From an optimization exercise on the open Yosys and OpenROAD flow, aimed at small area; shortcuts taken in it are not production practice.
Where RTL was checked, it was by simulation tests only, not by an equivalence proof against the original.
The series may have gaps, and a smaller design here may also do less where the tests do not look.
For runs 4 to 7 and 10, only the layout was checked, not whether the RTL still works.
Power and IR drop assume default switching activity.

Figure 1. The metal 3 layer (run 1).
(4 px per um) Cells faint in the background.
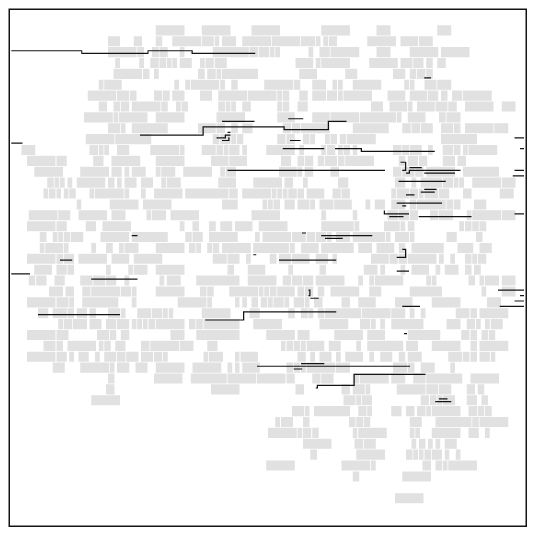
Figure 2. Routed metal, one colour a layer (run 1).
(3 px per um) Two of the layers only.
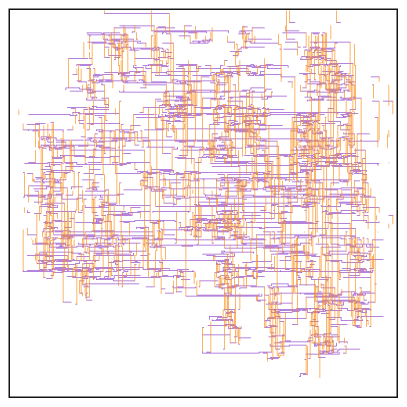
Figure 3. Met2 routing (run 1).
(4 px per um) Cells faint in the background.
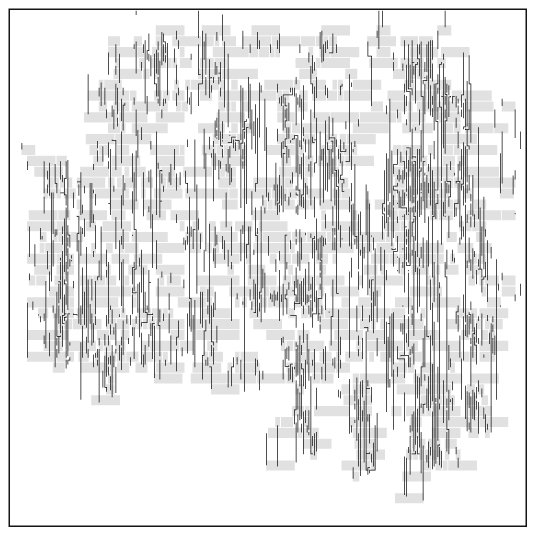
Figure 4. Nets reached from selected ports (run 1).
(4 px per um)
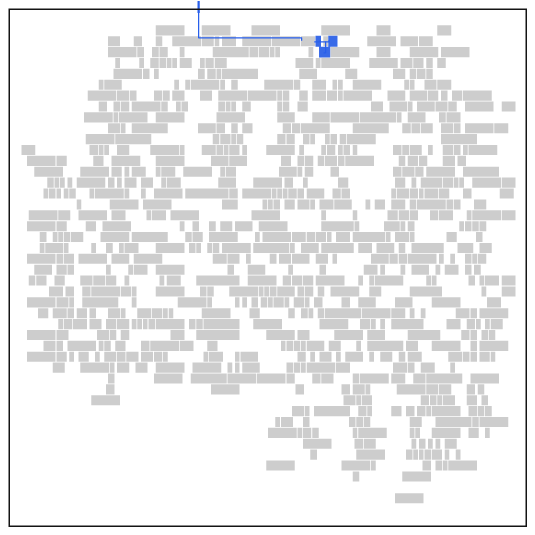
## flow/run.sh

```bash
#!/bin/bash
# synth_recipe.tcl (not shown) runs the flow's synth.tcl, then flattens the netlist and writes it again
# the make line also repeats each setting of config.mk as NAME=value (left out here)
make -C /OpenROAD-flow-scripts/flow DESIGN_CONFIG=/design/flow/config.mk WORK_HOME=/design/flow/orfs CLKGATE_MAP_FILE= SYNTH_SCRIPT=/design/flow/synth_recipe.tcl finish
```

## flow/config.mk

```make
export PLATFORM = sky130hd
export DESIGN_NAME = ReactionGame
export DESIGN_NICKNAME = ReactionGame
export VERILOG_FILES = /design/flow/design.v
export SDC_FILE = /design/flow/constraint.sdc
export NUM_CORES = 4
export LEC_CHECK = 0
export CAP_MARGIN = 20
export CORE_MARGIN = 2
export CORE_UTILIZATION = 40
export SLEW_MARGIN = 20
```

## flow/constraint.sdc

```tcl
create_clock -name core_clock -period 10.0 [get_ports {clk}]
set_input_delay 2.0000 -clock core_clock [delete_from_list [all_inputs] [get_ports {clk}]]
set_output_delay 2.0000 -clock core_clock [all_outputs]
set_load 0.01 [all_outputs]
```

## flow/design.v

```verilog
module ReactionGame(
    input  wire clk,
    input  wire rst,
    input  wire start,
    input  wire switchP1,
    input  wire switchP2,
    output wire [6:0] cathode,
    output wire [3:0] anode,
    output wire dp
);
reg [1:0] st_c, p1_c, p2_c;
reg st_db, p1_db, p2_db;
always @(posedge clk) begin
    st_c  <= {start & (st_c[0] | st_c[1]), start & ~st_c[1]};
    st_db <= start & st_c[1] & ~st_c[0];
    p1_c  <= {switchP1 & (p1_c[0] | p1_c[1]), switchP1 & ~p1_c[1]};
    p1_db <= switchP1 & p1_c[1] & ~p1_c[0];
    p2_c  <= {switchP2 & (p2_c[0] | p2_c[1]), switchP2 & ~p2_c[1]};
    p2_db <= switchP2 & p2_c[1] & ~p2_c[0];
end
reg [2:0] L;
reg [6:0] M;
reg [1:0] T;
wire L_end = (L == 3'd7);
wire M_end = (M == 7'd124);
always @(posedge clk) begin
    if (rst) begin
        L <= 3'd0;
        M <= 7'd0;
        T <= 2'd0;
    end else begin
        L <= L + 3'd1;
        if (L_end) begin
            if (M_end) begin
                M <= 7'd0;
                T <= T + 2'd1;
            end else begin
                M <= M + 7'd1;
            end
        end
    end
end
wire tick_1k   = (L[1:0] == 2'b01);         
wire clk_1k    = L[1];                      
wire tick_disp = (L == 3'd3);               
wire tick_cd   = L_end & M_end & (T == 2'd1);  
wire blink     = T[0];                      
wire [1:0] scr = M[1:0] + T;                
reg [1:0] cd_step;
reg cd_done, cd_act;
always @(posedge clk) begin
    if (rst) begin
        cd_step <= 2'd0;
        cd_done <= 1'b0;
        cd_act  <= 1'b0;
    end else if (st_db) begin
        cd_step <= 2'd0;
        cd_done <= 1'b0;
        cd_act  <= 1'b1;
    end else if (tick_cd) begin
        if (cd_act) begin
            if (cd_step == 2'd3) begin
                cd_done <= 1'b1;
                cd_act  <= 1'b0;
            end else begin
                cd_step <= cd_step + 2'd1;
            end
        end else begin
            cd_done <= 1'b0;
        end
    end
end
reg [15:0] lfsr;
reg [12:0] rem;
reg dl_act, dl_done, prev_1k;
wire fb = lfsr[15] ^ lfsr[14] ^ lfsr[12] ^ lfsr[3];
wire [11:0] x = lfsr[11:0];
wire x_big = (&x[11:7]) & (x[6] | x[5]);
wire [11:0] y = x_big ? {5'd0, x[6:5] - 2'd1, x[4:0]} : x;
wire rem_end = (rem == 13'd7193);
always @(posedge clk) begin
    if (rst) begin
        lfsr    <= 16'hACE1;
        rem     <= 13'd0;
        dl_act  <= 1'b0;
        dl_done <= 1'b0;
        prev_1k <= 1'b0;
    end else if (cd_done) begin
        dl_act <= 1'b1;
        rem    <= {1'b0, y};
    end else begin
        lfsr    <= {lfsr[14:0], fb};
        prev_1k <= clk_1k;
        if (dl_done)
            dl_done <= 1'b0;
        if (clk_1k && !prev_1k && dl_act) begin
            if (rem_end) begin
                dl_act  <= 1'b0;
                dl_done <= 1'b1;
            end else begin
                rem <= rem - 13'd1;
            end
        end
    end
end
reg [1:0] mode;
reg [12:0] timer;
reg [1:0] winner;
wire round_over = |winner;
always @(posedge clk) begin
    if (rst) begin
        mode <= 2'b11;
    end else begin
        case (mode)
            2'b00: begin
                if (dl_done)
                    mode <= 2'b01;
                else if (round_over)
                    mode <= 2'b10;
            end
            2'b01: begin
                if (round_over)
                    mode <= 2'b10;
            end
            2'b10: begin
                if (timer[12] & timer[11] & timer[10] & timer[9] & timer[8] & timer[6])
                    mode <= 2'b11;
            end
            2'b11: begin
                if (st_db)
                    mode <= 2'b00;
            end
        endcase
    end
end
always @(posedge clk) begin
    if (!mode[1] && round_over)
        timer <= 13'd0;
    else
        timer <= timer + 13'd1;
end
reg [3:0] p1u, p1t, p2u, p2t;
reg jump, legal, cd_prev;
wire sw1 = p1_db & ~p2_db;
wire sw2 = p2_db & ~p1_db;
wire can_score = ~(cd_act & ~cd_prev) & ~dl_done & ~mode[1] & ~round_over;
wire inc1 = can_score & ((sw1 & legal) | (sw2 & ~legal));
wire inc2 = can_score & ((sw2 & legal) | (sw1 & ~legal));
always @(posedge clk) begin
    if (rst) begin
        p1u <= 4'd0; p1t <= 4'd0;
        p2u <= 4'd0; p2t <= 4'd0;
        winner <= 2'b00;
        jump   <= 1'b0;
        legal  <= 1'b0;
    end else begin
        if (cd_act && !cd_prev) begin
            winner <= 2'b00;
            jump   <= 1'b0;
            legal  <= 1'b0;
        end else if (dl_done) begin
            legal <= 1'b1;
        end else if (!mode[1] && !round_over) begin
            if (sw1 || sw2) begin
                winner <= {inc2, inc1};
                jump   <= ~legal;
            end
        end
        if (inc1) begin
            if (p1u == 4'd9) begin
                p1u <= 4'd0;
                p1t <= p1t + 4'd1;
            end else if (p1t == 4'd12 && p1u == 4'd7) begin
                p1u <= 4'd0;
                p1t <= 4'd0;
            end else begin
                p1u <= p1u + 4'd1;
            end
        end
        if (inc2) begin
            if (p2u == 4'd9) begin
                p2u <= 4'd0;
                p2t <= p2t + 4'd1;
            end else if (p2t == 4'd12 && p2u == 4'd7) begin
                p2u <= 4'd0;
                p2t <= 4'd0;
            end else begin
                p2u <= p2u + 4'd1;
            end
        end
        cd_prev <= cd_act;
    end
end
reg [3:0] sec, m2, m1, m0;
always @(posedge clk) begin
    if (rst || dl_done) begin
        sec <= 4'd0; m2 <= 4'd0; m1 <= 4'd0; m0 <= 4'd0;
    end else if (tick_1k && mode != 2'b10) begin
        if (m0 == 4'd9) begin
            m0 <= 4'd0;
            if (m1 == 4'd9) begin
                m1 <= 4'd0;
                if (m2 == 4'd9) begin
                    m2 <= 4'd0;
                    sec <= (sec == 4'd10) ? 4'd0 : sec + 4'd1;
                end else begin
                    m2 <= m2 + 4'd1;
                end
            end else begin
                m1 <= m1 + 4'd1;
            end
        end else begin
            m0 <= m0 + 4'd1;
        end
    end
end
localparam C_LIT = 4'd10, C_SLASH = 4'd11, C_BLANK = 4'd12, C_RST = 4'd15;
reg [3:0] code;
reg dpr;
reg [3:0] dsel;
always @(*) begin
    if (mode == 2'b11) begin
        case (scr)
            2'd0: dsel = p1t;
            2'd1: dsel = p1u;
            2'd2: dsel = p2t;
            default: dsel = p2u;
        endcase
    end else begin
        case (scr)
            2'd0: dsel = sec;
            2'd1: dsel = m2;
            2'd2: dsel = m1;
            default: dsel = m0;
        endcase
    end
end
wire [3:0] dclamp = (dsel[3] & (dsel[2] | dsel[1])) ? 4'd9 : dsel;
reg [3:0] code_n;
reg dp_n;
always @(*) begin
    dp_n = 1'b1;
    case (mode)
        2'b00: code_n = (cd_step >= scr) ? C_LIT : C_BLANK;
        2'b01, 2'b10: begin
            if (jump) begin
                code_n = C_SLASH;
            end else begin
                code_n = dclamp;
                dp_n = (scr == 2'd0) ? 1'b0 : 1'b1;
            end
        end
        default: begin
            if (!blink && ((winner == 2'b01 && !scr[1]) || (winner == 2'b10 && scr[1])))
                code_n = C_BLANK;
            else
                code_n = dclamp;
        end
    endcase
end
always @(posedge clk) begin
    if (rst) begin
        code <= C_RST;
        dpr  <= 1'b1;
    end else if (tick_disp) begin
        code <= code_n;
        dpr  <= dp_n;
    end
end
reg [6:0] seg;
always @(*) begin
    case (code)
        4'd0: seg = 7'b0000001;
        4'd1: seg = 7'b1001111;
        4'd2: seg = 7'b0010010;
        4'd3: seg = 7'b0000110;
        4'd4: seg = 7'b1001100;
        4'd5: seg = 7'b0100100;
        4'd6: seg = 7'b0100000;
        4'd7: seg = 7'b0001111;
        4'd8: seg = 7'b0000000;
        4'd9: seg = 7'b0000100;
        C_LIT: seg = 7'b0011100;
        C_SLASH: seg = 7'b1111110;
        default: seg = 7'b1111111;
    endcase
end
wire [1:0] dshow = M[1:0] + T - {1'b0, ~L[2]};
assign cathode = seg;
assign anode = (code == C_RST) ? 4'b1111 : ~(4'b0001 << dshow);
assign dp = dpr;
endmodule
```

==> results.txt, run 1 <==
Floorplan
The initial core utilization is 41.0%. The floorplan step set the die height to 129 um. The die width is around 130 um.

The row count is 45.

Synth
The total nets after synthesis is ~750. In the post-synthesis netlist, the cell with the most instances is sky130_fd_sc_hd__dfxtp_1. Ranked by instance count, the synthesized netlist is headed by sky130_fd_sc_hd__dfxtp_1, sky130_fd_sc_hd__nor2_1, sky130_fd_sc_hd__nand2_1, sky130_fd_sc_hd__a21oi_1, sky130_fd_sc_hd__inv_1. Counting flops with an async set or reset pin after synthesis yields a share of 0%. The count of flip-flops with a built-in enable after synthesis is 1.

The synthesized design spends more area on one cell type than any other, namely sky130_fd_sc_hd__dfxtp_1. Of the post-synthesis cell area, the dominant cell type holds roughly two fifths. The synthesized netlist contains 61 unique library cells.

After synthesis, the cell types taking the most area are sky130_fd_sc_hd__dfxtp_1, sky130_fd_sc_hd__ha_1, sky130_fd_sc_hd__nor2_1, sky130_fd_sc_hd__mux2i_1, sky130_fd_sc_hd__nand2_1. The primary flip-flop cell chosen by synthesis mapping is sky130_fd_sc_hd__dfxtp_1.

CTS
Hold repair after CTS inserted 0 buffers. For this design, the sink count on the clock tree is approximately 120. The latest clock arrival within the worst-skew pair is 420 ps.

TritonCTS built the clock tree. The number of buffers on the longest clock path is 2.

Setup path
At the worst endpoint, the arrival time is 2630 ps. The startpoint of the lowest-slack register-to-register path is T[0]$_SDFFE_PP0P_.

Outcome
The flow ran to the end and the layout has no timing, DRC or antenna violations.

Min path
The worst min-delay path class is register to register. The origin of the worst min-delay path is p1_c[0]$_DFF_P_.

Global routing
The number of global-route vias before repair came to 4577.

STA
The final hold violation count is 0. The headroom to the max-slew limit is 40.4%. The final critical-path share of the clock period is 46.3%. Setup repair after global routing left no endpoint under its margin. The final-report max-slew violation count was 0. For the pin with the worst max-slew slack, the measured transition is 887 ps.

Drt
The number of design-rule violations left by the first detailed-router iteration is ~280.

Power and ir drop
The maximum vdd ir drop is roughly 130 uV.

Final layout
Compared with the post-synthesis result, the final layout area differs by 14.4%. The proportion of layout cells with a drive suffix above 1 is under 10%. Leaving out filler cells and counting taps, the final layout contains between 900 and 1000.

Placement
The estimated wirelength of the detail-placed design is between 9000 and 10000 um.
## Picture notes: Figure 1
share of all routed wire: 3.9%
wire length on this layer: 526 um
main direction: horizontal
final routed wirelength across all metal layers: 13500 um
vias after detailed routing: 5057
met3 Usage GRT: 4.62%

## Picture notes: Figure 2
legend:
  orange:
    layer: metal 2
    wire_length: 6360 um
  purple:
    layer: metal 1
    wire_length: 6370 um
overall fraction of global-route tracks in use: 16.8%
average wire per cell in the routed design: 14.5 um

## Picture notes: Figure 3
longest straight run: 62.2 um
wire length on this layer: 6360 um
nets with wire on the layer: 627
share of all routed wire: 47%
main direction: vertical
met2 usage in global routing: 27.0%

## Picture notes: Figure 4
legend:
  blue:
    port: switchP2
    bits: 1
    direction: input
    edge: top
    end_cells: 3
    buffers: 1
    wire: 40.7 um
number of input and output port buffers inserted: 16
I/O pin count: 17

-- run 1: routing by layer --
metal	vias up	GRT usage (%)	routed length (um)
met1	2400	21.4	6370
met2	98	27.0	6360
li1	2541	-	-
met3	18	4.62	525
met5	-	0	0
met4	0	7.03	230
-- run 1: placed cells by master, fill, tap and decap left out, types with 17 or more instances in the layout --
| cell | instances |
|---|---|
| sky130_fd_sc_hd__a21oi_1 | 40 |
| sky130_fd_sc_hd__clkbuf_16 | 17 |
| sky130_fd_sc_hd__o21ai_0 | 31 |
| sky130_fd_sc_hd__nand2_1 | 59 |
| sky130_fd_sc_hd__nor2b_1 | 17 |
| sky130_fd_sc_hd__nor2_1 | 82 |
| sky130_fd_sc_hd__nor3_1 | 24 |
| sky130_fd_sc_hd__inv_1 | 38 |
| sky130_fd_sc_hd__ha_1 | 35 |
| sky130_fd_sc_hd__nand3_1 | 20 |
| sky130_fd_sc_hd__xnor2_1 | 24 |
| sky130_fd_sc_hd__mux2i_1 | 27 |
| sky130_fd_sc_hd__dfxtp_1 | 120 |
-- run 1: report_power, final --
part / internal [W] / switching [W]
logic: 0.0000555 / 0.0000669
clock network: 0.000371 / 0.000238
registers: 0.000520 / 0.0000315
-- run 1: final timing paths --
| check | to | slack [ps] | cells past startpoint |
|---|---|---|---|
| worst max-delay path | anode[1] | 5370 | 6 |
| worst min-delay path | p1_db$_DFF_P_ | 410 | 1 |
| worst max register to register | cathode[3]$_DFF_P_ | 6050 | 9 |
| worst min register to register | p1_db$_DFF_P_ | 410 | 1 |
-- run 1: flip-flops by register name, indices dropped and copies added (netlist names), 7 cells and up --
signal,cells
timer,13
M,7
lfsr,16
rem,13
cathode,7
-- run 1: kinds of logic (layout without fill, tap and decap cells) --
| logic type | after synthesis | count (layout) | synth area share (%) |
|---|---|---|---|
| compound gates | 133 | 133 | 13.7 |
| mux | 36 | 36 | 7.22 |
| flops | 121 | 121 | 39.0 |
| buf+inv | 66 | 91 | 4.21 |
| simple gates | 282 | 282 | 22.8 |
| xor+xnor | 41 | 41 | 6.02 |
| fa+ha+maj | 35 | 35 | 7.02 |
-- run 1: area by class of cell --
cell class,count,area [um^2],share of cell area (%)
tap,188,235,3.30
clock inverter,15,165,2.32
multi-input combinational,527,3540,49.6
inverter,39,151,2.12
timing repair buffer,20,181,2.54
clock buffer,17,425,5.97
sequential,121,2430,34.1
-- run 1: per-stage QoR --
step	utilization (%)	hold slack [ps]	setup WS, ps	area (um^2)	total power (W)
after CTS	46.9	415	5330	7130	0.00130
after global placement	43.0	400	5480	6540	0.000677
after detailed placement	43.0	407	5410	6540	0.000683
after global routing	46.9	425	5190	7130	0.00134
after floorplan	-	391	5930	6230	0.000648
final	46.9	412	5370	7130	0.00128
-- run 1: worst max-delay path: stages (launching register included) --
cell and delay (ps):
sky130_fd_sc_hd__dfxtp_1 490, sky130_fd_sc_hd__ha_1 250, sky130_fd_sc_hd__xor3_2 480, sky130_fd_sc_hd__inv_6 180
sky130_fd_sc_hd__nor3_1 60, sky130_fd_sc_hd__o21ai_0 190, sky130_fd_sc_hd__clkdlybuf4s50_1 560
--- run 2 (diff from run 1) ---
--- a/flow/config.mk
+++ b/flow/config.mk
@@ -5,6 +5,7 @@
 export SDC_FILE = /design/flow/constraint.sdc
 export NUM_CORES = 4
 export LEC_CHECK = 0
+export ABC_AREA = 1
 export CAP_MARGIN = 20
 export CORE_MARGIN = 2
 export CORE_UTILIZATION = 40
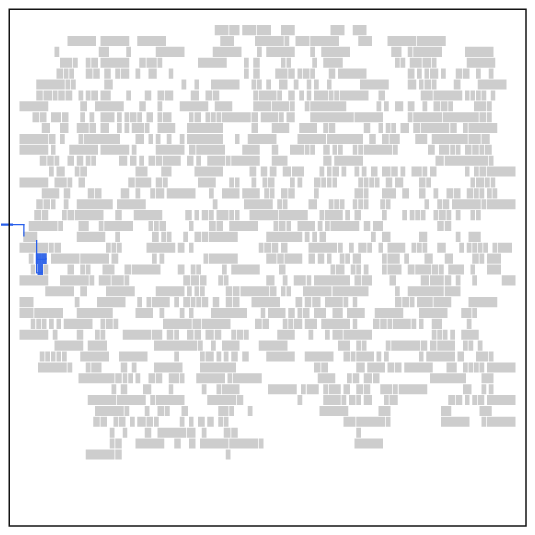
Figure 5: run 2, nets reached from selected ports.
(4 px per um)
legend:
  blue:
    port: switchP2
    bits: 1
    direction: input
    edge: left
    end_cells: 3
    buffers: 1
    wire: 19.3 um

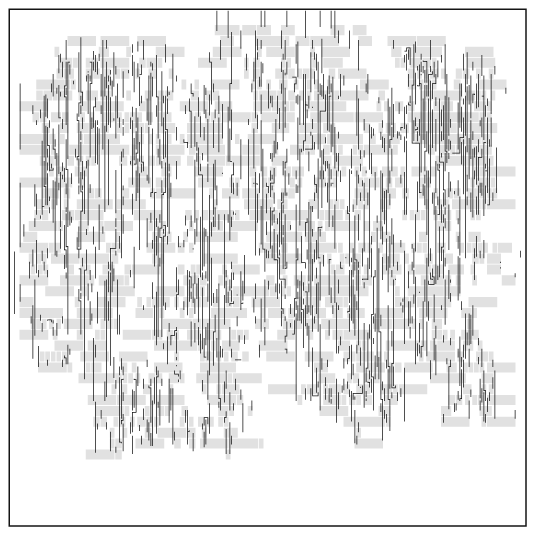
Figure 6: run 2, met2 routing.
(4 px per um) Cells faint in the background.
share of all routed wire: 46%
nets with wire on the layer: 706
longest straight run: 44.9 um
final routed wirelength across all metal layers: 13700 um
met2 usage in global routing: 29.4%
vias after detailed routing: 5395

==> run 2 against run 1 <==
Still clean. Clock-buffer cell count is 5 higher. Global-route usage increased by 0.91 points. Utilization shrank 0.21 points. Setup slack better by 180 ps. Via count up 6.7%. Fmax grew 4.0%. Non-clock buffer count is 1 lower. Design area down 0.44%. Sequential power shrank 2%. Cell count increased by 16%. Sequential share of layout area rose by 0.15 points. Largest power group unchanged.
==> results.txt, run 2 <==
Drt
The number of design-rule violations left by the first detailed-router iteration is 288. The post-detailed-route wirelength per cell is between 10 and 15 um.

Final layout
The register with the most flip-flops in the layout has 16 of them. The post-synthesis to final-layout area growth is 14.0%. In the final layout, the registers with the most flip-flops are lfsr: 16 flops, rem: 13 flops, timer: 13 flops. Leaving out fill and tap cells, the most frequent cells in the layout are sky130_fd_sc_hd__nand2_1, sky130_fd_sc_hd__dfxtp_1, sky130_fd_sc_hd__inv_1. Ranked by flip-flop count, first place goes to lfsr. Summing all flip-flop and latch instances after layout gives ~2400 um^2. The commonest non-fill, non-tap cell in the layout is sky130_fd_sc_hd__nand2_1. The post-route netlist has under 10% of its cells at a drive strength greater than 1.

Power and ir drop
The sequential power share is a little over two fifths. The internal portion of the total power is between 0.0009 and 0.001 W. The net load switching power is approximately 0.00032 W. Per report_power, the combinational group accounts for approximately 11% of the total.

IR analysis of the VDD net gives a maximum drop of about 130 uV.

Setup path
The number of buffers and inverters on the critical path is 2. The family with the most delay on the worst path is adder cells. In this design, the stage delay of the slowest critical-path cell is approximately 670 ps. The arrival time at the worst endpoint is 2450 ps. Traced cell by cell, the critical path runs through ha_1 > nor2_1 > xor2_1 > inv_1 > nand2_1 > clkdlybuf4s50_1.

CTS
The hold buffer count at CTS is 0. The TritonCTS clock tree is done. At the later pin of the worst-skew pair, clock insertion delay measures roughly 420 ps.

STA
The final hold violation count is 0. The post-layout worst setup margin is roughly 5500 ps. Setup repair after global routing left no endpoint under its margin. The final-report max-slew violation count is 0.

Synth
By area the synthesized netlist is led by sky130_fd_sc_hd__dfxtp_1, sky130_fd_sc_hd__nand2_1, sky130_fd_sc_hd__inv_1, sky130_fd_sc_hd__ha_1, sky130_fd_sc_hd__nor2_1. The number of nets in the synthesized netlist is approximately 900. The largest total area in the synthesized netlist belongs to sky130_fd_sc_hd__dfxtp_1. Among all flip-flop cells after synthesis, the most frequent one is sky130_fd_sc_hd__dfxtp_1. In the synthesized netlist the async set-or-reset flop fraction comes to 0%.

Floorplan
The initial utilization of the core area, before any placement, comes to around two fifths. The floorplan step set the die height to between 100 and 150 um. The floorplan has 45 rows.

Global routing
For this run, the total global-route usage over all layers was measured as between 10% and 20%.

Placement
Buffers placed on the I/O ports in this run total 16.

Outcome
The flow ran to the end and the layout has no timing, DRC or antenna violations.
run 2: changes by cell type after synthesis, moves of 22 or more:
| cell | before | now |
|---|---|---|
| sky130_fd_sc_hd__mux2i_1 | 27 | 0 |
| sky130_fd_sc_hd__nand2_1 | 59 | 161 |
| sky130_fd_sc_hd__a21oi_1 | 40 | 63 |
| sky130_fd_sc_hd__xnor2_1 | 24 | 2 |
| sky130_fd_sc_hd__inv_1 | 38 | 120 |
| sky130_fd_sc_hd__nand3_1 | 20 | 53 |
| sky130_fd_sc_hd__o21ai_0 | 31 | 60 |
run 2: final timing paths:
path                     start                  to  slack [ps]  cells after the start
max          M[0]$_SDFFE_PP0N_            anode[3]        5550                      6
min            p1_c[1]$_DFF_P_     p1_c[0]$_DFF_P_         400                      1
max reg2reg  M[0]$_SDFFE_PP0N_  cathode[3]$_DFF_P_        6850                     20
min reg2reg    p1_c[1]$_DFF_P_     p1_c[0]$_DFF_P_         400                      1
run 2: area by class of cell:
cell class,count,area share (%)
sequential,121,34.3
tap,188,3.31
clock inverter,8,1.39
clock buffer,22,6.54
multi-input combinational,592,45.2
inverter,127,6.75
timing repair buffer,19,2.57
run 2: metal layers:
layer	vias to the layer above	share of wire [%]	global-route usage (%)
met3	15	2.9	4.57
li1	2860	-	-
met2	65	46	29.4
met4	0	1.3	6.01
met1	2455	49	22.5
met5	-	0	0
run 2: metrics by stage:
stage	hold slack (ps)	total power (W)	area, um^2	utilization [%]	cells
2_1_floorplan	389	0.000651	6230	-	859
3_3_place_gp	396	0.000687	6540	43.0	1047
5_1_grt	428	0.00133	7100	46.7	1077
4_1_cts	408	0.00128	7100	46.7	1077
3_5_place_dp	401	0.000689	6540	43.0	1047
6_report	404	0.00127	7100	46.7	1077
run 2: power groups by stage:
stage	clock network (W)	logic (W)	registers (W)
2_1_floorplan	0	0.000104	0.000547
3_3_place_gp	0	0.000135	0.000551
3_5_place_dp	0	0.000137	0.000552
4_1_cts	0.000599	0.000138	0.000542
5_1_grt	0.000618	0.000162	0.000547
6_report	0.000586	0.000137	0.000542
run 2: cell families after synthesis:
family                     Yosys count  share of synthesized area [%]
AOI/OAI and AO/OA                  162                           14.5
xor gates and xnor gates            15                           2.11
adders and majority gates           35                           7.03
buffers and inverters              146                           9.48
DFF                                121                           39.0
and+or+nand+nor                    380                           27.8
--- run 3 (diff from run 2) ---
--- a/flow/config.mk
+++ b/flow/config.mk
@@ -9,4 +9,6 @@
 export CAP_MARGIN = 20
 export CORE_MARGIN = 2
 export CORE_UTILIZATION = 40
+export CTS_CLUSTER_DIAMETER = 100
+export CTS_CLUSTER_SIZE = 40
 export SLEW_MARGIN = 20
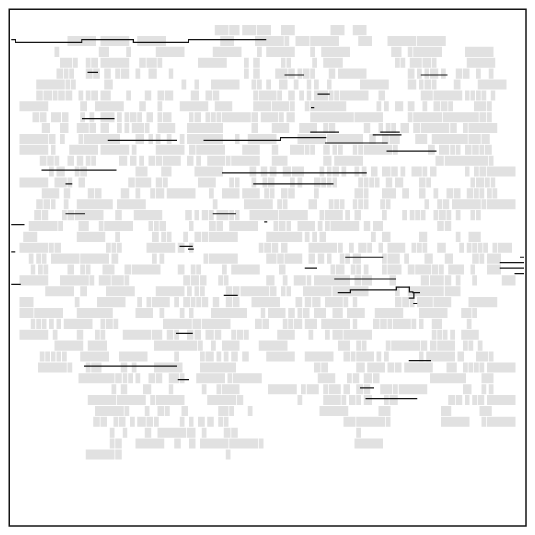
Figure 7: run 3, the metal 3 layer.
(4 px per um) Cells faint in the background.
longest straight run: 35.9 um
wire length on this layer: 402 um
main direction: horizontal
share of all routed wire: 2.9%
met3 Usage GRT: 4.57%

==> run 3 against run 2 <==
Clock skew did not move. First-iteration DRC count did not move. Global-route usage did not move. Setup slack did not move. Sequential share of layout area did not move. Cell count did not move. Design area did not move. Routed wire length did not move. Critical path depth did not move. Utilization did not move. Synthesized cell count did not move. Worst hold slack did not move.
==> results.txt, run 3 <==
Power and ir drop
In this run the power spent charging and discharging nets is 0.000319 W. The maximum vdd ir drop is roughly 130 uV. Net switching is between 20 and 30% of the power. The clock share of power is 46.4%.

Drt
The via total after detailed routing is ~5400. The number of design-rule violations left by the first detailed-router iteration is around 290.

Setup path
The logic depth of the worst register-to-register path is 20. The slowest stage of the critical path is the sky130_fd_sc_hd__ha_1 cell. The arrival time at the worst endpoint is 2450 ps. The family with the most delay on the worst path is adder cells. The number of buffers and inverters on the critical path is 2. The slack of the worst reg-to-reg path is about 6900 ps.

The endpoint of the worst register-to-register path is cathode[3]$_DFF_P_.

STA
The final critical-path share of the clock period is 44.5%. The final-report max-slew violation count is 0. The headroom to the max-slew limit is between 40% and 50%. Setup repair after global routing left no endpoint under its margin.

Synth
The area share of the largest cell type after synthesis is between 30% and 40%. Counting every net in the synthesized netlist gives 899. The synthesized netlist contains 49 unique library cells.

The most frequent cell after synthesis is sky130_fd_sc_hd__nand2_1. In the synthesized netlist the dominant register cell turns out to be sky130_fd_sc_hd__dfxtp_1. Ranked by total cell area, the synthesized netlist is headed by sky130_fd_sc_hd__dfxtp_1, sky130_fd_sc_hd__nand2_1, sky130_fd_sc_hd__inv_1, sky130_fd_sc_hd__ha_1, sky130_fd_sc_hd__nor2_1.

Final layout
The register with the most flip-flops in the layout has 16 of them. The post-synthesis to final-layout area growth is 14.0%. The commonest non-fill, non-tap cell in the layout is sky130_fd_sc_hd__nand2_1. In the layout the commonest cells are sky130_fd_sc_hd__nand2_1, sky130_fd_sc_hd__dfxtp_1, sky130_fd_sc_hd__inv_1. The register bank with the most flops is lfsr.

Placement
The estimated wirelength of the detail-placed design is just under 10000 um. The worst setup slack before clock tree synthesis is between 5000 and 6000 ps. The count of buffers inserted at the top-level ports is 16.

Floorplan
The y dimension of the die is 129 um. The row count is 45. The initial utilization of the core area, before any placement, comes to 41.0%.

For this design the top-level I/O count stands at 17. In this run the horizontal extent of the chip is 129 um.

Min path
The origin of the worst min-delay path is p1_c[1]$_DFF_P_. The worst hold path belongs to the class register to register. The worst min-delay path endpoint is p1_c[0]$_DFF_P_.

CTS
The TritonCTS clock tree is done. Hold repair after CTS inserted 0 buffers. The number of buffers on the longest clock path is 2.

Outcome
The flow ran to the end and the layout has no timing, DRC or antenna violations.

Global routing
The met2 routing resource usage after global routing is 29.4%.
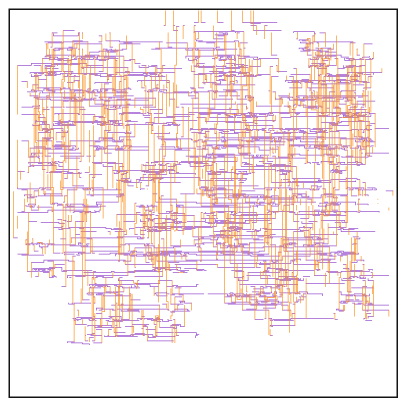
Figure 8: run 3, routed metal, one colour a layer.
(3 px per um) Two of the layers only.
legend:
  orange:
    layer: metal 2
    wire_length: 6350 um
  purple:
    layer: metal 1
    wire_length: 6730 um
average wire per cell in the routed design: 12.7 um
overall fraction of global-route tracks in use: 17.7%

## run 3: cell counts after synthesis
Identical to the previous run, type by type.
## run 3: worst max-delay path by stage
stage,from,to,slack [ps],cells past startpoint
2_1_floorplan,M[0]$_SDFFE_PP0N_,anode[3],6580,6
3_3_place_gp,M[0]$_SDFFE_PP0N_,anode[3],5990,6
3_5_place_dp,M[0]$_SDFFE_PP0N_,anode[3],5960,6
4_1_cts,M[0]$_SDFFE_PP0N_,anode[3],5510,6
5_1_grt,M[0]$_SDFFE_PP0N_,anode[3],5320,6
6_report,M[0]$_SDFFE_PP0N_,anode[3],5550,6
## run 3: area by class of cell
class | instances | area [um^2]
clock buffers | 22 | 464
clock inverters | 8 | 98.8
fillers | 1561 | 8100
inverters | 127 | 479
multi-input cells | 592 | 3210
flip-flops and latches | 121 | 2430
well taps | 188 | 235
repair buffers | 19 | 183
## run 3: through the flow
step	area, um^2	instances	util [%]	power (W)	hold slack, ps
after floorplan	6230	859	-	0.000651	389
after global placement	6540	1047	43.0	0.000687	396
after detailed placement	6540	1047	43.0	0.000689	401
after CTS	7100	1077	46.7	0.00128	408
after global routing	7100	1077	46.7	0.00133	428
final	7100	1077	46.7	0.00127	404
## run 3: cells by family after synthesis
kind of cell	share of synthesized area, %
buffers and inverters	9.48
DFF	39.0
and+or+nand+nor	27.8
adders and majority gates	7.03
xor gates and xnor gates	2.11
AOI/OAI and AO/OA	14.5
## run 3: power groups by stage
stage	Clock, W	Sequential [W]	Combinational [W]
after floorplan	0	0.000547	0.000104
final	0.000586	0.000542	0.000137
after global routing	0.000618	0.000547	0.000162
after CTS	0.000599	0.000542	0.000138
after global placement	0	0.000551	0.000135
after detailed placement	0	0.000552	0.000137
## run 3: layer usage
layer  vias up  part of all wire (%)
met5         -                     0
met2        65                    46
li1       2860                     -
met1      2455                    49
met4         0                   1.3
met3        15                   2.9
## Run 4: files that changed since run 3, shown whole
==> flow/design.v <==
module ReactionGame(
    input  wire clk,
    input  wire rst,
    input  wire start,
    input  wire switchP1,
    input  wire switchP2,
    output wire [6:0] cathode,
    output wire [3:0] anode,
    output wire dp
);
reg [1:0] st_c, p1_c, p2_c;
reg st_db, p1_db, p2_db;
always @(posedge clk) begin
    st_c  <= {start & (st_c[0] | st_c[1]), start & ~st_c[1]};
    st_db <= start & st_c[1] & ~st_c[0];
    p1_c  <= {switchP1 & (p1_c[0] | p1_c[1]), switchP1 & ~p1_c[1]};
    p1_db <= switchP1 & p1_c[1] & ~p1_c[0];
    p2_c  <= {switchP2 & (p2_c[0] | p2_c[1]), switchP2 & ~p2_c[1]};
    p2_db <= switchP2 & p2_c[1] & ~p2_c[0];
end
reg [2:0] L;
reg [6:0] M;
reg [1:0] T;
wire L_end = (L == 3'd7);
wire M_end = &M[6:2];                      
always @(posedge clk) begin
    if (rst) begin
        L <= 3'd0;
        M <= 7'd0;
        T <= 2'd0;
    end else begin
        L <= L + 3'd1;
        if (L_end) begin
            if (M_end) begin
                M <= 7'd0;
                T <= T + 2'd1;
            end else begin
                M <= M + 7'd1;
            end
        end
    end
end
wire tick_1k   = (L[1:0] == 2'b01);         
wire clk_1k    = L[1];                      
wire tick_disp = (L == 3'd3);               
wire tick_cd   = L_end & M_end & (T == 2'd1);  
wire blink     = T[0];                      
wire [1:0] scr = M[1:0] + T;                
reg [1:0] cd_a;
reg cd_act;
always @(posedge clk) begin
    if (rst) begin
        cd_a   <= 2'd0;
        cd_act <= 1'b0;
    end else if (st_db) begin
        cd_a   <= 2'd0;
        cd_act <= 1'b1;
    end else if (tick_cd) begin
        if (cd_act) begin
            if (cd_a == 2'd3) begin
                cd_a   <= 2'd1;
                cd_act <= 1'b0;
            end else begin
                cd_a <= cd_a + 2'd1;
            end
        end else begin
            cd_a <= 2'd0;
        end
    end
end
wire cd_done = ~cd_act & cd_a[0];
wire [1:0] cd_step = cd_a | {2{~cd_act}};    
reg [15:0] lfsr;
reg [12:0] rem;       
reg dl_done, prev_1k;
wire fb = lfsr[15] ^ lfsr[14] ^ lfsr[12] ^ lfsr[3];
wire [11:0] x = lfsr[11:0];
wire x_big = (&x[11:7]) & (x[6] | x[5]);
wire [11:0] y = x_big ? {5'd0, x[6:5] - 2'd1, x[4:0]} : x;
wire rem_hi = (rem[12:1] == 12'd3596);    
wire rem_end = rem_hi & rem[0];            
wire dl_act = ~(rem_hi & ~rem[0]);         
always @(posedge clk) begin
    if (rst) begin
        lfsr    <= 16'hACE1;
        rem     <= 13'd7192;
        dl_done <= 1'b0;
        prev_1k <= 1'b0;
    end else if (cd_done) begin
        rem    <= {1'b0, y};
    end else begin
        lfsr    <= {lfsr[14:0], fb};
        prev_1k <= clk_1k;
        dl_done <= clk_1k & ~prev_1k & rem_end;
        if (clk_1k && !prev_1k && dl_act)
            rem <= rem - 13'd1;
    end
end
reg [1:0] mode;
reg [12:0] timer;
reg [1:0] winner;
wire round_over = |winner;
always @(posedge clk) begin
    if (rst) begin
        mode <= 2'b11;
    end else begin
        case (mode)
            2'b00: begin
                if (dl_done)
                    mode <= 2'b01;
                else if (round_over)
                    mode <= 2'b10;
            end
            2'b01: begin
                if (round_over)
                    mode <= 2'b10;
            end
            2'b10: begin
                if (timer == 13'd5900)
                    mode <= 2'b11;
            end
            2'b11: begin
                if (st_db)
                    mode <= 2'b00;
            end
        endcase
    end
end
always @(posedge clk) begin
    if (!mode[1] && round_over)
        timer <= 13'd0;
    else
        timer <= {timer[11:0], ~(timer[12] ^ timer[3] ^ timer[2] ^ timer[0])};
end
reg [3:0] p1u, p1t, p2u, p2t;
reg jump, legal, cd_prev;
wire sw1 = p1_db & ~p2_db;
wire sw2 = p2_db & ~p1_db;
wire can_score = ~(cd_act & ~cd_prev) & ~dl_done & ~mode[1] & ~round_over;
wire inc1 = can_score & ((sw1 & legal) | (sw2 & ~legal));
wire inc2 = can_score & ((sw2 & legal) | (sw1 & ~legal));
always @(posedge clk) begin
    if (rst) begin
        p1u <= 4'd0; p1t <= 4'd0;
        p2u <= 4'd0; p2t <= 4'd0;
        winner <= 2'b00;
        jump   <= 1'b0;
        legal  <= 1'b0;
    end else begin
        if (cd_act && !cd_prev) begin
            winner <= 2'b00;
            jump   <= 1'b0;
            legal  <= 1'b0;
        end else if (dl_done) begin
            legal <= 1'b1;
        end else if (!mode[1] && !round_over) begin
            if (sw1 || sw2) begin
                winner <= {inc2, inc1};
                jump   <= ~legal;
            end
        end
        if (inc1) begin
            if (p1u[3] & p1u[0]) begin
                p1u <= 4'd0;
                p1t <= p1t + 4'd1;
            end else if (p1t[3] & p1t[2] & p1u[2] & p1u[1] & p1u[0]) begin
                p1u <= 4'd0;
                p1t <= 4'd0;
            end else begin
                p1u <= p1u + 4'd1;
            end
        end
        if (inc2) begin
            if (p2u[3] & p2u[0]) begin
                p2u <= 4'd0;
                p2t <= p2t + 4'd1;
            end else if (p2t[3] & p2t[2] & p2u[2] & p2u[1] & p2u[0]) begin
                p2u <= 4'd0;
                p2t <= 4'd0;
            end else begin
                p2u <= p2u + 4'd1;
            end
        end
        cd_prev <= cd_act;
    end
end
reg [3:0] sec, m2, m1, m0;
always @(posedge clk) begin
    if (rst || dl_done) begin
        sec <= 4'd0; m2 <= 4'd0; m1 <= 4'd0; m0 <= 4'd0;
    end else if (tick_1k && mode != 2'b10) begin
        if (m0[3] & m0[0]) begin
            m0 <= 4'd0;
            if (m1[3] & m1[0]) begin
                m1 <= 4'd0;
                if (m2[3] & m2[0]) begin
                    m2 <= 4'd0;
                    sec <= (sec[3] & sec[1]) ? 4'd0 : sec + 4'd1;
                end else begin
                    m2 <= m2 + 4'd1;
                end
            end else begin
                m1 <= m1 + 4'd1;
            end
        end else begin
            m0 <= m0 + 4'd1;
        end
    end
end
localparam C_LIT = 4'd13, C_SLASH = 4'd14, C_BLANK = 4'd15;
reg [3:0] code;
reg dpr;
reg [3:0] dsel;
always @(*) begin
    if (mode == 2'b11) begin
        case (scr)
            2'd0: dsel = p1t;
            2'd1: dsel = p1u;
            2'd2: dsel = p2t;
            default: dsel = p2u;
        endcase
    end else begin
        case (scr)
            2'd0: dsel = sec;
            2'd1: dsel = m2;
            2'd2: dsel = m1;
            default: dsel = m0;
        endcase
    end
end
reg [3:0] code_n;
reg dp_n;
always @(*) begin
    dp_n = 1'b1;
    case (mode)
        2'b00: code_n = (cd_step >= scr) ? C_LIT : C_BLANK;
        2'b01, 2'b10: begin
            if (jump) begin
                code_n = C_SLASH;
            end else begin
                code_n = dsel;
                dp_n = (scr == 2'd0) ? 1'b0 : 1'b1;
            end
        end
        default: begin
            if (!blink && ((winner == 2'b01 && !scr[1]) || (winner == 2'b10 && scr[1])))
                code_n = C_BLANK;
            else
                code_n = dsel;
        end
    endcase
end
always @(posedge clk) begin
    if (rst) begin
        code <= C_BLANK;
        dpr  <= 1'b0;
    end else if (tick_disp) begin
        code <= code_n;
        dpr  <= dp_n;
    end
end
reg [6:0] seg;
always @(*) begin
    case (code)
        4'd0: seg = 7'b0000001;
        4'd1: seg = 7'b1001111;
        4'd2: seg = 7'b0010010;
        4'd3: seg = 7'b0000110;
        4'd4: seg = 7'b1001100;
        4'd5: seg = 7'b0100100;
        4'd6: seg = 7'b0100000;
        4'd7: seg = 7'b0001111;
        4'd8: seg = 7'b0000000;
        C_LIT: seg = 7'b0011100;
        C_SLASH: seg = 7'b1111110;
        C_BLANK: seg = 7'b1111111;
        default: seg = 7'b0000100;    
    endcase
end
wire blank_hi = code[3] & code[2];         
wire rst_blank = blank_hi & ~dpr;          
wire [1:0] dshow = M[1:0] + T - {1'b0, ~L[2]};
assign cathode = seg;
assign anode = rst_blank ? 4'b1111 : ~(4'b0001 << dshow);
assign dp = dpr | blank_hi;
endmodule
==> flow/config.mk <==
export PLATFORM = sky130hd
export DESIGN_NAME = ReactionGame
export DESIGN_NICKNAME = ReactionGame
export VERILOG_FILES = /design/flow/design.v
export SDC_FILE = /design/flow/constraint.sdc
export NUM_CORES = 4
export LEC_CHECK = 0
export CAP_MARGIN = 20
export CORE_MARGIN = 2
export CORE_UTILIZATION = 40
export CTS_BUF_LIST = sky130_fd_sc_hd__clkbuf_4
export CTS_CLUSTER_DIAMETER = 60
export CTS_CLUSTER_SIZE = 30
export SLEW_MARGIN = 20
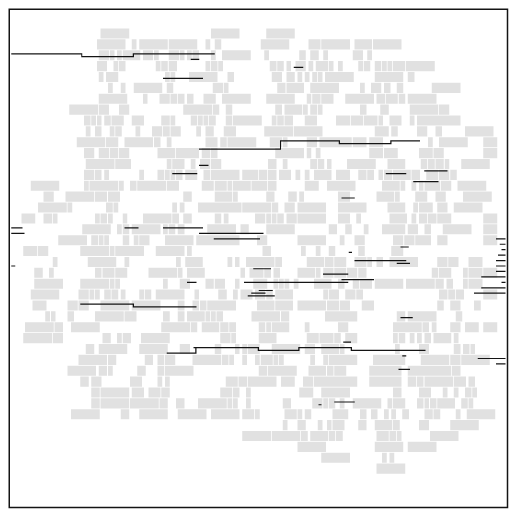
Figure 9: run 4, the metal 3 layer.
(4 px per um) Cells faint in the background.
share of all routed wire: 3.5%
wire length on this layer: 424 um
final routed wirelength across all metal layers: 12200 um
met3 Usage GRT: 5.82%
vias after detailed routing: 4656

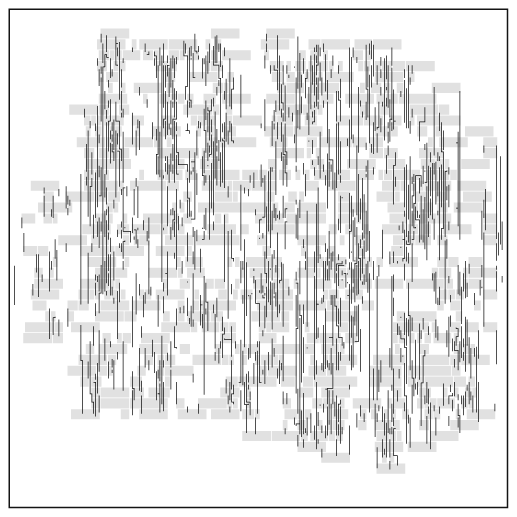
Figure 10: run 4, met2 routing.
(4 px per um) Cells faint in the background.
wire length on this layer: 5650 um
longest straight run: 56.8 um
share of all routed wire: 46%
main direction: vertical
nets with wire on the layer: 587
met2 usage in global routing: 28.0%

==> run 4 against run 3 <==
Flip-flop and latch count down 2. Non-clock buffer count down 1. Combinational power up 38%. Still clean on timing, DRC and antenna. Critical endpoint is now anode[1]. Highest routed layer unchanged. Routed wire length down 11%. Synthesized cell count down 22%. Worst hold slack better by 16 ps. Register-to-register slack worse by 400 ps. Largest cell class unchanged. Clock skew down 1.6 ps.
==> results.txt, run 4 <==
Outcome
The run finished with no timing, DRC or antenna violations.

Final layout
Ranked by flip-flop count, first place goes to lfsr. The register with the most flip-flops in the layout has 16 of them. With fillers left out, the area of the finished cells amounts to between 6000 and 7000 um^2. The largest registers in the layout are lfsr: 16 flops, rem: 13 flops, timer: 13 flops. Compared with the post-synthesis result, the final layout area differs by 10.3%. Cells fill between 40% and 50% of the core in the end. Leaving out fill and tap cells, the most frequent cell in the layout is sky130_fd_sc_hd__dfxtp_1.

The proportion of layout cells with a drive suffix above 1 is under 10%. The library cells used most frequently in the layout, excluding fill and tap cells, are sky130_fd_sc_hd__dfxtp_1, sky130_fd_sc_hd__nand2_1, sky130_fd_sc_hd__nor2_1. The count of non-filler cells in the finished layout is approximately 870.

Synth
The most frequent cell after synthesis is sky130_fd_sc_hd__dfxtp_1. The synthesized design devotes to its leading area cell type 40.9% of total area. By area the synthesized netlist is led by sky130_fd_sc_hd__dfxtp_1, sky130_fd_sc_hd__ha_1, sky130_fd_sc_hd__nand2_1, sky130_fd_sc_hd__nor2_1, sky130_fd_sc_hd__a21oi_1. Synthesis instantiated between 60 and 70 different standard cells from the library. In the synthesized netlist the dominant register cell turns out to be sky130_fd_sc_hd__dfxtp_1. The async set or reset register ratio after synthesis is 0%. For this run, the number of Yosys warnings is 1. The largest area contributor in the netlist is sky130_fd_sc_hd__dfxtp_1. The count of flip-flops with a built-in enable after synthesis is 1. The total nets after synthesis is between 700 and 800. Ranked by instance count, the synthesized netlist is headed by sky130_fd_sc_hd__dfxtp_1, sky130_fd_sc_hd__nand2_1, sky130_fd_sc_hd__nor2_1, sky130_fd_sc_hd__a21oi_1, sky130_fd_sc_hd__ha_1. The synthesized netlist occupies a cell area of about 5800 um^2.

Power and ir drop
The internal power is about 0.0008 W. Combinational cells account for around 17% of the total power. The clock network burns about a third of the power. The switching share of total power is a little over a quarter.

The sequential power share is about half. The maximum vdd ir drop is roughly 100 uV. The analysis attributes to net switching a power of slightly above 0.0003 W.

CTS
The TritonCTS clock tree is done. No sink is reached through more buffers than the 2 on the longest clock path. The latest clock arrival within the worst-skew pair is approximately 540 ps. The clock net in this run drives a total of 119 sinks.

Floorplan
The row count is 43. The y dimension of the die is 124 um. The floorplan step defined a die boundary enclosing around 15000 um^2. The die width is 124 um. Once the floorplan was initialized, standard cells occupied between 40% and 50% of the core.

Global routing
The number of global-route vias before repair came to about 4400. In the global route stage, overall resource usage came out at between 10% and 20%.

STA
The headroom to the max-slew limit is 35.8%. The minimum hold slack is roughly 420 ps. The final hold violation count came to 0. The final-report max-slew violation count was 0. The final critical-path share of the clock period is about half. Setup repair after global routing left no endpoint under its margin. The measured slew at the worst slew-check pin is just under 1000 ps.

Placement
After detailed placement, the design holds a cell count of between 800 and 900. The count of buffers inserted at the top-level ports is 16. The instance area at placement is between 6000 and 7000 um^2.

Setup path
The slack of the worst reg-to-reg path is 6450 ps. The arrival time at the worst endpoint is 2990 ps.

Min path
The worst hold path belongs to the class register to register.

Drt
The number of design-rule violations left by the first detailed-router iteration is 240.
## run 4: cell count changes after synthesis, sizes merged, moves of 9 or more
cell / delta
nand2: -89
nor2: -25
nand3: -42
nor2b: +9
xnor2: +16
o21ai: -43
mux2i: +11
nor3: +14
a21oi: -17
nand2b: +10
inv: -100
and2: +14
## run 4: worst max-delay path, stage by stage (launching register included)
cell and delay, ps:
sky130_fd_sc_hd__dfxtp_1 450, sky130_fd_sc_hd__ha_1 320, sky130_fd_sc_hd__xnor3_1 610, sky130_fd_sc_hd__and3_1 340, sky130_fd_sc_hd__o21ai_0 180, sky130_fd_sc_hd__clkdlybuf4s50_1 560
## run 4: path summary, 6_finish.rpt
| check | from | end | cells past startpoint |
|---|---|---|---|
| max | T[0]$_SDFFE_PP0P_ | anode[1] | 5 |
| min | p1_c[0]$_DFF_P_ | p1_db$_DFF_P_ | 1 |
| max reg2reg | T[0]$_SDFFE_PP0P_ | cathode[3]$_DFF_P_ | 11 |
| min reg2reg | p1_c[0]$_DFF_P_ | p1_db$_DFF_P_ | 1 |
## run 4: layout make-up
type                       count  area [um^2]
multi-input combinational    495         3180
timing repair buffer          18          170
clock inverter                11          156
sequential                   119         2390
fill                        1377         7610
inverter                      26         97.6
tap                          180          225
clock buffer                  20          150
## run 4: logic make-up after synthesis
group                      share of synthesized area (%)
and+or+nand+nor                                     23.9
AOI/OAI and AO/OA                                   13.9
DFF                                                 41.4
buffers and inverters                               3.53
xor gates and xnor gates                            6.30
adders and majority gates                           6.93
muxes                                               4.05
## run 4: per-layer routing
layer / up-vias / part of all wire, % / global-route usage, %
met5: - / 0 / 0
met1: 2197 / 48 / 21.1
met3: 22 / 3.5 / 5.82
li1: 2366 / - / -
met2: 71 / 46 / 28.0
met4: 0 / 2.2 / 5.97
## run 4: power by group through the flow
stage | logic, W | clock network, W | registers, W
after floorplan | 0.000145 | 0 | 0.000560
after global placement | 0.000184 | 0 | 0.000566
after detailed placement | 0.000188 | 0 | 0.000568
after CTS | 0.000190 | 0.000386 | 0.000558
after global routing | 0.000212 | 0.000407 | 0.000564
final | 0.000189 | 0.000375 | 0.000557
## run 4: through the flow
step                      setup slack (ps)  total power, W
after floorplan                       6310        0.000705
after global placement                5670        0.000750
after detailed placement              5570        0.000756
after CTS                             4960         0.00113
after global routing                  4770         0.00118
final                                 5010         0.00112
Figure 11. Routed metal, one colour a layer (run 4).
(3 px per um) Two of the layers only.
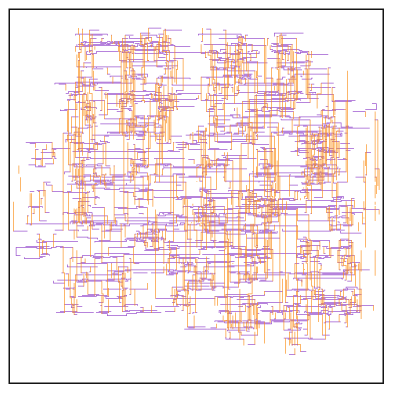

--- run 5 (diff from run 4) ---
--- a/flow/config.mk
+++ b/flow/config.mk
@@ -8,7 +8,7 @@
 export CAP_MARGIN = 20
 export CORE_MARGIN = 2
 export CORE_UTILIZATION = 40
-export CTS_BUF_LIST = sky130_fd_sc_hd__clkbuf_4
-export CTS_CLUSTER_DIAMETER = 60
-export CTS_CLUSTER_SIZE = 30
+export CTS_BUF_LIST = sky130_fd_sc_hd__clkbuf_8
+export CTS_CLUSTER_DIAMETER = 500
+export CTS_CLUSTER_SIZE = 100
 export SLEW_MARGIN = 20
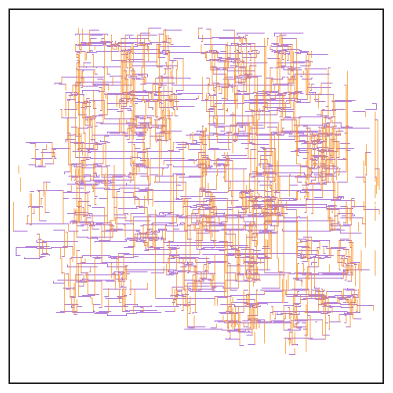
Figure 12: run 5, routed metal, one colour a layer.
(3 px per um) Two of the layers only.
legend:
  purple:
    layer: metal 1
    wire_length: 5740 um
  orange:
    layer: metal 2
    wire_length: 5710 um
average wire per cell in the routed design: 14.0 um
overall fraction of global-route tracks in use: 17.1%
vias after detailed routing: 4674
final routed wirelength across all metal layers: 12200 um

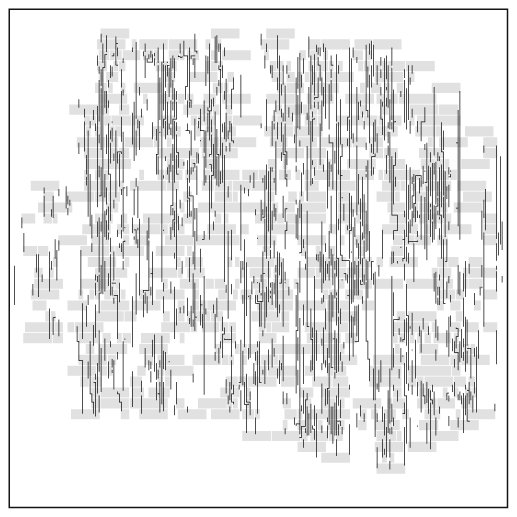
Figure 13: run 5, met2 routing.
(4 px per um) Cells faint in the background.
main direction: vertical
nets with wire on the layer: 589
longest straight run: 56.6 um
met2 usage in global routing: 27.9%

==> run 5 against run 4 <==
Still clean. Total power increased by 7.2%. Clock skew is 6.5 ps lower. Worst hold slack got worse by 4.9 ps. First-iteration DRC count increased by 13%. Combinational power hardly changed. Design area is 1.6% higher. Clock-buffer cell count decreased by 2. Setup slack improved by 130 ps. Fmax up 2.7%. Sequential share of layout area is 0.61 points lower. Sequential power is essentially flat. Critical path depth is the same. Critical path type unchanged. Highest routed layer unchanged.
==> results.txt, run 5 <==
Final layout
The register with the most flip-flops in the layout has 16 of them. The largest registers in the layout are lfsr: 16 flops, rem: 13 flops, timer: 13 flops. The count of non-filler cells in the finished layout is 869.

The library cell used most frequently in the layout, excluding fill and tap cells, is sky130_fd_sc_hd__dfxtp_1. With fillers left out, the area of the finished cells amounts to around 6500 um^2. The final cell utilization of the core is 46.3%. Leaving out fill and tap cells, the most frequent cells in the layout are sky130_fd_sc_hd__dfxtp_1, sky130_fd_sc_hd__nand2_1, sky130_fd_sc_hd__nor2_1.

Placement
The instance area at placement is between 6000 and 7000 um^2. OpenSTA, run right after detailed placement, puts the worst setup slack at around 5600 ps.

Setup path
The setup check on the worst reg-to-reg path leaves a slack of ~6500 ps. The worst register-to-register path has a depth of 11. The worst register-to-register path ends at cathode[3]$_DFF_P_.

Floorplan
The die area is about 15000 um^2. The floorplan step set the die width to 124 um. The floorplan has 43 rows.

In this run the count of I/O pins placed on the die edge is 17.

Synth
The largest area contributor in the netlist is sky130_fd_sc_hd__dfxtp_1. Ranked by total cell area, the synthesized netlist is headed by sky130_fd_sc_hd__dfxtp_1, sky130_fd_sc_hd__ha_1, sky130_fd_sc_hd__nand2_1, sky130_fd_sc_hd__nor2_1, sky130_fd_sc_hd__a21oi_1. The count of flip-flops with a built-in enable after synthesis is 1.

The area share of the largest cell type after synthesis is about two fifths. The async set or reset register ratio after synthesis is 0%. The post-synthesis cell area is between 5000 and 6000 um^2. The primary flip-flop cell chosen by synthesis mapping is sky130_fd_sc_hd__dfxtp_1.

CTS
The latest clock arrival within the worst-skew pair is between 400 and 500 ps. TritonCTS built the clock tree. The clock drives 119 sinks.

Drt
The number of design-rule violations left by the first detailed-router iteration is approximately 270.

STA
The final-report max-slew violation count was 0. The final hold violation count is 0.

Global routing
The number of global-route vias before repair is roughly 4400.

Min path
For hold timing, the worst endpoint is p1_db$_DFF_P_. The worst min-delay path class is register to register. The number of instances on the worst hold path is 1.

Outcome
The run finished with no timing, DRC or antenna violations.

Power and ir drop
VDD sags by at most between 100 and 150 uV.
[run 5: worst max path at each step]
| stage | startpoint | to | slack (ps) | cells past startpoint |
|---|---|---|---|---|
| 3_5_place_dp | T[0]$_SDFFE_PP0P_ | anode[1] | 5570 | 5 |
| 5_1_grt | T[0]$_SDFFE_PP0P_ | anode[1] | 4910 | 5 |
| 4_1_cts | T[0]$_SDFFE_PP0P_ | anode[1] | 5100 | 5 |
| 2_1_floorplan | T[0]$_SDFFE_PP0P_ | anode[1] | 6310 | 6 |
| 6_report | T[0]$_SDFFE_PP0P_ | anode[1] | 5140 | 5 |
| 3_3_place_gp | T[0]$_SDFFE_PP0P_ | anode[1] | 5670 | 5 |
[run 5: layout make-up]
cell class,instances,area [um^2],share of cell area [%]
multi-input cells,495,3180,49.1
flip-flops and latches,119,2390,36.9
clock buffers,18,248,3.82
repair buffers,18,170,2.63
well taps,180,225,3.48
clock inverters,13,164,2.53
inverters,26,97.6,1.51
[run 5: stage by stage]
stage                     total power [W]  hold WS (ps)
after detailed placement         0.000756           405
after global placement           0.000750           401
final                             0.00120           416
after global routing              0.00126           424
after floorplan                  0.000705           391
after CTS                         0.00121           417
[run 5: where the power goes]
part	internal [W]	leakage [nW]	switching [W]
clock	0.000271	0.222	0.000182
sequential	0.000524	0.976	0.0000335
combinational	0.0000891	1.30	0.000101
total	0.000885	2.50	0.000317
[run 5: critical path, stage by stage (launching register included)]
cell and delay [ps]:
sky130_fd_sc_hd__dfxtp_1 440, sky130_fd_sc_hd__ha_1 320, sky130_fd_sc_hd__xnor3_1 600, sky130_fd_sc_hd__and3_1 330, sky130_fd_sc_hd__o21ai_0 170, sky130_fd_sc_hd__clkdlybuf4s50_1 560
[run 5: per-layer routing]
| layer | track usage (%) | vias up | share of wire [%] |
|---|---|---|---|
| met5 | 0 | - | 0 |
| met4 | 7.09 | 0 | 2.0 |
| met3 | 5.04 | 20 | 4.1 |
| met2 | 27.9 | 95 | 47 |
| met1 | 21.1 | 2202 | 47 |
| li1 | - | 2357 | - |
[run 5: cell families (layout without fill, tap and decap cells)]
group / after synthesis / after routing / synth area share [%]
fa+ha+maj: 32 / 32 / 6.93
buf+inv: 52 / 75 / 3.53
xor+xnor: 40 / 40 / 6.30
compound gates: 122 / 122 / 13.9
simple gates: 283 / 283 / 23.9
flops: 119 / 119 / 41.4
mux: 18 / 18 / 4.05
Figure 14. Nets reached from selected ports (run 5).
(4 px per um)
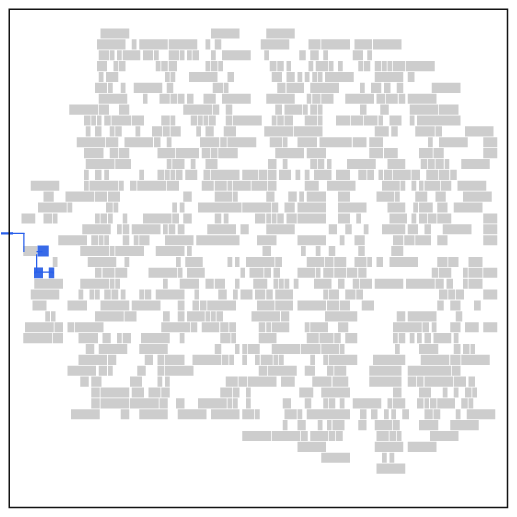

--- run 6 (diff from run 5) ---
==> flow/flow/run.sh (new file) <==
#!/bin/bash
# The standard layout (standard.sh), with two changes:
#  - clock-tree synthesis adds no dummy loads and uses small clock buffers;
#  - ports are buffered with the smallest buffer.
export CTS_ARGS="-sink_clustering_enable -repair_clock_nets -dont_use_dummy_load -buf_list sky130_fd_sc_hd__clkbuf_4 -sink_clustering_size 30 -sink_clustering_max_diameter 100"
export BUFFER_PORTS_ARGS="-buffer_cell sky130_fd_sc_hd__buf_1"
bash standard.sh > standard.log 2>&1
==> flow/standard.sh (new file) <==
#!/bin/bash
# synth_recipe.tcl (not shown) runs the flow's synth.tcl, then flattens the netlist and writes it again
# the make line also repeats each setting of config.mk as NAME=value (left out here)
make -C /OpenROAD-flow-scripts/flow DESIGN_CONFIG=/design/flow/config.mk WORK_HOME=/design/flow/orfs CLKGATE_MAP_FILE= SYNTH_SCRIPT=/design/flow/synth_recipe.tcl "${@:-finish}"
--- a/flow/config.mk
+++ b/flow/config.mk
@@ -8,7 +8,4 @@
 export CAP_MARGIN = 20
 export CORE_MARGIN = 2
 export CORE_UTILIZATION = 40
-export CTS_BUF_LIST = sky130_fd_sc_hd__clkbuf_8
-export CTS_CLUSTER_DIAMETER = 500
-export CTS_CLUSTER_SIZE = 100
 export SLEW_MARGIN = 20
removed: flow/run.sh
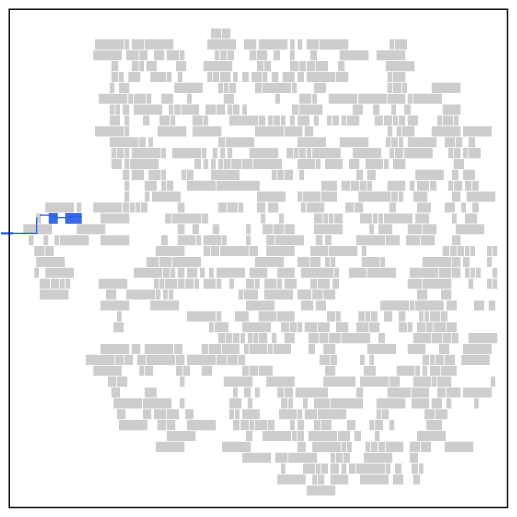
Figure 15: run 6, nets reached from selected ports.
(4 px per um)
legend:
  blue:
    port: switchP2
    bits: 1
    direction: input
    edge: left
    end_cells: 3
    buffers: 1
    wire: 21.6 um

==> run 6 against run 5 <==
Still clean. Via count is 2.4% lower. Cell count is 1.6% lower. Global-route usage is 0.30 points lower. Design area is 5.8% lower.
==> results.txt, run 6 <==
Outcome
The run finished with no timing, DRC or antenna violations.

CTS
The number of buffers on the longest clock path is 2. The post-CTS repair timing setup buffer count is 0. TritonCTS built the clock tree.

After clock tree synthesis, the flow added hold-fix buffers numbering 0. For the worst-skew pair, the clock arrives at the later sink with an insertion delay of between 500 and 600 ps. The sink count of the clock tree is 119.

Synth
For this run, the number of Yosys warnings is 1. The post-synthesis cell area is about 5800 um^2. When the netlist entered floorplanning its net count stood at 703. Summed over its instances, the top area cell type makes up between 40% and 50% of the synthesized netlist area. The distinct cell type count after synthesis is between 60 and 70. The count of flip-flops with a built-in enable after synthesis is 1. sky130_fd_sc_hd__dfxtp_1 takes more of the synthesized area than any other cell. The sequential-to-total area share from yosys stat is 41.4%. After synthesis, the share of flip-flops with an asynchronous set or reset is 0%. By instance count, the leading cell after synthesis is sky130_fd_sc_hd__dfxtp_1. In the synthesized netlist, the cells that appear most often are sky130_fd_sc_hd__dfxtp_1, sky130_fd_sc_hd__nand2_1, sky130_fd_sc_hd__nor2_1, sky130_fd_sc_hd__a21oi_1, sky130_fd_sc_hd__ha_1.

Final layout
In the final layout, the registers with the most flip-flops are lfsr: 16 flops, rem: 13 flops, timer: 13 flops. The proportion of layout cells with a drive suffix above 1 is a little over 5%. The register bank with the most flops is lfsr. The number of flip-flops in the largest register is 16. The library cells used most frequently in the layout, excluding fill and tap cells, are sky130_fd_sc_hd__dfxtp_1, sky130_fd_sc_hd__nand2_1, sky130_fd_sc_hd__nor2_1. Cells fill 43.6% of the core in the end. After filler insertion, the fill cell instance count of the layout stands at ~1400. Relative to the synthesized area, the layout overhead comes to 5.59%. The library cell used most frequently in the layout, excluding fill and tap cells, is sky130_fd_sc_hd__dfxtp_1.

STA
Hold is met by around 420 ps. The headroom to the max-slew limit is a little under two fifths. For the pin with the worst max-slew slack, the measured transition is approximately 940 ps. Setup repair after global routing left no endpoint under its margin. The final critical-path share of the clock period is ~45%. The final hold violation count is 0. On the final layout, the worst clock skew is about 32 ps. The worst path meets setup with between 5000 and 6000 ps of slack.

Placement
At the placement stage, the worst setup path has a slack of 6030 ps. The estimated wirelength of the detail-placed design is about 8400 um. Buffers placed on the I/O ports in this run total 16.

Setup path
Walking the worst path, the cells encountered are ha_1 > xnor3_1 > and3_1 > o21ai_0 > buf_1. At the worst endpoint, the arrival time is between 2000 and 3000 ps. In this run the critical register-to-register path is launched from T[0]$_SDFFE_PP0P_. The worst setup path startpoint is T[0]$_SDFFE_PP0P_. The peak per-stage delay on the critical path is slightly below 600 ps.

Floorplan
The die width is ~120 um. The number of top-level pins is 17. The die covers between 15000 and 20000 um^2. The y dimension of the die is ~120 um. The row count is 43.

Global routing
The total routing resource utilization after global routing is between 15 and 20%. The initial antenna violation count is 0.

Drt
The detailed router finished its first iteration with 306 violations. The post-detailed-route wirelength per cell is between 10 and 15 um.

Min path
The worst min-delay path class is register to register. The origin of the worst min-delay path is p2_c[0]$_DFF_P_.

Power and ir drop
The total power per unit cell area is 159 nW/um^2. The worst-case IR drop observed on VDD is around 67 uV.
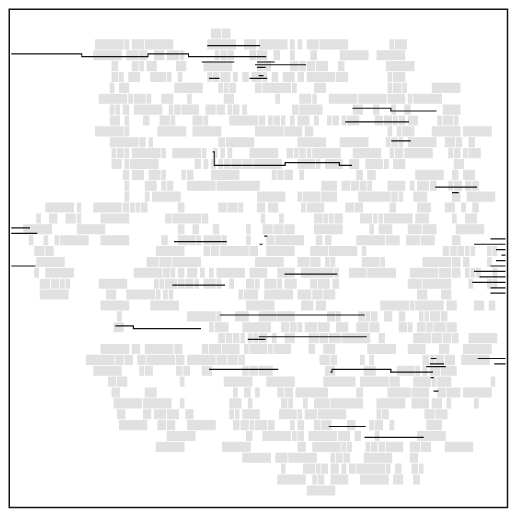
Figure 16: run 6, the metal 3 layer.
(4 px per um) Cells faint in the background.
longest straight run: 35.9 um
nets with wire on the layer: 35
vias after detailed routing: 4560
final routed wirelength across all metal layers: 11900 um

## run 6: cell counts after synthesis
No cell type changed its count.
## run 6: final timing paths
path,slack (ps),cells after the start,endpoint
worst max-delay path,5490,5,anode[1]
worst min-delay path,420,1,p2_db$_DFF_P_
worst max register to register,6540,10,cathode[6]$_DFF_P_
worst min register to register,420,1,p2_db$_DFF_P_
## run 6: worst max-delay path, delay by kind of cell, from the launching register on
kind                     cells  cell delay, ps
XOR/XNOR                     1             590
flip-flops                   1             440
AND/OR/NAND/NOR              1             340
adder cells (fa/ha/maj)      1             310
buffers and inverters        1             170
AO/OA/AOI/OAI                1             150
## run 6: cell families (layout without fill, tap and decap cells)
group	count (synthesis)	after routing	synth area share (%)
XOR/XNOR	40	40	6.30
AND/OR/NAND/NOR	283	283	23.9
AO/OA/AOI/OAI	122	122	13.9
multiplexers	18	18	4.05
flip-flops	119	119	41.4
buffers and inverters	52	61	3.53
adder cells (fa/ha/maj)	32	32	6.93
## run 6: final cells by class
cell class	instances	area [um^2]	area share, %
inverters	26	97.6	1.60
flip-flops and latches	119	2390	39.2
clock buffers	17	128	2.09
repair buffers	18	76.3	1.25
multi-input cells	495	3180	52.2
well taps	180	225	3.69
## run 6: through the flow
step | std cells | instance area [um^2]
finish | 855 | 6100
global route | 855 | 6100
detailed placement | 838 | 5970
CTS | 855 | 6100
global placement | 838 | 5970
floorplan | 666 | 5780
## run 6: routing by layer
layer | track usage (%) | wire length [um]
met3 | 5.63 | 482
met4 | 6.11 | 97
met2 | 26.0 | 5460
met1 | 21.8 | 5900
met5 | 0 | 0
## run 6: where the power goes
group,internal [W],leakage [nW],switching (W)
sequential,0.000524,0.976,0.0000344
combinational,0.0000819,1.25,0.0000989
clock,0.0000774,0.0782,0.000151
total,0.000683,2.31,0.000285
--- run 7 (diff from run 6) ---
==> flow/flow/run.sh (replaced) <==
#!/bin/bash
# The standard layout (standard.sh), with two changes:
#  - clock-tree synthesis adds no dummy loads and uses small clock buffers;
#  - ports are buffered with the smallest buffer.
export CTS_ARGS="-sink_clustering_enable -repair_clock_nets -dont_use_dummy_load -buf_list sky130_fd_sc_hd__clkbuf_4"
export BUFFER_PORTS_ARGS="-buffer_cell sky130_fd_sc_hd__buf_1"
bash standard.sh > standard.log 2>&1
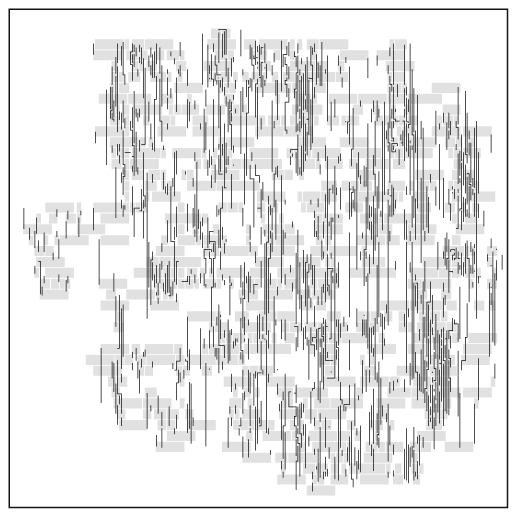
Figure 17: run 7, met2 routing.
(4 px per um) Cells faint in the background.
wire length on this layer: 5460 um
main direction: vertical
met2 usage in global routing: 26.0%

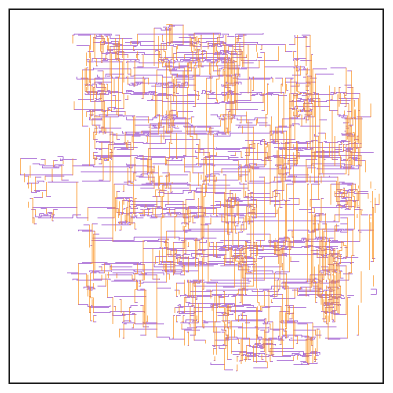
Figure 18: run 7, routed metal, one colour a layer.
(3 px per um) Two of the layers only.
legend:
  purple:
    layer: metal 1
    wire_length: 5900 um
  orange:
    layer: metal 2
    wire_length: 5460 um
overall fraction of global-route tracks in use: 16.8%
average wire per cell in the routed design: 14.0 um

==> run 7 against run 6 <==
Clock power is essentially flat. Total power is the same. Sequential share of layout area is the same. Critical path depth is the same. Utilization is the same. Die area is the same. Non-clock buffer count is the same. Setup slack is the same. Via count is the same. Global-route usage is the same. Largest power group unchanged. Highest routed layer unchanged.
==> results.txt, run 7 <==
Outcome
The flow ran to the end and the layout has no timing, DRC or antenna violations.

Floorplan
The row count is 43. The number of top-level pins is 17. The die width is 124 um. The die area is ~15000 um^2.

Final layout
The finished layout cell area is slightly above 6000 um^2. The register bank with the most flops is lfsr. The number of flip-flops in the largest register is 16. The largest registers in the layout are lfsr: 16 flops, rem: 13 flops, timer: 13 flops. In the layout the commonest cells are sky130_fd_sc_hd__dfxtp_1, sky130_fd_sc_hd__nand2_1, sky130_fd_sc_hd__nor2_1.

Synth
The most common cell in the synthesized netlist is sky130_fd_sc_hd__dfxtp_1. The total nets after synthesis is about 700. The synthesized design devotes to its leading area cell type 40.9% of total area.

Sorting the synthesized cells by area gives the leading types as sky130_fd_sc_hd__dfxtp_1, sky130_fd_sc_hd__ha_1, sky130_fd_sc_hd__nand2_1, sky130_fd_sc_hd__nor2_1, sky130_fd_sc_hd__a21oi_1. The sequential-to-total area share from yosys stat is 41.4%. In the synthesized netlist the dominant register cell turns out to be sky130_fd_sc_hd__dfxtp_1. The post-synthesis cell area is 5780 um^2. In this run, distinct cell masters in the synthesized netlist total 68. The synthesis warning total is 1.

Setup path
The slack of the worst reg-to-reg path is around 6500 ps. For the worst setup path, the data arrival time is about 2500 ps. The number of cells on the worst reg-to-reg path is 10. The startpoint of the lowest-slack register-to-register path is T[0]$_SDFFE_PP0P_.

Min path
Counting instances, the worst hold path has a depth of 1. The origin of the worst min-delay path is p2_c[0]$_DFF_P_.

CTS
Hold repair after CTS inserted 0 buffers. Clock latency on the worst-skew pair, taken at its later pin, is 540 ps.

Drt
The wire length after detailed routing is around 12000 um. The via total after detailed routing is around 4600.

Placement
Detailed placement finished with a half-perimeter wire length of between 8000 and 9000 um.

STA
The final critical-path share of the clock period is approximately 45%. The final-report max-slew violation count was 0. The measured slew at the worst slew-check pin is 937 ps.

Power and ir drop
The total power per unit cell area is 159 nW/um^2.

Global routing
The number of global-route vias before repair is 4258.
==> run 7: logic make-up (layout without fill, tap and decap cells) <==
group | after synthesis | count (layout) | share of synthesized area [%]
buf+inv | 52 | 61 | 3.53
xor+xnor | 40 | 40 | 6.30
mux | 18 | 18 | 4.05
compound gates | 122 | 122 | 13.9
fa+ha+maj | 32 | 32 | 6.93
flops | 119 | 119 | 41.4
simple gates | 283 | 283 | 23.9
==> run 7: worst paths after layout <==
kind                                            to
worst min-delay path                 p2_db$_DFF_P_
worst max-delay path                      anode[1]
worst max register to register  cathode[6]$_DFF_P_
worst min register to register       p2_db$_DFF_P_
==> run 7: critical path, stage by stage (launching register included) <==
cell                      delay, ps
sky130_fd_sc_hd__dfxtp_1        440
sky130_fd_sc_hd__ha_1           310
sky130_fd_sc_hd__xnor3_1        590
sky130_fd_sc_hd__and3_1         340
sky130_fd_sc_hd__o21ai_0        150
sky130_fd_sc_hd__buf_1          170
==> run 7: stage by stage <==
step / hold slack, ps / total power (W) / std cells / utilization [%] / setup WS (ps)
final: 417 / 0.000968 / 855 / 43.6 / 5490
after global routing: 430 / 0.00103 / 855 / 43.6 / 5270
after CTS: 416 / 0.000984 / 855 / 43.6 / 5430
after detailed placement: 401 / 0.000748 / 838 / 42.7 / 6030
after global placement: 402 / 0.000743 / 838 / 42.7 / 6070
after floorplan: 391 / 0.000705 / 666 / - / 6310
==> run 7: power breakdown <==
group          internal [W]  switching (W)
clock             0.0000774       0.000151
combinational     0.0000819      0.0000989
sequential         0.000524      0.0000344
total              0.000683       0.000285
==> run 7: layer usage <==
metal	up-vias	GRT usage, %	wire [um]
met5	-	0	0
met2	81	26.0	5460
met3	9	5.63	482
met1	2130	21.8	5900
li1	2340	-	-
met4	0	6.11	97
==> run 7: area by class of cell <==
class | count | area, um^2
fill | 1378 | 7890
multi-input combinational | 495 | 3180
sequential | 119 | 2390
tap | 180 | 225
clock buffer | 17 | 128
inverter | 26 | 97.6
timing repair buffer | 18 | 76.3
--- run 8 (changed files replaced; the others as in run 7) ---
==> flow/design.v <==
module ReactionGame(
    input  wire clk,
    input  wire rst,
    input  wire start,
    input  wire switchP1,
    input  wire switchP2,
    output wire [6:0] cathode,
    output wire [3:0] anode,
    output wire dp
);
reg [1:0] st_c, p1_c, p2_c;
reg st_db, p1_db, p2_db;
always @(posedge clk) begin
    st_c  <= {start & (st_c[0] | st_c[1]), start & ~st_c[1]};
    st_db <= start & st_c[1] & ~st_c[0];
    p1_c  <= {switchP1 & (p1_c[0] | p1_c[1]), switchP1 & ~p1_c[1]};
    p1_db <= switchP1 & p1_c[1] & ~p1_c[0];
    p2_c  <= {switchP2 & (p2_c[0] | p2_c[1]), switchP2 & ~p2_c[1]};
    p2_db <= switchP2 & p2_c[1] & ~p2_c[0];
end
reg [2:0] L;
reg [6:0] M;
reg [1:0] T;
wire L_end = (L == 3'd7);
wire M_end = &M[6:2];                      
always @(posedge clk) begin
    if (rst) begin
        L <= 3'd0;
        M <= 7'd0;
        T <= 2'd0;
    end else begin
        L <= L + 3'd1;
        if (L_end) begin
            if (M_end) begin
                M <= 7'd0;
                T <= T + 2'd1;
            end else begin
                M <= M + 7'd1;
            end
        end
    end
end
wire tick_1k   = (L[1:0] == 2'b01);         
wire clk_1k    = L[1];                      
wire tick_disp = (L == 3'd3);               
wire tick_cd   = L_end & M_end & (T == 2'd1);  
wire blink     = T[0];                      
wire [1:0] scr = M[1:0] + T;                
reg [1:0] cd_a;
reg cd_f;
wire cd_fresh = ~cd_f & cd_a[1];              
wire cd_act   = cd_f | cd_a[1];               
wire cd_done  = ~cd_f & ~cd_a[1] & cd_a[0];
always @(posedge clk) begin
    if (rst) begin
        cd_a <= 2'd0;
        cd_f <= 1'b0;
    end else if (st_db) begin
        if (cd_act) begin
            cd_a <= 2'd0;
            cd_f <= 1'b1;
        end else begin
            cd_a <= {1'b1, cd_a[0]};
        end
    end else if (tick_cd) begin
        if (cd_fresh) begin
            cd_a <= 2'd1;
            cd_f <= 1'b1;
        end else if (cd_f) begin
            if (cd_a == 2'd3) begin
                cd_a <= 2'd1;
                cd_f <= 1'b0;
            end else begin
                cd_a <= cd_a + 2'd1;
            end
        end else begin
            cd_a <= 2'd0;
        end
    end else if (cd_fresh) begin
        cd_a <= 2'd0;
        cd_f <= 1'b1;
    end
end
wire [1:0] cd_step = cd_f ? cd_a : {2{~cd_a[1]}};
reg [15:0] lfsr;
reg [12:0] rem;
wire fb = lfsr[15] ^ lfsr[14] ^ lfsr[12] ^ lfsr[3];
wire [11:0] x = lfsr[11:0];
wire x_big = (&x[11:7]) & (x[6] | x[5]);
wire [11:0] y = x_big ? {5'd0, x[6:5] - 2'd1, x[4:0]} : x;
wire rem_idle = rem[12] & ~rem[11];
wire dl_done = (rem == 13'd7192);
wire edge_1k = (L[1:0] == 2'b10) & ~(cd_fresh & cd_a[0]);
always @(posedge clk) begin
    if (rst) begin
        lfsr <= 16'hACE1;
        rem  <= 13'd5144;
    end else if (cd_done) begin
        rem  <= {1'b0, y};
    end else begin
        lfsr <= {lfsr[14:0], fb};
        if (dl_done)
            rem[11] <= 1'b0;
        else if (edge_1k && !rem_idle)
            rem <= rem - 13'd1;
    end
end
reg [1:0] mode;
reg [12:0] timer;
reg [1:0] winner;
wire round_over = |winner;
always @(posedge clk) begin
    if (rst) begin
        mode <= 2'b11;
    end else begin
        case (mode)
            2'b00: begin
                if (dl_done)
                    mode <= 2'b01;
                else if (round_over)
                    mode <= 2'b10;
            end
            2'b01: begin
                if (round_over)
                    mode <= 2'b10;
            end
            2'b10: begin
                if (timer == 13'd5900)
                    mode <= 2'b11;
            end
            2'b11: begin
                if (st_db)
                    mode <= 2'b00;
            end
        endcase
    end
end
always @(posedge clk) begin
    if (!mode[1] && round_over)
        timer <= 13'd0;
    else
        timer <= {timer[11:0], ~(timer[12] ^ timer[3] ^ timer[2] ^ timer[0])};
end
reg [3:0] p1u, p1t, p2u, p2t;
reg jump, legal;
wire sw1 = p1_db & ~p2_db;
wire sw2 = p2_db & ~p1_db;
wire can_score = ~cd_fresh & ~dl_done & ~mode[1] & ~round_over;
wire inc1 = can_score & ((sw1 & legal) | (sw2 & ~legal));
wire inc2 = can_score & ((sw2 & legal) | (sw1 & ~legal));
always @(posedge clk) begin
    if (rst) begin
        p1u <= 4'd0; p1t <= 4'd0;
        p2u <= 4'd0; p2t <= 4'd0;
        winner <= 2'b00;
        jump   <= 1'b0;
        legal  <= 1'b0;
    end else begin
        if (cd_fresh) begin
            winner <= 2'b00;
            jump   <= 1'b0;
            legal  <= 1'b0;
        end else if (dl_done) begin
            legal <= 1'b1;
        end else if (!mode[1] && !round_over) begin
            if (sw1 || sw2) begin
                winner <= {inc2, inc1};
                jump   <= ~legal;
            end
        end
        if (inc1) begin
            if (p1u[3] & p1u[0]) begin
                p1u <= 4'd0;
                p1t <= p1t + 4'd1;
            end else if (p1t[3] & p1t[2] & p1u[2] & p1u[1] & p1u[0]) begin
                p1u <= 4'd0;
                p1t <= 4'd0;
            end else begin
                p1u <= p1u + 4'd1;
            end
        end
        if (inc2) begin
            if (p2u[3] & p2u[0]) begin
                p2u <= 4'd0;
                p2t <= p2t + 4'd1;
            end else if (p2t[3] & p2t[2] & p2u[2] & p2u[1] & p2u[0]) begin
                p2u <= 4'd0;
                p2t <= 4'd0;
            end else begin
                p2u <= p2u + 4'd1;
            end
        end
    end
end
reg [3:0] sec, m2, m1, m0;
always @(posedge clk) begin
    if (rst || dl_done) begin
        sec <= 4'd0; m2 <= 4'd0; m1 <= 4'd0; m0 <= 4'd0;
    end else if (tick_1k && mode != 2'b10) begin
        if (m0[3] & m0[0]) begin
            m0 <= 4'd0;
            if (m1[3] & m1[0]) begin
                m1 <= 4'd0;
                if (m2[3] & m2[0]) begin
                    m2 <= 4'd0;
                    sec <= (sec[3] & sec[1]) ? 4'd0 : sec + 4'd1;
                end else begin
                    m2 <= m2 + 4'd1;
                end
            end else begin
                m1 <= m1 + 4'd1;
            end
        end else begin
            m0 <= m0 + 4'd1;
        end
    end
end
localparam C_LIT = 4'd13, C_SLASH = 4'd14, C_BLANK = 4'd15;
reg [3:0] code;
reg dpr;
reg [3:0] dsel;
always @(*) begin
    if (mode == 2'b11) begin
        case (scr)
            2'd0: dsel = p1t;
            2'd1: dsel = p1u;
            2'd2: dsel = p2t;
            default: dsel = p2u;
        endcase
    end else begin
        case (scr)
            2'd0: dsel = sec;
            2'd1: dsel = m2;
            2'd2: dsel = m1;
            default: dsel = m0;
        endcase
    end
end
reg [3:0] code_n;
reg dp_n;
always @(*) begin
    dp_n = 1'b1;
    case (mode)
        2'b00: code_n = (cd_step >= scr) ? C_LIT : C_BLANK;
        2'b01, 2'b10: begin
            if (jump) begin
                code_n = C_SLASH;
            end else begin
                code_n = dsel;
                dp_n = (scr == 2'd0) ? 1'b0 : 1'b1;
            end
        end
        default: begin
            if (!blink && ((winner == 2'b01 && !scr[1]) || (winner == 2'b10 && scr[1])))
                code_n = C_BLANK;
            else
                code_n = dsel;
        end
    endcase
end
always @(posedge clk) begin
    if (rst) begin
        code <= C_BLANK;
        dpr  <= 1'b0;
    end else if (tick_disp) begin
        code <= code_n;
        dpr  <= dp_n;
    end
end
wire [6:0] seg =
    (code == 4'd0)    ? 7'b0000001 :
    (code == 4'd1)    ? 7'b1001111 :
    (code == 4'd2)    ? 7'b0010010 :
    (code == 4'd3)    ? 7'b0000110 :
    (code == 4'd4)    ? 7'b1001100 :
    (code == 4'd5)    ? 7'b0100100 :
    (code == 4'd6)    ? 7'b0100000 :
    (code == 4'd7)    ? 7'b0001111 :
    (code == 4'd8)    ? 7'b0000000 :
    (code == C_LIT)   ? 7'b0011100 :
    (code == C_SLASH) ? 7'b1111110 :
    (code == C_BLANK) ? 7'b1111111 :
                        7'b0000100;    
wire blank_hi = code[3] & code[2];         
wire rst_blank = blank_hi & ~dpr;          
wire [1:0] dshow = M[1:0] + T - {1'b0, ~L[2]};
assign cathode = seg;
assign anode = rst_blank ? 4'b1111 : ~(4'b0001 << dshow);
assign dp = dpr | blank_hi;
endmodule
==> flow/flow/run.sh <==
#!/bin/bash
# The standard layout (standard.sh) with these changes:
#  - synthesis maps logic with an area-oriented ABC script and lets ABC
#    map the adders too (no separate half/full-adder extraction);
#  - clock-tree synthesis adds no dummy loads and uses small clock buffers;
#  - ports are buffered with the smallest buffer.
set -e
export FLOW_FLOW_DIR=$PWD/flow
# flow/synth.tcl followed by the rest of synth_recipe.tcl (all but its first line)
{ cat flow/synth.tcl; tail -n +2 synth_recipe.tcl; } > my_synth.tcl
export CTS_ARGS="-sink_clustering_enable -repair_clock_nets -dont_use_dummy_load -buf_list sky130_fd_sc_hd__clkbuf_8"
export BUFFER_PORTS_ARGS="-buffer_cell sky130_fd_sc_hd__buf_1"
bash standard.sh SYNTH_SCRIPT=$PWD/my_synth.tcl ADDER_MAP_FILE= finish > standard.log 2>&1
==> flow/flow/abc_area.script <==
strash
&get -n
&deepsyn -T 30
&put
dch -f
map -a
mfs2
strash
&get -n
&deepsyn -T 30
&put
dch -f
map -a
topo
dnsize -c
==> flow/flow/synth.tcl <==
# The standard flow's synthesis (synth_recipe.tcl) with one change: ABC maps the logic
# with the area-oriented script flow/abc_area.script instead of ORFS's
# speed script. Registers are untouched (ABC runs without -dff).
proc synth {args} { yosys synth -nofsm -noshare {*}$args }
proc abc {args} {
  set i [lsearch -exact $args -script]
  if { $i >= 0 } {
    lset args [expr {$i + 1}] $::env(FLOW_FLOW_DIR)/abc_area.script
  }
  yosys abc {*}$args
}
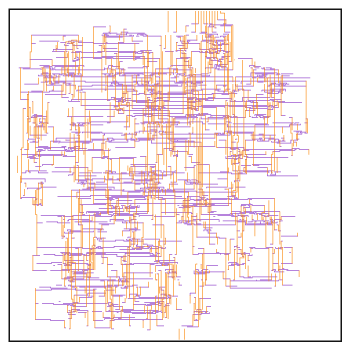
Figure 19: run 8, routed metal, one colour a layer.
(3 px per um) Two of the layers only.
legend:
  purple:
    layer: metal 1
    wire_length: 4670 um
  orange:
    layer: metal 2
    wire_length: 3970 um
overall fraction of global-route tracks in use: 17.1%
vias after detailed routing: 3845
average wire per cell in the routed design: 11.6 um
final routed wirelength across all metal layers: 9130 um

==> run 8 against run 7 <==
Still clean on timing, DRC and antenna. Setup slack improved by 310 ps. Via count decreased by 16%. Flip-flop and latch count decreased by 10. Die area decreased by 21%. Non-clock buffer count decreased by 1. Area after synthesis decreased by 22%. Synthesized cell count decreased by 6.5%. Global-route usage increased by 0.28 points. Clock skew decreased by 13 ps. Critical path type unchanged.
==> results.txt, run 8 <==
Power and ir drop
In this run the power density over the cells is 162 nW/um^2. The maximum vdd ir drop is about 90 uV.

CTS
The number of setup buffers added after CTS is 0. The number of buffers on the longest clock path is 2. The hold buffer count at CTS is 0.

The latest clock arrival within the worst-skew pair is 370 ps.

Placement
The wire-length estimate of the detail-placed layout is approximately 7000 um. The cell total after placement is around 800.

Synth
The sequential-to-total area share from yosys stat is 48.4%. After synthesis, the share of flip-flops with an asynchronous set or reset is 0%. Ranked by total cell area, the synthesized netlist is headed by sky130_fd_sc_hd__dfxtp_1, sky130_fd_sc_hd__nor2_1, sky130_fd_sc_hd__clkinv_1, sky130_fd_sc_hd__nand2_1, sky130_fd_sc_hd__o21ai_0. Sorting the synthesized cells by how often they occur yields sky130_fd_sc_hd__nor2_1, sky130_fd_sc_hd__clkinv_1, sky130_fd_sc_hd__dfxtp_1, sky130_fd_sc_hd__nand2_1, sky130_fd_sc_hd__o21ai_0.

For this run, the leading register cell type out of synthesis is sky130_fd_sc_hd__dfxtp_1. The synthesized design spends more area on one cell type than any other, namely sky130_fd_sc_hd__dfxtp_1. The count of flip-flops with a built-in enable after synthesis is 0. The post-synthesis cell area is ~4500 um^2.

Setup path
The critical path's most frequent cell is sky130_fd_sc_hd__nor2_1. The cell with the largest stage delay on the worst path is sky130_fd_sc_hd__dfxtp_1.

Final layout
The commonest non-fill, non-tap cell in the layout is sky130_fd_sc_hd__nor2_1. The post-synthesis to final-layout area growth is 8.13%. The count of non-filler cells in the finished layout is 789. Cells fill between 40% and 50% of the core in the end.

Floorplan
The die covers 12100 um^2. The initial utilization of the core area, before any placement, comes to between 40 and 50%. In this run the core area contains 38 standard-cell rows.

Outcome
The flow ran to the end and the layout has no timing, DRC or antenna violations.

STA
The headroom to the max-slew limit is 44.5%. The final hold violation count is 0. Between clock sinks in the finished design, the worst skew comes to around 19 ps.

Drt
The first routing iteration left about 200 violations.

Min path
The worst min-delay path class is register to register.
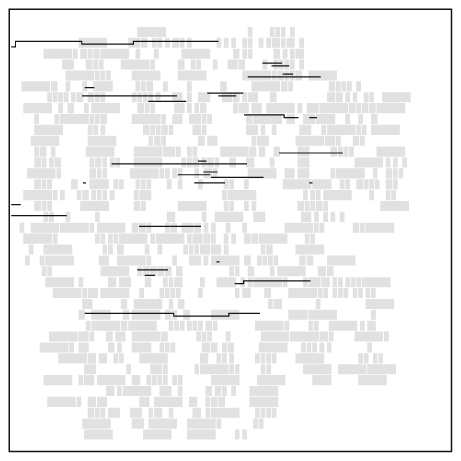
Figure 20: run 8, the metal 3 layer.
(4 px per um) Cells faint in the background.
nets with wire on the layer: 23
main direction: horizontal
met3 Usage GRT: 3.53%

## run 8: cell types whose count changed after synthesis, sizes merged, moves of 10 or more
cell    before  now
o22ai        1   14
clkinv       0  128
and2        14    1
xor2        21    4
mux2i       11    0
nand2b      10    0
ha          32    0
nor2        65  129
clkbuf      21    0
xnor2       18    4
o21ai       22   33
a21oi       47   21
inv         26    0
## run 8: stage by stage
| stage | hold WS, ps | area [um^2] | total power (W) | setup slack, ps |
|---|---|---|---|---|
| after global routing | 417 | 4880 | 0.000835 | 5550 |
| after global placement | 396 | 4750 | 0.000588 | 5850 |
| after detailed placement | 409 | 4750 | 0.000591 | 5830 |
| final | 400 | 4880 | 0.000790 | 5800 |
| after floorplan | 389 | 4510 | 0.000568 | 6600 |
| after CTS | 405 | 4880 | 0.000800 | 5780 |
## run 8: area by class of cell
cell class | count | area share [%]
flip-flops and latches | 109 | 44.7
multi-input cells | 386 | 37.9
inverters | 128 | 9.85
well taps | 140 | 3.59
clock buffers | 9 | 2.54
repair buffers | 17 | 1.38
## run 8: worst paths after layout
kind                           from                    to  slack, ps  cells after the start
setup reg to reg  cd_f$_SDFFE_PP0P_  rem[11]$_SDFFE_PP0P_       6670                     20
hold / removal      st_c[1]$_DFF_P_       st_c[0]$_DFF_P_        400                      1
hold reg to reg     st_c[1]$_DFF_P_       st_c[0]$_DFF_P_        400                      1
setup / recovery  T[0]$_SDFFE_PP0P_              anode[2]       5800                      8
## run 8: cell families (layout without fill, tap and decap cells)
| family | after synthesis | count (layout) | synth area share, % |
|---|---|---|---|
| AND/OR/NAND/NOR | 268 | 268 | 24.2 |
| buffers and inverters | 128 | 154 | 10.6 |
| AO/OA/AOI/OAI | 110 | 110 | 15.3 |
| flip-flops | 109 | 109 | 48.4 |
| XOR/XNOR | 8 | 8 | 1.55 |
## run 8: power breakdown
group | total [W] | switching (W) | internal, W
Combinational | 0.0000867 | 0.0000538 | 0.0000329
Sequential | 0.000493 | 0.0000194 | 0.000474
Clock | 0.000210 | 0.000129 | 0.0000811
## run 8: routing by layer
metal / routed length, um / track usage (%) / up-vias
met4: 152 / 7.59 / 0
met1: 4670 / 22.9 / 1703
met3: 334 / 3.53 / 8
met2: 3970 / 26.5 / 52
li1: - / - / 2082
met5: 0 / 0 / -
Figure 21. Met2 routing (run 8).
(4 px per um) Cells faint in the background.
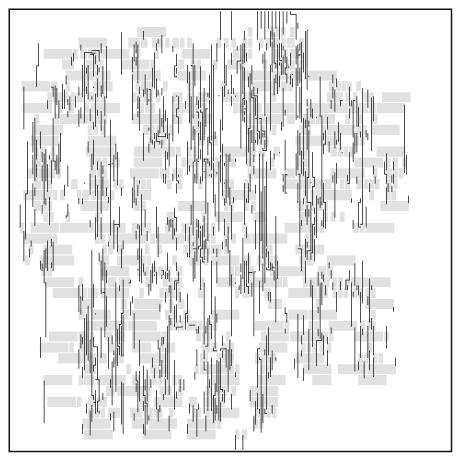

--- run 9 (diff from run 8) ---
==> flow/flow/abc_area.script (replaced) <==
strash
&get -n
&deepsyn -J 300 -T 200
&dch -f
&nf -p -R 1000
&put
mfs2
strash
&get -n
&dch -f
&nf -p -R 1000 -F 8 -A 4 -a
&put
topo
dnsize -c
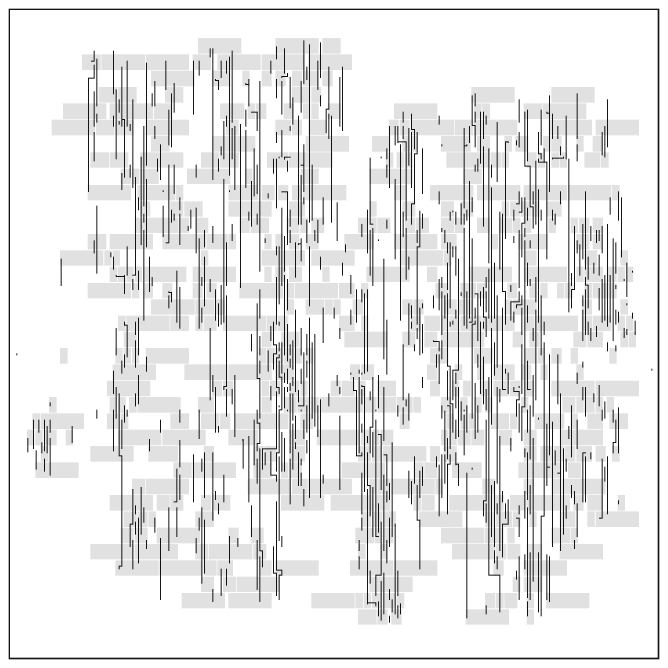
Figure 22: run 9, met2 routing.
(6 px per um) Cells faint in the background.
share of all routed wire: 45%
main direction: vertical
vias after detailed routing: 3502
final routed wirelength across all metal layers: 9040 um
met2 usage in global routing: 27.2%

==> run 9 against run 8 <==
Setup slack better by 10 ps. Synthesized cell count down 21%. Flip-flop and latch count unchanged. Utilization up 0.37 points. Total power down 0.71%. Clock skew up 11 ps. Sequential power up 2%. Die area down 4.0%. Highest routed layer unchanged.
==> results.txt, run 9 <==
Floorplan
The die area is between 10000 and 15000 um^2. The initial utilization of the core area, before any placement, comes to approximately two fifths. The y dimension of the die is between 100 and 150 um. 17 I/O pins were placed.

Final layout
The post-route netlist has 1.92% of its cells at a drive strength greater than 1. Counting flops per register, the top entry is lfsr. Leaving out filler cells and counting taps, the final layout contains 657. The post-synthesis to final-layout area growth is 8.36%.

Placement
The HPWL after detailed placement is 6640 um. The count of buffers added on input and output ports is 16.

Synth
The share of synthesized area in the top cell type comes to around half. Yosys mapped a number of flops with a built-in enable equal to 0. Sorting the synthesized cells by area gives the leading types as sky130_fd_sc_hd__dfxtp_1, sky130_fd_sc_hd__nor2_1, sky130_fd_sc_hd__nand2_1, sky130_fd_sc_hd__a21oi_1, sky130_fd_sc_hd__xnor2_1. By instance count, the leading cell after synthesis is sky130_fd_sc_hd__dfxtp_1. For this run, the leading register cell type out of synthesis is sky130_fd_sc_hd__dfxtp_1. The total nets after synthesis is 500. The synthesized design spends more area on one cell type than any other, namely sky130_fd_sc_hd__dfxtp_1.

Setup path
For the worst setup path, the data arrival time is 2190 ps. The cell that appears most often on the critical path is sky130_fd_sc_hd__nor2_1. On the worst path, the slowest cell contributes a delay of between 400 and 500 ps. The number of buffers and inverters on the critical path is 1. On the critical path, the stage with the largest delay is an instance of sky130_fd_sc_hd__xnor2_1.

The family with the most delay on the worst path is compound AO/OA/AOI/OAI gates. Across all register-to-register paths, the minimum setup slack is slightly below 7000 ps.

STA
The final critical path takes up 41.9% of the cycle. Measured against its own limit, the worst slew margin works out to between 30 and 40%. Setup repair after global routing left no endpoint under its margin. The worst clock skew on the final layout is between 20 and 30 ps.

CTS
Buffers added to address setup during post-CTS repair amount to 0. Buffers inserted to repair hold after CTS numbered 0. The number of buffers on the longest clock path is 2.

The latest clock arrival within the worst-skew pair is between 300 and 400 ps.

Power and ir drop
The internal power of the cells totals slightly below 0.0006 W. The total power per unit cell area is about 170 nW/um^2. The sequential power share is about 64%.

Drt
The detailed router finished its first iteration with roughly 200 violations.

Outcome
The flow ran to the end and the layout has no timing, DRC or antenna violations.
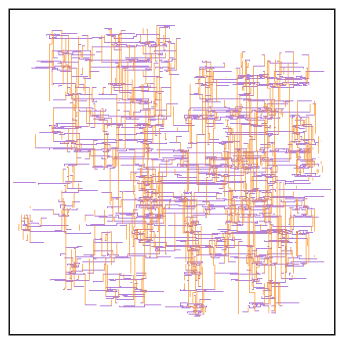
Figure 23: run 9, routed metal, one colour a layer.
(3 px per um) Two of the layers only.
legend:
  purple:
    layer: metal 1
    wire_length: 4470 um
  orange:
    layer: metal 2
    wire_length: 4060 um
average wire per cell in the routed design: 13.8 um
overall fraction of global-route tracks in use: 16.8%

run 9: cell types whose count changed after synthesis, moves of 13 or more:
| cell | previous run | this run |
|---|---|---|
| sky130_fd_sc_hd__and2_0 | 0 | 19 |
| sky130_fd_sc_hd__nor2_1 | 129 | 65 |
| sky130_fd_sc_hd__a21oi_1 | 21 | 40 |
| sky130_fd_sc_hd__clkinv_1 | 128 | 6 |
| sky130_fd_sc_hd__xnor2_1 | 4 | 17 |
| sky130_fd_sc_hd__nand2_1 | 85 | 60 |
run 9: metrics by stage:
step | hold slack [ps] | setup slack, ps | util, % | power (W) | area (um^2)
floorplan | 391 | 6530 | - | 0.000562 | 4320
global placement | 397 | 6260 | 43.8 | 0.000582 | 4560
detailed placement | 404 | 6180 | 43.8 | 0.000587 | 4560
CTS | 421 | 5840 | 45.0 | 0.000794 | 4690
global route | 441 | 5630 | 45.0 | 0.000825 | 4690
finish | 417 | 5810 | 45.0 | 0.000784 | 4690
run 9: power by group through the flow:
stage / Clock, W / Combinational [W] / Sequential [W]
detailed placement: 0 / 0.0000733 / 0.000513
floorplan: 0 / 0.0000569 / 0.000505
CTS: 0.000217 / 0.0000734 / 0.000504
global route: 0.000233 / 0.0000815 / 0.000510
finish: 0.000208 / 0.0000719 / 0.000504
global placement: 0 / 0.0000694 / 0.000513
run 9: path summary, 6_finish.rpt:
kind / startpoint / cells after the start / endpoint
setup / recovery: M[1]$_SDFFE_PP0N_ / 6 / anode[3]
hold reg to reg: p2_c[0]$_DFF_P_ / 1 / p2_db$_DFF_P_
setup reg to reg: rem[5]$_SDFFE_PP0P_ / 11 / rem[11]$_SDFFE_PP0P_
hold / removal: p2_c[0]$_DFF_P_ / 1 / p2_db$_DFF_P_
run 9: layout make-up:
cell class,count,area [um^2]
clock buffers,9,124
fillers,1019,5730
inverters,6,22.5
multi-input cells,380,2120
flip-flops and latches,109,2180
well taps,136,170
repair buffers,17,67.6
run 9: metal layers:
layer / global-route usage, % / vias to the layer above / part of all wire [%]
li1: - / 1824 / -
met1: 21.4 / 1596 / 49
met2: 27.2 / 65 / 45
met3: 3.86 / 17 / 4.0
met4: 6.96 / 0 / 1.7
met5: 0 / - / 0
run 9: cells by family (layout without fill, tap and decap cells):
| family | Yosys count | in the layout | share of synthesized area (%) |
|---|---|---|---|
| AOI/OAI and AO/OA | 126 | 126 | 18.8 |
| xor gates and xnor gates | 26 | 26 | 5.27 |
| buffers and inverters | 6 | 32 | 0.521 |
| DFF | 109 | 109 | 50.5 |
| and+or+nand+nor | 228 | 228 | 24.9 |
Figure 24. Nets reached from selected ports (run 9).
(4 px per um)
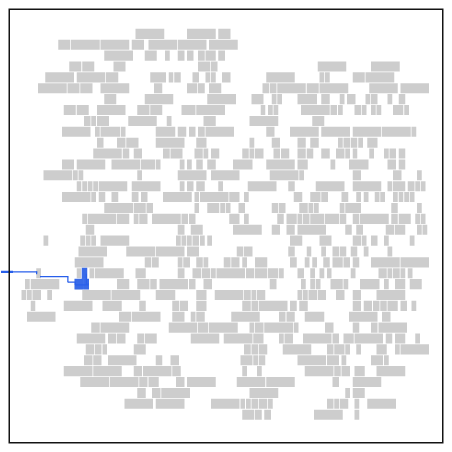

==> run 10: a larger rewrite; changed files in full <==
removed: flow/flow/run.sh
removed: flow/flow/abc_area.script
removed: flow/flow/synth.tcl
removed: flow/standard.sh
==> flow/design.v <==
module Debouncer(
    input wire clk,
    input wire btn,
    output wire btn_db
);
reg [1:0] counter;
reg btn_db_tmp;
always @(posedge clk) begin
    if (btn) begin
        if (counter == 2'h3) begin
            btn_db_tmp <= 1;
        end
        else begin
            counter <= counter + 1;
        end
    end
    else begin
        counter <= 0;
        btn_db_tmp <= 0;
    end
end
assign btn_db = btn_db_tmp;
endmodule
module ClockFactory(
    input  wire clk,
    input  wire rst,
    output wire clk_1kHz,
    output wire clk_display,
    output wire clk_blink,
    output wire clk_countdown,
    output wire tick_1kHz,
    output wire tick_display,
    output wire tick_countdown
);
    reg [26:0] counter_1kHz;
    reg clk_1kHz_tmp;
    always @(posedge clk) begin
        if (rst) begin
            counter_1kHz <= 0;
            clk_1kHz_tmp <= 0;
        end else begin
            if (counter_1kHz == 2 - 1) begin
                counter_1kHz <= 0;
                clk_1kHz_tmp <= ~clk_1kHz_tmp;
            end else begin
                counter_1kHz <= counter_1kHz + 1;
            end
        end
    end
    reg [26:0] counter_display;
    reg clk_display_tmp;
    always @(posedge clk) begin
        if (rst) begin
            counter_display <= 0;
            clk_display_tmp <= 0;
        end else begin
            if (counter_display == 4 - 1) begin
                counter_display <= 0;
                clk_display_tmp <= ~clk_display_tmp;
            end else begin
                counter_display <= counter_display + 1;
            end
        end
    end
    reg [26:0] counter_blink;
    reg clk_blink_tmp;
    always @(posedge clk) begin
        if (rst) begin
            counter_blink <= 0;
            clk_blink_tmp <= 0;
        end else begin
            if (counter_blink == 1_000 - 1) begin
                counter_blink <= 0;
                clk_blink_tmp <= ~clk_blink_tmp;
            end else begin
                counter_blink <= counter_blink + 1;
            end
        end
    end
    reg [26:0] counter_countdown;
    reg clk_countdown_tmp;
    always @(posedge clk) begin
        if (rst) begin
            counter_countdown <= 0;
            clk_countdown_tmp <= 0;
        end else begin
            if (counter_countdown == 2_000 - 1) begin
                counter_countdown <= 0;
                clk_countdown_tmp <= ~clk_countdown_tmp;
            end else begin
                counter_countdown <= counter_countdown + 1;
            end
        end
    end
    assign clk_1kHz = clk_1kHz_tmp;
    assign clk_display = clk_display_tmp;
    assign clk_blink = clk_blink_tmp;
    assign clk_countdown = clk_countdown_tmp;
    assign tick_1kHz = !rst && (counter_1kHz == 2 - 1) && !clk_1kHz_tmp;
    assign tick_display = !rst && (counter_display == 4 - 1) && !clk_display_tmp;
    assign tick_countdown = !rst && (counter_countdown == 2_000 - 1) && !clk_countdown_tmp;
endmodule
module Countdown(
    input wire clk,
    input wire tick_countdown,
    input wire rst,
    input wire start,
    output reg [1:0] anode,
    output reg countdown_done,
    output reg countdown_in_action
);
always @(posedge clk) begin
    if (rst) begin
        anode <= 2'b00;
        countdown_done <= 0;
        countdown_in_action <= 0;
    end else if (start) begin
        anode <= 2'b00;
        countdown_done <= 0;
        countdown_in_action <= 1;
    end else if (tick_countdown) begin
        if (countdown_in_action) begin
            if (anode == 2'd3) begin
                countdown_done <= 1;
                countdown_in_action <= 0;
            end else begin
                anode <= anode + 1;
                countdown_done <= 0;
            end
        end else begin
            countdown_done <= 0;
        end
    end
end
endmodule
module RandomDelay(
    input wire clk,
    input wire clk_1kHz,
    input wire rst,
    input wire start,
    output wire done
);
reg [15:0] lfsr;
reg [12:0] counter;
reg [12:0] delay_ms;
reg delay_active;
reg done_reg;
reg clk_1kHz_prev;
wire feedback = lfsr[15] ^ lfsr[14] ^ lfsr[12] ^ lfsr[3];
always @(posedge clk) begin
    if (rst) begin
        lfsr <= 16'hACE1;
        delay_active <= 0;
        done_reg <= 0;
        counter <= 0;
        delay_ms <= 0;
        clk_1kHz_prev <= 0;
    end else if (start) begin
        delay_active <= 1;
        counter <= 0;
        delay_ms <= (lfsr[11:0] % 4000) + 1000;
    end else begin
        lfsr <= {lfsr[14:0], feedback};
        clk_1kHz_prev <= clk_1kHz;
        if (done_reg)
            done_reg <= 0;
        if (clk_1kHz && !clk_1kHz_prev && delay_active) begin
            if (counter == delay_ms - 1) begin
                delay_active <= 0;
                counter <= 0;
                done_reg <= 1;
            end else begin
                counter <= counter + 1;
            end
        end
    end
end
assign done = done_reg;
endmodule
module ScoreTracker(
    input wire clk,
    input wire rst,
    input wire countdown_in_action,
    input wire delay_done,
    input wire round_in_action,
    input wire switchP1,
    input wire switchP2,
    output wire [3:0] p1Score_left,
    output wire [3:0] p1Score_right,
    output wire [3:0] p2Score_left,
    output wire [3:0] p2Score_right,
    output wire round_over,
    output wire jump_start,
    output wire [1:0] winner
);
reg [6:0] p1Score_tmp;
reg [6:0] p2Score_tmp;
reg round_over_tmp;
reg jump_start_tmp;
reg [1:0] winner_tmp;
reg legal_to_end;
reg countdown_prev;
always @(posedge clk) begin
    if (rst) begin
        p1Score_tmp <= 7'b0000000;
        p2Score_tmp <= 7'b0000000;
        round_over_tmp <= 0;
        jump_start_tmp <= 0;
        winner_tmp <= 2'b00;
        legal_to_end <= 0;
    end else begin
        if (countdown_in_action && !countdown_prev) begin
            round_over_tmp <= 0;
            jump_start_tmp <= 0;
            winner_tmp <= 2'b00;
            legal_to_end <= 0;
        end else if (delay_done) begin
            legal_to_end <= 1;
        end else if (round_in_action && !round_over_tmp) begin
            if (!legal_to_end) begin
                if (switchP1 && !switchP2) begin
                    p2Score_tmp <= p2Score_tmp + 1;
                    round_over_tmp <= 1;
                    jump_start_tmp <= 1;
                    winner_tmp <= 2'b10;  
                end else if (switchP2 && !switchP1) begin
                    p1Score_tmp <= p1Score_tmp + 1;
                    round_over_tmp <= 1;
                    jump_start_tmp <= 1;
                    winner_tmp <= 2'b01;  
                end
            end else begin
                if (switchP1 && !switchP2) begin
                    p1Score_tmp <= p1Score_tmp + 1;
                    round_over_tmp <= 1;
                    winner_tmp <= 2'b01;  
                end else if (switchP2 && !switchP1) begin
                    p2Score_tmp <= p2Score_tmp + 1;
                    round_over_tmp <= 1;
                    winner_tmp <= 2'b10;  
                end
            end
        end
        countdown_prev <= countdown_in_action;
    end
end
assign p1Score_left = p1Score_tmp / 10;
assign p1Score_right = p1Score_tmp % 10;
assign p2Score_left = p2Score_tmp / 10;
assign p2Score_right = p2Score_tmp % 10;
assign round_over = round_over_tmp;
assign jump_start = jump_start_tmp;
assign winner = winner_tmp;
endmodule
module Stopwatch(
    input wire clk,
    input wire tick_1kHz,
    input wire rst,
    input wire pause,
    output wire [3:0] sec0,
    output wire [3:0] ms2,
    output wire [3:0] ms1,
    output wire [3:0] ms0
);
reg [3:0] seconds;
reg [9:0] ms;
always @(posedge clk) begin
    if (rst) begin
        seconds <= 4'd0;
        ms <= 10'd0;
    end else if (tick_1kHz) begin
        if (!pause) begin
            if (ms == 10'd999) begin
                ms <= 10'd0;
                if (seconds == 4'd10) begin
                    seconds <= 4'd0;
                end else begin
                    seconds <= seconds + 1;
                end
            end else begin
                ms <= ms + 1;
            end
        end
    end
end
assign sec0 = seconds;
assign ms2 = ms / 100;
assign ms1 = (ms % 100) / 10;
assign ms0 = ms % 10;
endmodule
module SevenSegment(
    input wire [3:0] digit,
    output wire [6:0] seg
);
reg [6:0] seg_tmp;
always @(digit) begin
    case (digit)
        4'h0: seg_tmp = 7'b0000001;
        4'h1: seg_tmp = 7'b1001111;
        4'h2: seg_tmp = 7'b0010010;
        4'h3: seg_tmp = 7'b0000110;
        4'h4: seg_tmp = 7'b1001100;
        4'h5: seg_tmp = 7'b0100100;
        4'h6: seg_tmp = 7'b0100000;
        4'h7: seg_tmp = 7'b0001111;
        4'h8: seg_tmp = 7'b0000000;
        default: seg_tmp = 7'b0000100;  
    endcase
end
assign seg = seg_tmp;
endmodule 
module Display(
    input wire clk,
    input wire tick_display,
    input wire clk_blink,
    input wire rst,
    input wire [1:0] game_mode,  
    input wire [1:0] winner,  
    input wire [6:0] p1Score_left, 
    input wire [6:0] p1Score_right, 
    input wire [6:0] p2Score_left,
    input wire [6:0] p2Score_right,
    input wire [6:0] sec0,
    input wire [6:0] ms2,
    input wire [6:0] ms1,
    input wire [6:0] ms0,
    input wire jump_start,
    input wire [1:0] anode_countdown,
    output wire [6:0] cathode,
    output wire [3:0] anode,
    output wire dp
);
    reg [6:0] cathode_tmp;
    reg [3:0] anode_tmp;
    reg dp_tmp;
    reg [1:0] screen;
    always @(posedge clk) begin
      if (rst) begin
        screen <= 0;
        cathode_tmp <= 7'b1111111;
        anode_tmp <= 4'b1111;
        dp_tmp <= 1;
      end else if (tick_display) begin
        screen <= screen + 1;
        if (game_mode == 0) begin
            dp_tmp <= 1;
            case (screen)
                0: begin
                    anode_tmp <= 4'b1110;
                    if (anode_countdown >= 0) begin
                        cathode_tmp <= 7'b0011100;
                    end else begin
                        cathode_tmp <= 7'b1111111;
                    end
                end
                1: begin
                    anode_tmp <= 4'b1101;
                    if (anode_countdown >= 1) begin
                        cathode_tmp <= 7'b0011100;
                    end else begin
                        cathode_tmp <= 7'b1111111;
                    end
                end
                2: begin
                    anode_tmp <= 4'b1011;
                    if (anode_countdown >= 2) begin
                        cathode_tmp <= 7'b0011100;
                    end else begin
                        cathode_tmp <= 7'b1111111;
                    end
                end
                3: begin
                    anode_tmp <= 4'b0111;
                    if (anode_countdown >= 3) begin
                        cathode_tmp <= 7'b0011100;
                    end else begin
                        cathode_tmp <= 7'b1111111;
                    end
                end
                default: begin
                    anode_tmp <= 4'b1111;
                    cathode_tmp <= 7'b1111111;
                end
            endcase
        end
        if (game_mode == 1 || game_mode == 2) begin
            if (jump_start) begin
                dp_tmp <= 1;
                cathode_tmp <= 7'b1111110;  
                case(screen)
                    2'd0: begin
                        anode_tmp <= 4'b1110;
                    end
                    2'd1: begin
                        anode_tmp <= 4'b1101;
                    end
                    2'd2: begin
                        anode_tmp <= 4'b1011;
                    end
                    2'd3: begin
                        anode_tmp <= 4'b0111;
                    end
                    default: begin
                        anode_tmp <= 4'b1111;
                    end
                endcase
            end else begin
                case (screen)
                    2'd0: begin
                        cathode_tmp <= sec0;
                        anode_tmp <= 4'b1110;
                        dp_tmp <= 0;
                    end
                    2'd1: begin
                        cathode_tmp <= ms2;
                        anode_tmp <= 4'b1101;
                        dp_tmp <= 1;
                    end
                    2'd2: begin
                        cathode_tmp <= ms1;
                        anode_tmp <= 4'b1011;
                        dp_tmp <= 1;
                    end
                    2'd3: begin
                        cathode_tmp <= ms0;
                        anode_tmp <= 4'b0111;
                        dp_tmp <= 1;
                    end
                    default: begin
                        cathode_tmp <= 7'b1111111;
                        anode_tmp <= 4'b1111;
                        dp_tmp <= 1;
                    end
                endcase
            end
        end
        if (game_mode == 3) begin
            dp_tmp <= 1;
            case (screen)
                2'd0: begin
                    cathode_tmp <= p1Score_left;
                    anode_tmp <= 4'b1110;
                    if (winner == 1 && !clk_blink) begin
                        cathode_tmp <= 7'b1111111;
                    end
                end
                2'd1: begin
                    cathode_tmp <= p1Score_right;
                    anode_tmp <= 4'b1101;
                    if (winner == 1 && !clk_blink) begin
                        cathode_tmp <= 7'b1111111;
                    end
                end
                2'd2: begin
                    cathode_tmp <= p2Score_left;
                    anode_tmp <= 4'b1011;
                    if (winner == 2 && !clk_blink) begin
                        cathode_tmp <= 7'b1111111;
                    end
                end
                2'd3: begin
                    cathode_tmp <= p2Score_right;
                    anode_tmp <= 4'b0111;
                    if (winner == 2 && !clk_blink) begin
                        cathode_tmp <= 7'b1111111;
                    end
                end
                default: begin
                    cathode_tmp <= 7'b1111111;
                    anode_tmp <= 4'b1111;
                end
            endcase
        end
      end
    end
    assign cathode = cathode_tmp;
    assign anode = anode_tmp;
    assign dp = dp_tmp;
endmodule
module ReactionGame(
    input wire clk,
    input wire rst,
    input wire start,
    input wire switchP1,
    input wire switchP2,
    output wire [6:0] cathode,
    output wire [3:0] anode,
    output wire dp
);
wire start_db;
wire switchP1_db;
wire switchP2_db;
reg start_countdown;
reg start_reaction;
reg [1:0] game_mode;  
Debouncer start_debouncer(
    .clk(clk),
    .btn(start),
    .btn_db(start_db)
);
Debouncer switchP1_debouncer(
    .clk(clk),
    .btn(switchP1),
    .btn_db(switchP1_db)
);
Debouncer switchP2_debouncer(
    .clk(clk),
    .btn(switchP2),
    .btn_db(switchP2_db)
);
wire clk_1kHz, clk_display, clk_blink, clk_countdown;
wire tick_1kHz, tick_display, tick_countdown;
ClockFactory clock_factory(
    .clk(clk),
    .rst(rst),
    .clk_1kHz(clk_1kHz),
    .clk_display(clk_display),
    .clk_blink(clk_blink),
    .clk_countdown(clk_countdown),
    .tick_1kHz(tick_1kHz),
    .tick_display(tick_display),
    .tick_countdown(tick_countdown)
);
wire [1:0] anode_countdown;
wire countdown_done, countdown_in_action;
Countdown countdown(
    .clk(clk),
    .tick_countdown(tick_countdown),
    .rst(rst),
    .start(start_db),
    .anode(anode_countdown),
    .countdown_done(countdown_done),
    .countdown_in_action(countdown_in_action)
);
wire delay_done;
RandomDelay random_delay(
    .clk(clk),
    .clk_1kHz(clk_1kHz),
    .rst(rst),
    .start(countdown_done),
    .done(delay_done)
);
wire round_in_action;
assign round_in_action = (game_mode == 2'b00 || game_mode == 2'b01);
wire [3:0] p1Score_left, p1Score_right, p2Score_left, p2Score_right;
wire round_over, jump_start;
wire [1:0] winner;
ScoreTracker score_tracker(
    .clk(clk),
    .rst(rst),
    .countdown_in_action(countdown_in_action),
    .delay_done(delay_done),
    .round_in_action(round_in_action),
    .switchP1(switchP1_db),
    .switchP2(switchP2_db),
    .p1Score_left(p1Score_left),
    .p1Score_right(p1Score_right),
    .p2Score_left(p2Score_left),
    .p2Score_right(p2Score_right),
    .round_over(round_over),
    .jump_start(jump_start),
    .winner(winner)
);
wire stopwatch_rst;
assign stopwatch_rst = rst || delay_done;
wire stopwatch_pause;
assign stopwatch_pause = (game_mode == 2'b10);
wire [3:0] sec0, ms2, ms1, ms0;
Stopwatch stopwatch(
    .clk(clk),
    .tick_1kHz(tick_1kHz),
    .rst(stopwatch_rst),
    .pause(stopwatch_pause),
    .sec0(sec0),
    .ms2(ms2),
    .ms1(ms1),
    .ms0(ms0)
);
wire [6:0] p1Score_left_7seg, p1Score_right_7seg, p2Score_left_7seg, p2Score_right_7seg;
SevenSegment p1Score_left_encoder(
    .digit(p1Score_left),
    .seg(p1Score_left_7seg)
);
SevenSegment p1Score_right_encoder(
    .digit(p1Score_right),
    .seg(p1Score_right_7seg)
);
SevenSegment p2Score_left_encoder(
    .digit(p2Score_left),
    .seg(p2Score_left_7seg)
);
SevenSegment p2Score_right_encoder(
    .digit(p2Score_right),
    .seg(p2Score_right_7seg)
);
wire [6:0] sec0_7seg, ms2_7seg, ms1_7seg, ms0_7seg;
SevenSegment sec0_encoder(
    .digit(sec0),
    .seg(sec0_7seg)
);
SevenSegment ms2_encoder(
    .digit(ms2),
    .seg(ms2_7seg)
);
SevenSegment ms1_encoder(
    .digit(ms1),
    .seg(ms1_7seg)
);
SevenSegment ms0_encoder(
    .digit(ms0),
    .seg(ms0_7seg)
);
wire [6:0] cathode_tmp;
wire [3:0] anode_tmp;
wire dp_tmp;
Display display(
    .clk(clk),
    .tick_display(tick_display),
    .clk_blink(clk_blink),
    .rst(rst),
    .game_mode(game_mode),
    .winner(winner),
    .p1Score_left(p1Score_left_7seg),
    .p1Score_right(p1Score_right_7seg),
    .p2Score_left(p2Score_left_7seg),
    .p2Score_right(p2Score_right_7seg),
    .sec0(sec0_7seg),
    .ms2(ms2_7seg),
    .ms1(ms1_7seg),
    .ms0(ms0_7seg),
    .jump_start(jump_start),
    .anode_countdown(anode_countdown),
    .cathode(cathode_tmp),
    .anode(anode_tmp),
    .dp(dp_tmp)
);
reg [31:0] stopwatch_display_timer;
always @(posedge clk) begin
    if (rst) begin
        game_mode <= 2'b11;
    end else begin
        case(game_mode)
            2'b00: begin
                if (delay_done) begin
                    game_mode <= 2'b01;
                end else if (round_over) begin
                    game_mode <= 2'b10;
                    stopwatch_display_timer <= 0;
                end
            end
            2'b01: begin
                if (round_over) begin
                    game_mode <= 2'b10;
                    stopwatch_display_timer <= 0;
                end
            end
            2'b10: begin
                if (stopwatch_display_timer >= 8_000) begin
                    game_mode <= 2'b11;
                end else begin
                    stopwatch_display_timer <= stopwatch_display_timer + 1;
                end
            end
            2'b11: begin
                if (start_db) begin
                    game_mode <= 2'b00;
                end
            end
        endcase
    end
end
assign cathode = cathode_tmp;
assign anode = anode_tmp;
assign dp = dp_tmp;
endmodule
==> flow/run.sh <==
#!/bin/bash
# synth_recipe.tcl (not shown) runs the flow's synth.tcl, then flattens the netlist and writes it again
# the make line also repeats each setting of config.mk as NAME=value (left out here)
make -C /OpenROAD-flow-scripts/flow DESIGN_CONFIG=/design/flow/config.mk WORK_HOME=/design/flow/orfs CLKGATE_MAP_FILE= SYNTH_SCRIPT=/design/flow/synth_recipe.tcl finish
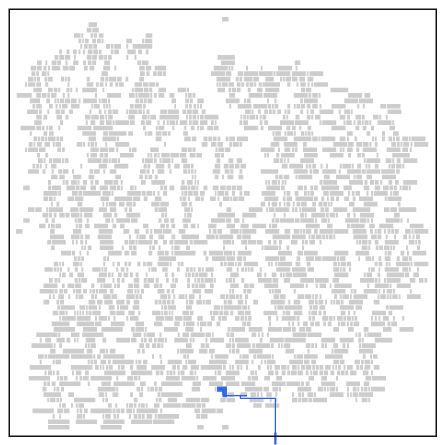
Figure 25: run 10, nets reached from selected ports.
(2 px per um)
legend:
  blue:
    port: switchP2
    bits: 1
    direction: input
    edge: bottom
    end_cells: 3
    buffers: 1
    wire: 54.6 um

==> run 10 against run 9 <==
Still clean on timing, DRC and antenna. Routed wire length increased to 4.4 times the previous value. Combinational power increased by 140%. Utilization decreased by 0.83 points. Design area increased to 4.1 times the previous value. Largest cell class is now multi-input combinational cells. Largest power group unchanged. Highest routed layer unchanged.
==> results.txt, run 10 <==
Synth
Ranked by total cell area, the synthesized netlist is headed by sky130_fd_sc_hd__dfxtp_1, sky130_fd_sc_hd__ha_1, sky130_fd_sc_hd__nor2_1, sky130_fd_sc_hd__edfxtp_1, sky130_fd_sc_hd__xor2_1. Of all cell types, the one taking the most synthesized area is sky130_fd_sc_hd__dfxtp_1. The total nets after synthesis is about 2300. For this run, the leading register cell type out of synthesis is sky130_fd_sc_hd__dfxtp_1. The post-synthesis cell area is roughly 17000 um^2.

Yosys mapped a number of flops with a built-in enable equal to 33. For this run, asynchronously set or reset flops after synthesis account for 0%. The synthesized netlist contains between 100 and 150 unique library cells.

Placement
The count of buffers inserted at the top-level ports is 16.

Final layout
The combined area of the multi-input logic cells is ~11000 um^2. Cells with a size suffix above 1 make up 6.49% of the layout. The library cells used most frequently in the layout, excluding fill and tap cells, are sky130_fd_sc_hd__nor2_1, sky130_fd_sc_hd__dfxtp_1, sky130_fd_sc_hd__nand2_1.

Global routing
met2 is the most crowded layer. The number of global-route vias before repair is around 14000. For this run, global-route usage on met3 was measured as ~2.4%.

Drt
The number of design-rule violations left by the first detailed-router iteration is about 960. After detailed routing, the average wire length per cell comes to between 10 and 15 um.

STA
Setup repair after global routing left no endpoint under its margin. The final critical-path share of the clock period is ~73%. The headroom to the max-slew limit is between 30% and 40%.

Floorplan
The floorplan step defined a die boundary enclosing between 40000 and 50000 um^2. The y dimension of the die is 213 um.

Setup path
The arrival time at the worst endpoint is 7780 ps. Walking the worst path, the cells encountered are nor3_2 > nor2b_1 > ha_1 > nand2b_1 > o21ai_1 > nand2_1 > a221oi_1 > a2111oi_4 > a2111o_1 > and2_1 > xnor2_1 > a211oi_1 > o21a_1 > o311a_1 > o22a_2 > nor2_1 > o211ai_1 > nand3_1 > and4_1 > ha_1 > a21o_1 > o31ai_1 > a311o_1 > a31oi_1. Among the stages of the critical path, the cell type that occurs most often is sky130_fd_sc_hd__ha_1. Grouping stages by cell kind, the critical path spends the most delay in compound AO/OA/AOI/OAI gates.

Outcome
The flow ran to the end and the layout has no timing, DRC or antenna violations.

CTS
TritonCTS built the clock tree. In this run the post-CTS setup repair buffer count came out at 0. The hold buffer count at CTS is 0.

Power and ir drop
The total power per unit cell area is ~120 nW/um^2.
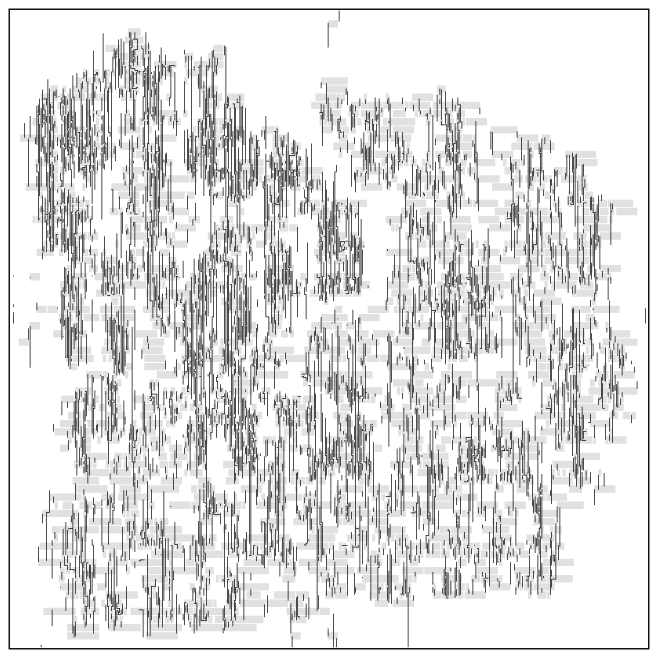
Figure 26: run 10, met2 routing.
(3 px per um) Cells faint in the background.
longest straight run: 75.1 um
nets with wire on the layer: 1811
main direction: vertical
share of all routed wire: 45%
wire length on this layer: 17800 um
final routed wirelength across all metal layers: 39900 um
met2 usage in global routing: 28.2%

-- run 10: changes by cell type in the layout (fill, tap and decap cells not counted), sizes merged, moves of 39 or more --
cell | before | now
a21oi | 40 | 100
and3 | 8 | 47
dfxtp | 109 | 226
ha | 0 | 93
inv | 0 | 91
nand2 | 60 | 208
nand3 | 11 | 86
nor2 | 65 | 297
o21ai | 23 | 104
xnor2 | 17 | 104
xor2 | 9 | 109
-- run 10: routing by layer --
metal | share of wire, % | wire length [um]
met1 | 49 | 19500
met2 | 45 | 17800
met3 | 3.9 | 1540
met4 | 2.5 | 989
met5 | 0 | 0
-- run 10: cell families after synthesis --
logic type / synth area share, %
fa+ha+maj: 7.02
flops: 31.7
simple gates: 25.8
xor+xnor: 10.8
mux: 2.46
compound gates: 18.0
buf+inv: 4.29
-- run 10: worst paths after layout --
kind	cells after the start	startpoint	slack [ps]	end
worst max-delay path	24	stopwatch.ms[6]$_SDFFE_PP0P_	2710	display.cathode_tmp[4]$_SDFFE_PP1P_
worst min-delay path	2	random_delay.lfsr[1]$_SDFFE_PP0N_	450	random_delay.lfsr[2]$_SDFFE_PP0N_
worst max register to register	24	stopwatch.ms[6]$_SDFFE_PP0P_	2710	display.cathode_tmp[4]$_SDFFE_PP1P_
worst min register to register	2	random_delay.lfsr[1]$_SDFFE_PP0N_	450	random_delay.lfsr[2]$_SDFFE_PP0N_
-- run 10: final cells by class --
| cell class | instances | area share (%) |
|---|---|---|
| inverter | 89 | 1.76 |
| tap | 585 | 3.85 |
| timing repair buffer | 31 | 1.41 |
| sequential | 259 | 29.0 |
| clock buffer | 35 | 4.20 |
| multi-input combinational | 1721 | 58.8 |
| clock inverter | 21 | 1.02 |
-- run 10: power breakdown --
group	total, W	switching, W	internal, W	leakage [nW]
registers	0.00111	0.0000275	0.00108	2.14
clock network	0.00109	0.000460	0.000629	0.480
logic	0.000170	0.000102	0.0000671	4.29
total	0.00237	0.000590	0.00178	6.90
-- run 10: worst reg2reg max path, cell delays in order (launching register included) --
cell                        delay [ps]
sky130_fd_sc_hd__dfxtp_1           860
sky130_fd_sc_hd__nor3_2            170
sky130_fd_sc_hd__nor2b_1           150
sky130_fd_sc_hd__ha_1              250
sky130_fd_sc_hd__nand2b_1          180
sky130_fd_sc_hd__o21ai_1           430
sky130_fd_sc_hd__nand2_1           250
sky130_fd_sc_hd__a221oi_1          560
sky130_fd_sc_hd__a2111oi_4         120
sky130_fd_sc_hd__a2111o_1          490
sky130_fd_sc_hd__and2_1            200
sky130_fd_sc_hd__xnor2_1           700
sky130_fd_sc_hd__a211oi_1          220
sky130_fd_sc_hd__o21a_1            290
sky130_fd_sc_hd__o311a_1           340
sky130_fd_sc_hd__o22a_2            300
sky130_fd_sc_hd__nor2_1            300
sky130_fd_sc_hd__o211ai_1          150
sky130_fd_sc_hd__nand3_1           120
sky130_fd_sc_hd__and4_1            290
sky130_fd_sc_hd__ha_1              170
sky130_fd_sc_hd__a21o_1            100
sky130_fd_sc_hd__o31ai_1            60
sky130_fd_sc_hd__a311o_1           360
sky130_fd_sc_hd__a31oi_1           160
-- run 10: metrics by stage --
step                      std cells  setup WS [ps]  util [%]  total power [W]  cell area, um^2
after detailed placement       2685           2870      41.8          0.00130            18000
after global placement         2685           3000      41.8          0.00130            18000
final                          2741           2710      44.2          0.00237            19000
after CTS                      2741           2830      44.1          0.00240            19000
after floorplan                2163           1940         -          0.00125            17400
after global routing           2741           2060      44.2          0.00246            19000

==> static timing again, ports no longer ideal <==
How much do the figures lean on ideal ports? The routed layouts below were timed once more, with nothing changed but the port constraints.
Step 1 sets driving cells, clkbuf_16 on the clock port and buf_2 on the other inputs (assumed; they add their load-dependent delay and slew).
Step 2 moves the port delays by t, midway between the first and last clock arrival at a register: inputs arrive t later, outputs are due t later. That takes back most of the time a late clock gives input paths.
Slacks: ideal / step 1 / step 2; pairs: ideal / step 1.
run	t, ns	slack for setup (ns)	clock arrival spread, ns	cell pins on the clock port's net
run 1	0.463	5.370 / 5.329 / 5.379	0.008 / 0.007	1
run 2	0.455	5.549 / 5.509 / 5.964	0.019 / 0.019	1
run 3	0.455	5.549 / 5.509 / 5.964	0.019 / 0.019	1
run 4	0.565	5.006 / 4.970 / 5.534	0.018 / 0.017	1
run 5	0.466	5.139 / 5.102 / 5.567	0.011 / 0.011	1
run 6	0.557	5.485 / 5.450 / 6.007	0.032 / 0.032	1
run 7	0.557	5.485 / 5.450 / 6.007	0.032 / 0.032	1
run 8	0.397	5.799 / 5.763 / 5.870	0.026 / 0.025	1
run 9	0.393	5.810 / 5.776 / 6.147	0.030 / 0.030	1
run 10	0.617	2.713 / 2.713 / 2.713	0.021 / 0.021	1
After both steps every run listed still meets setup and hold.
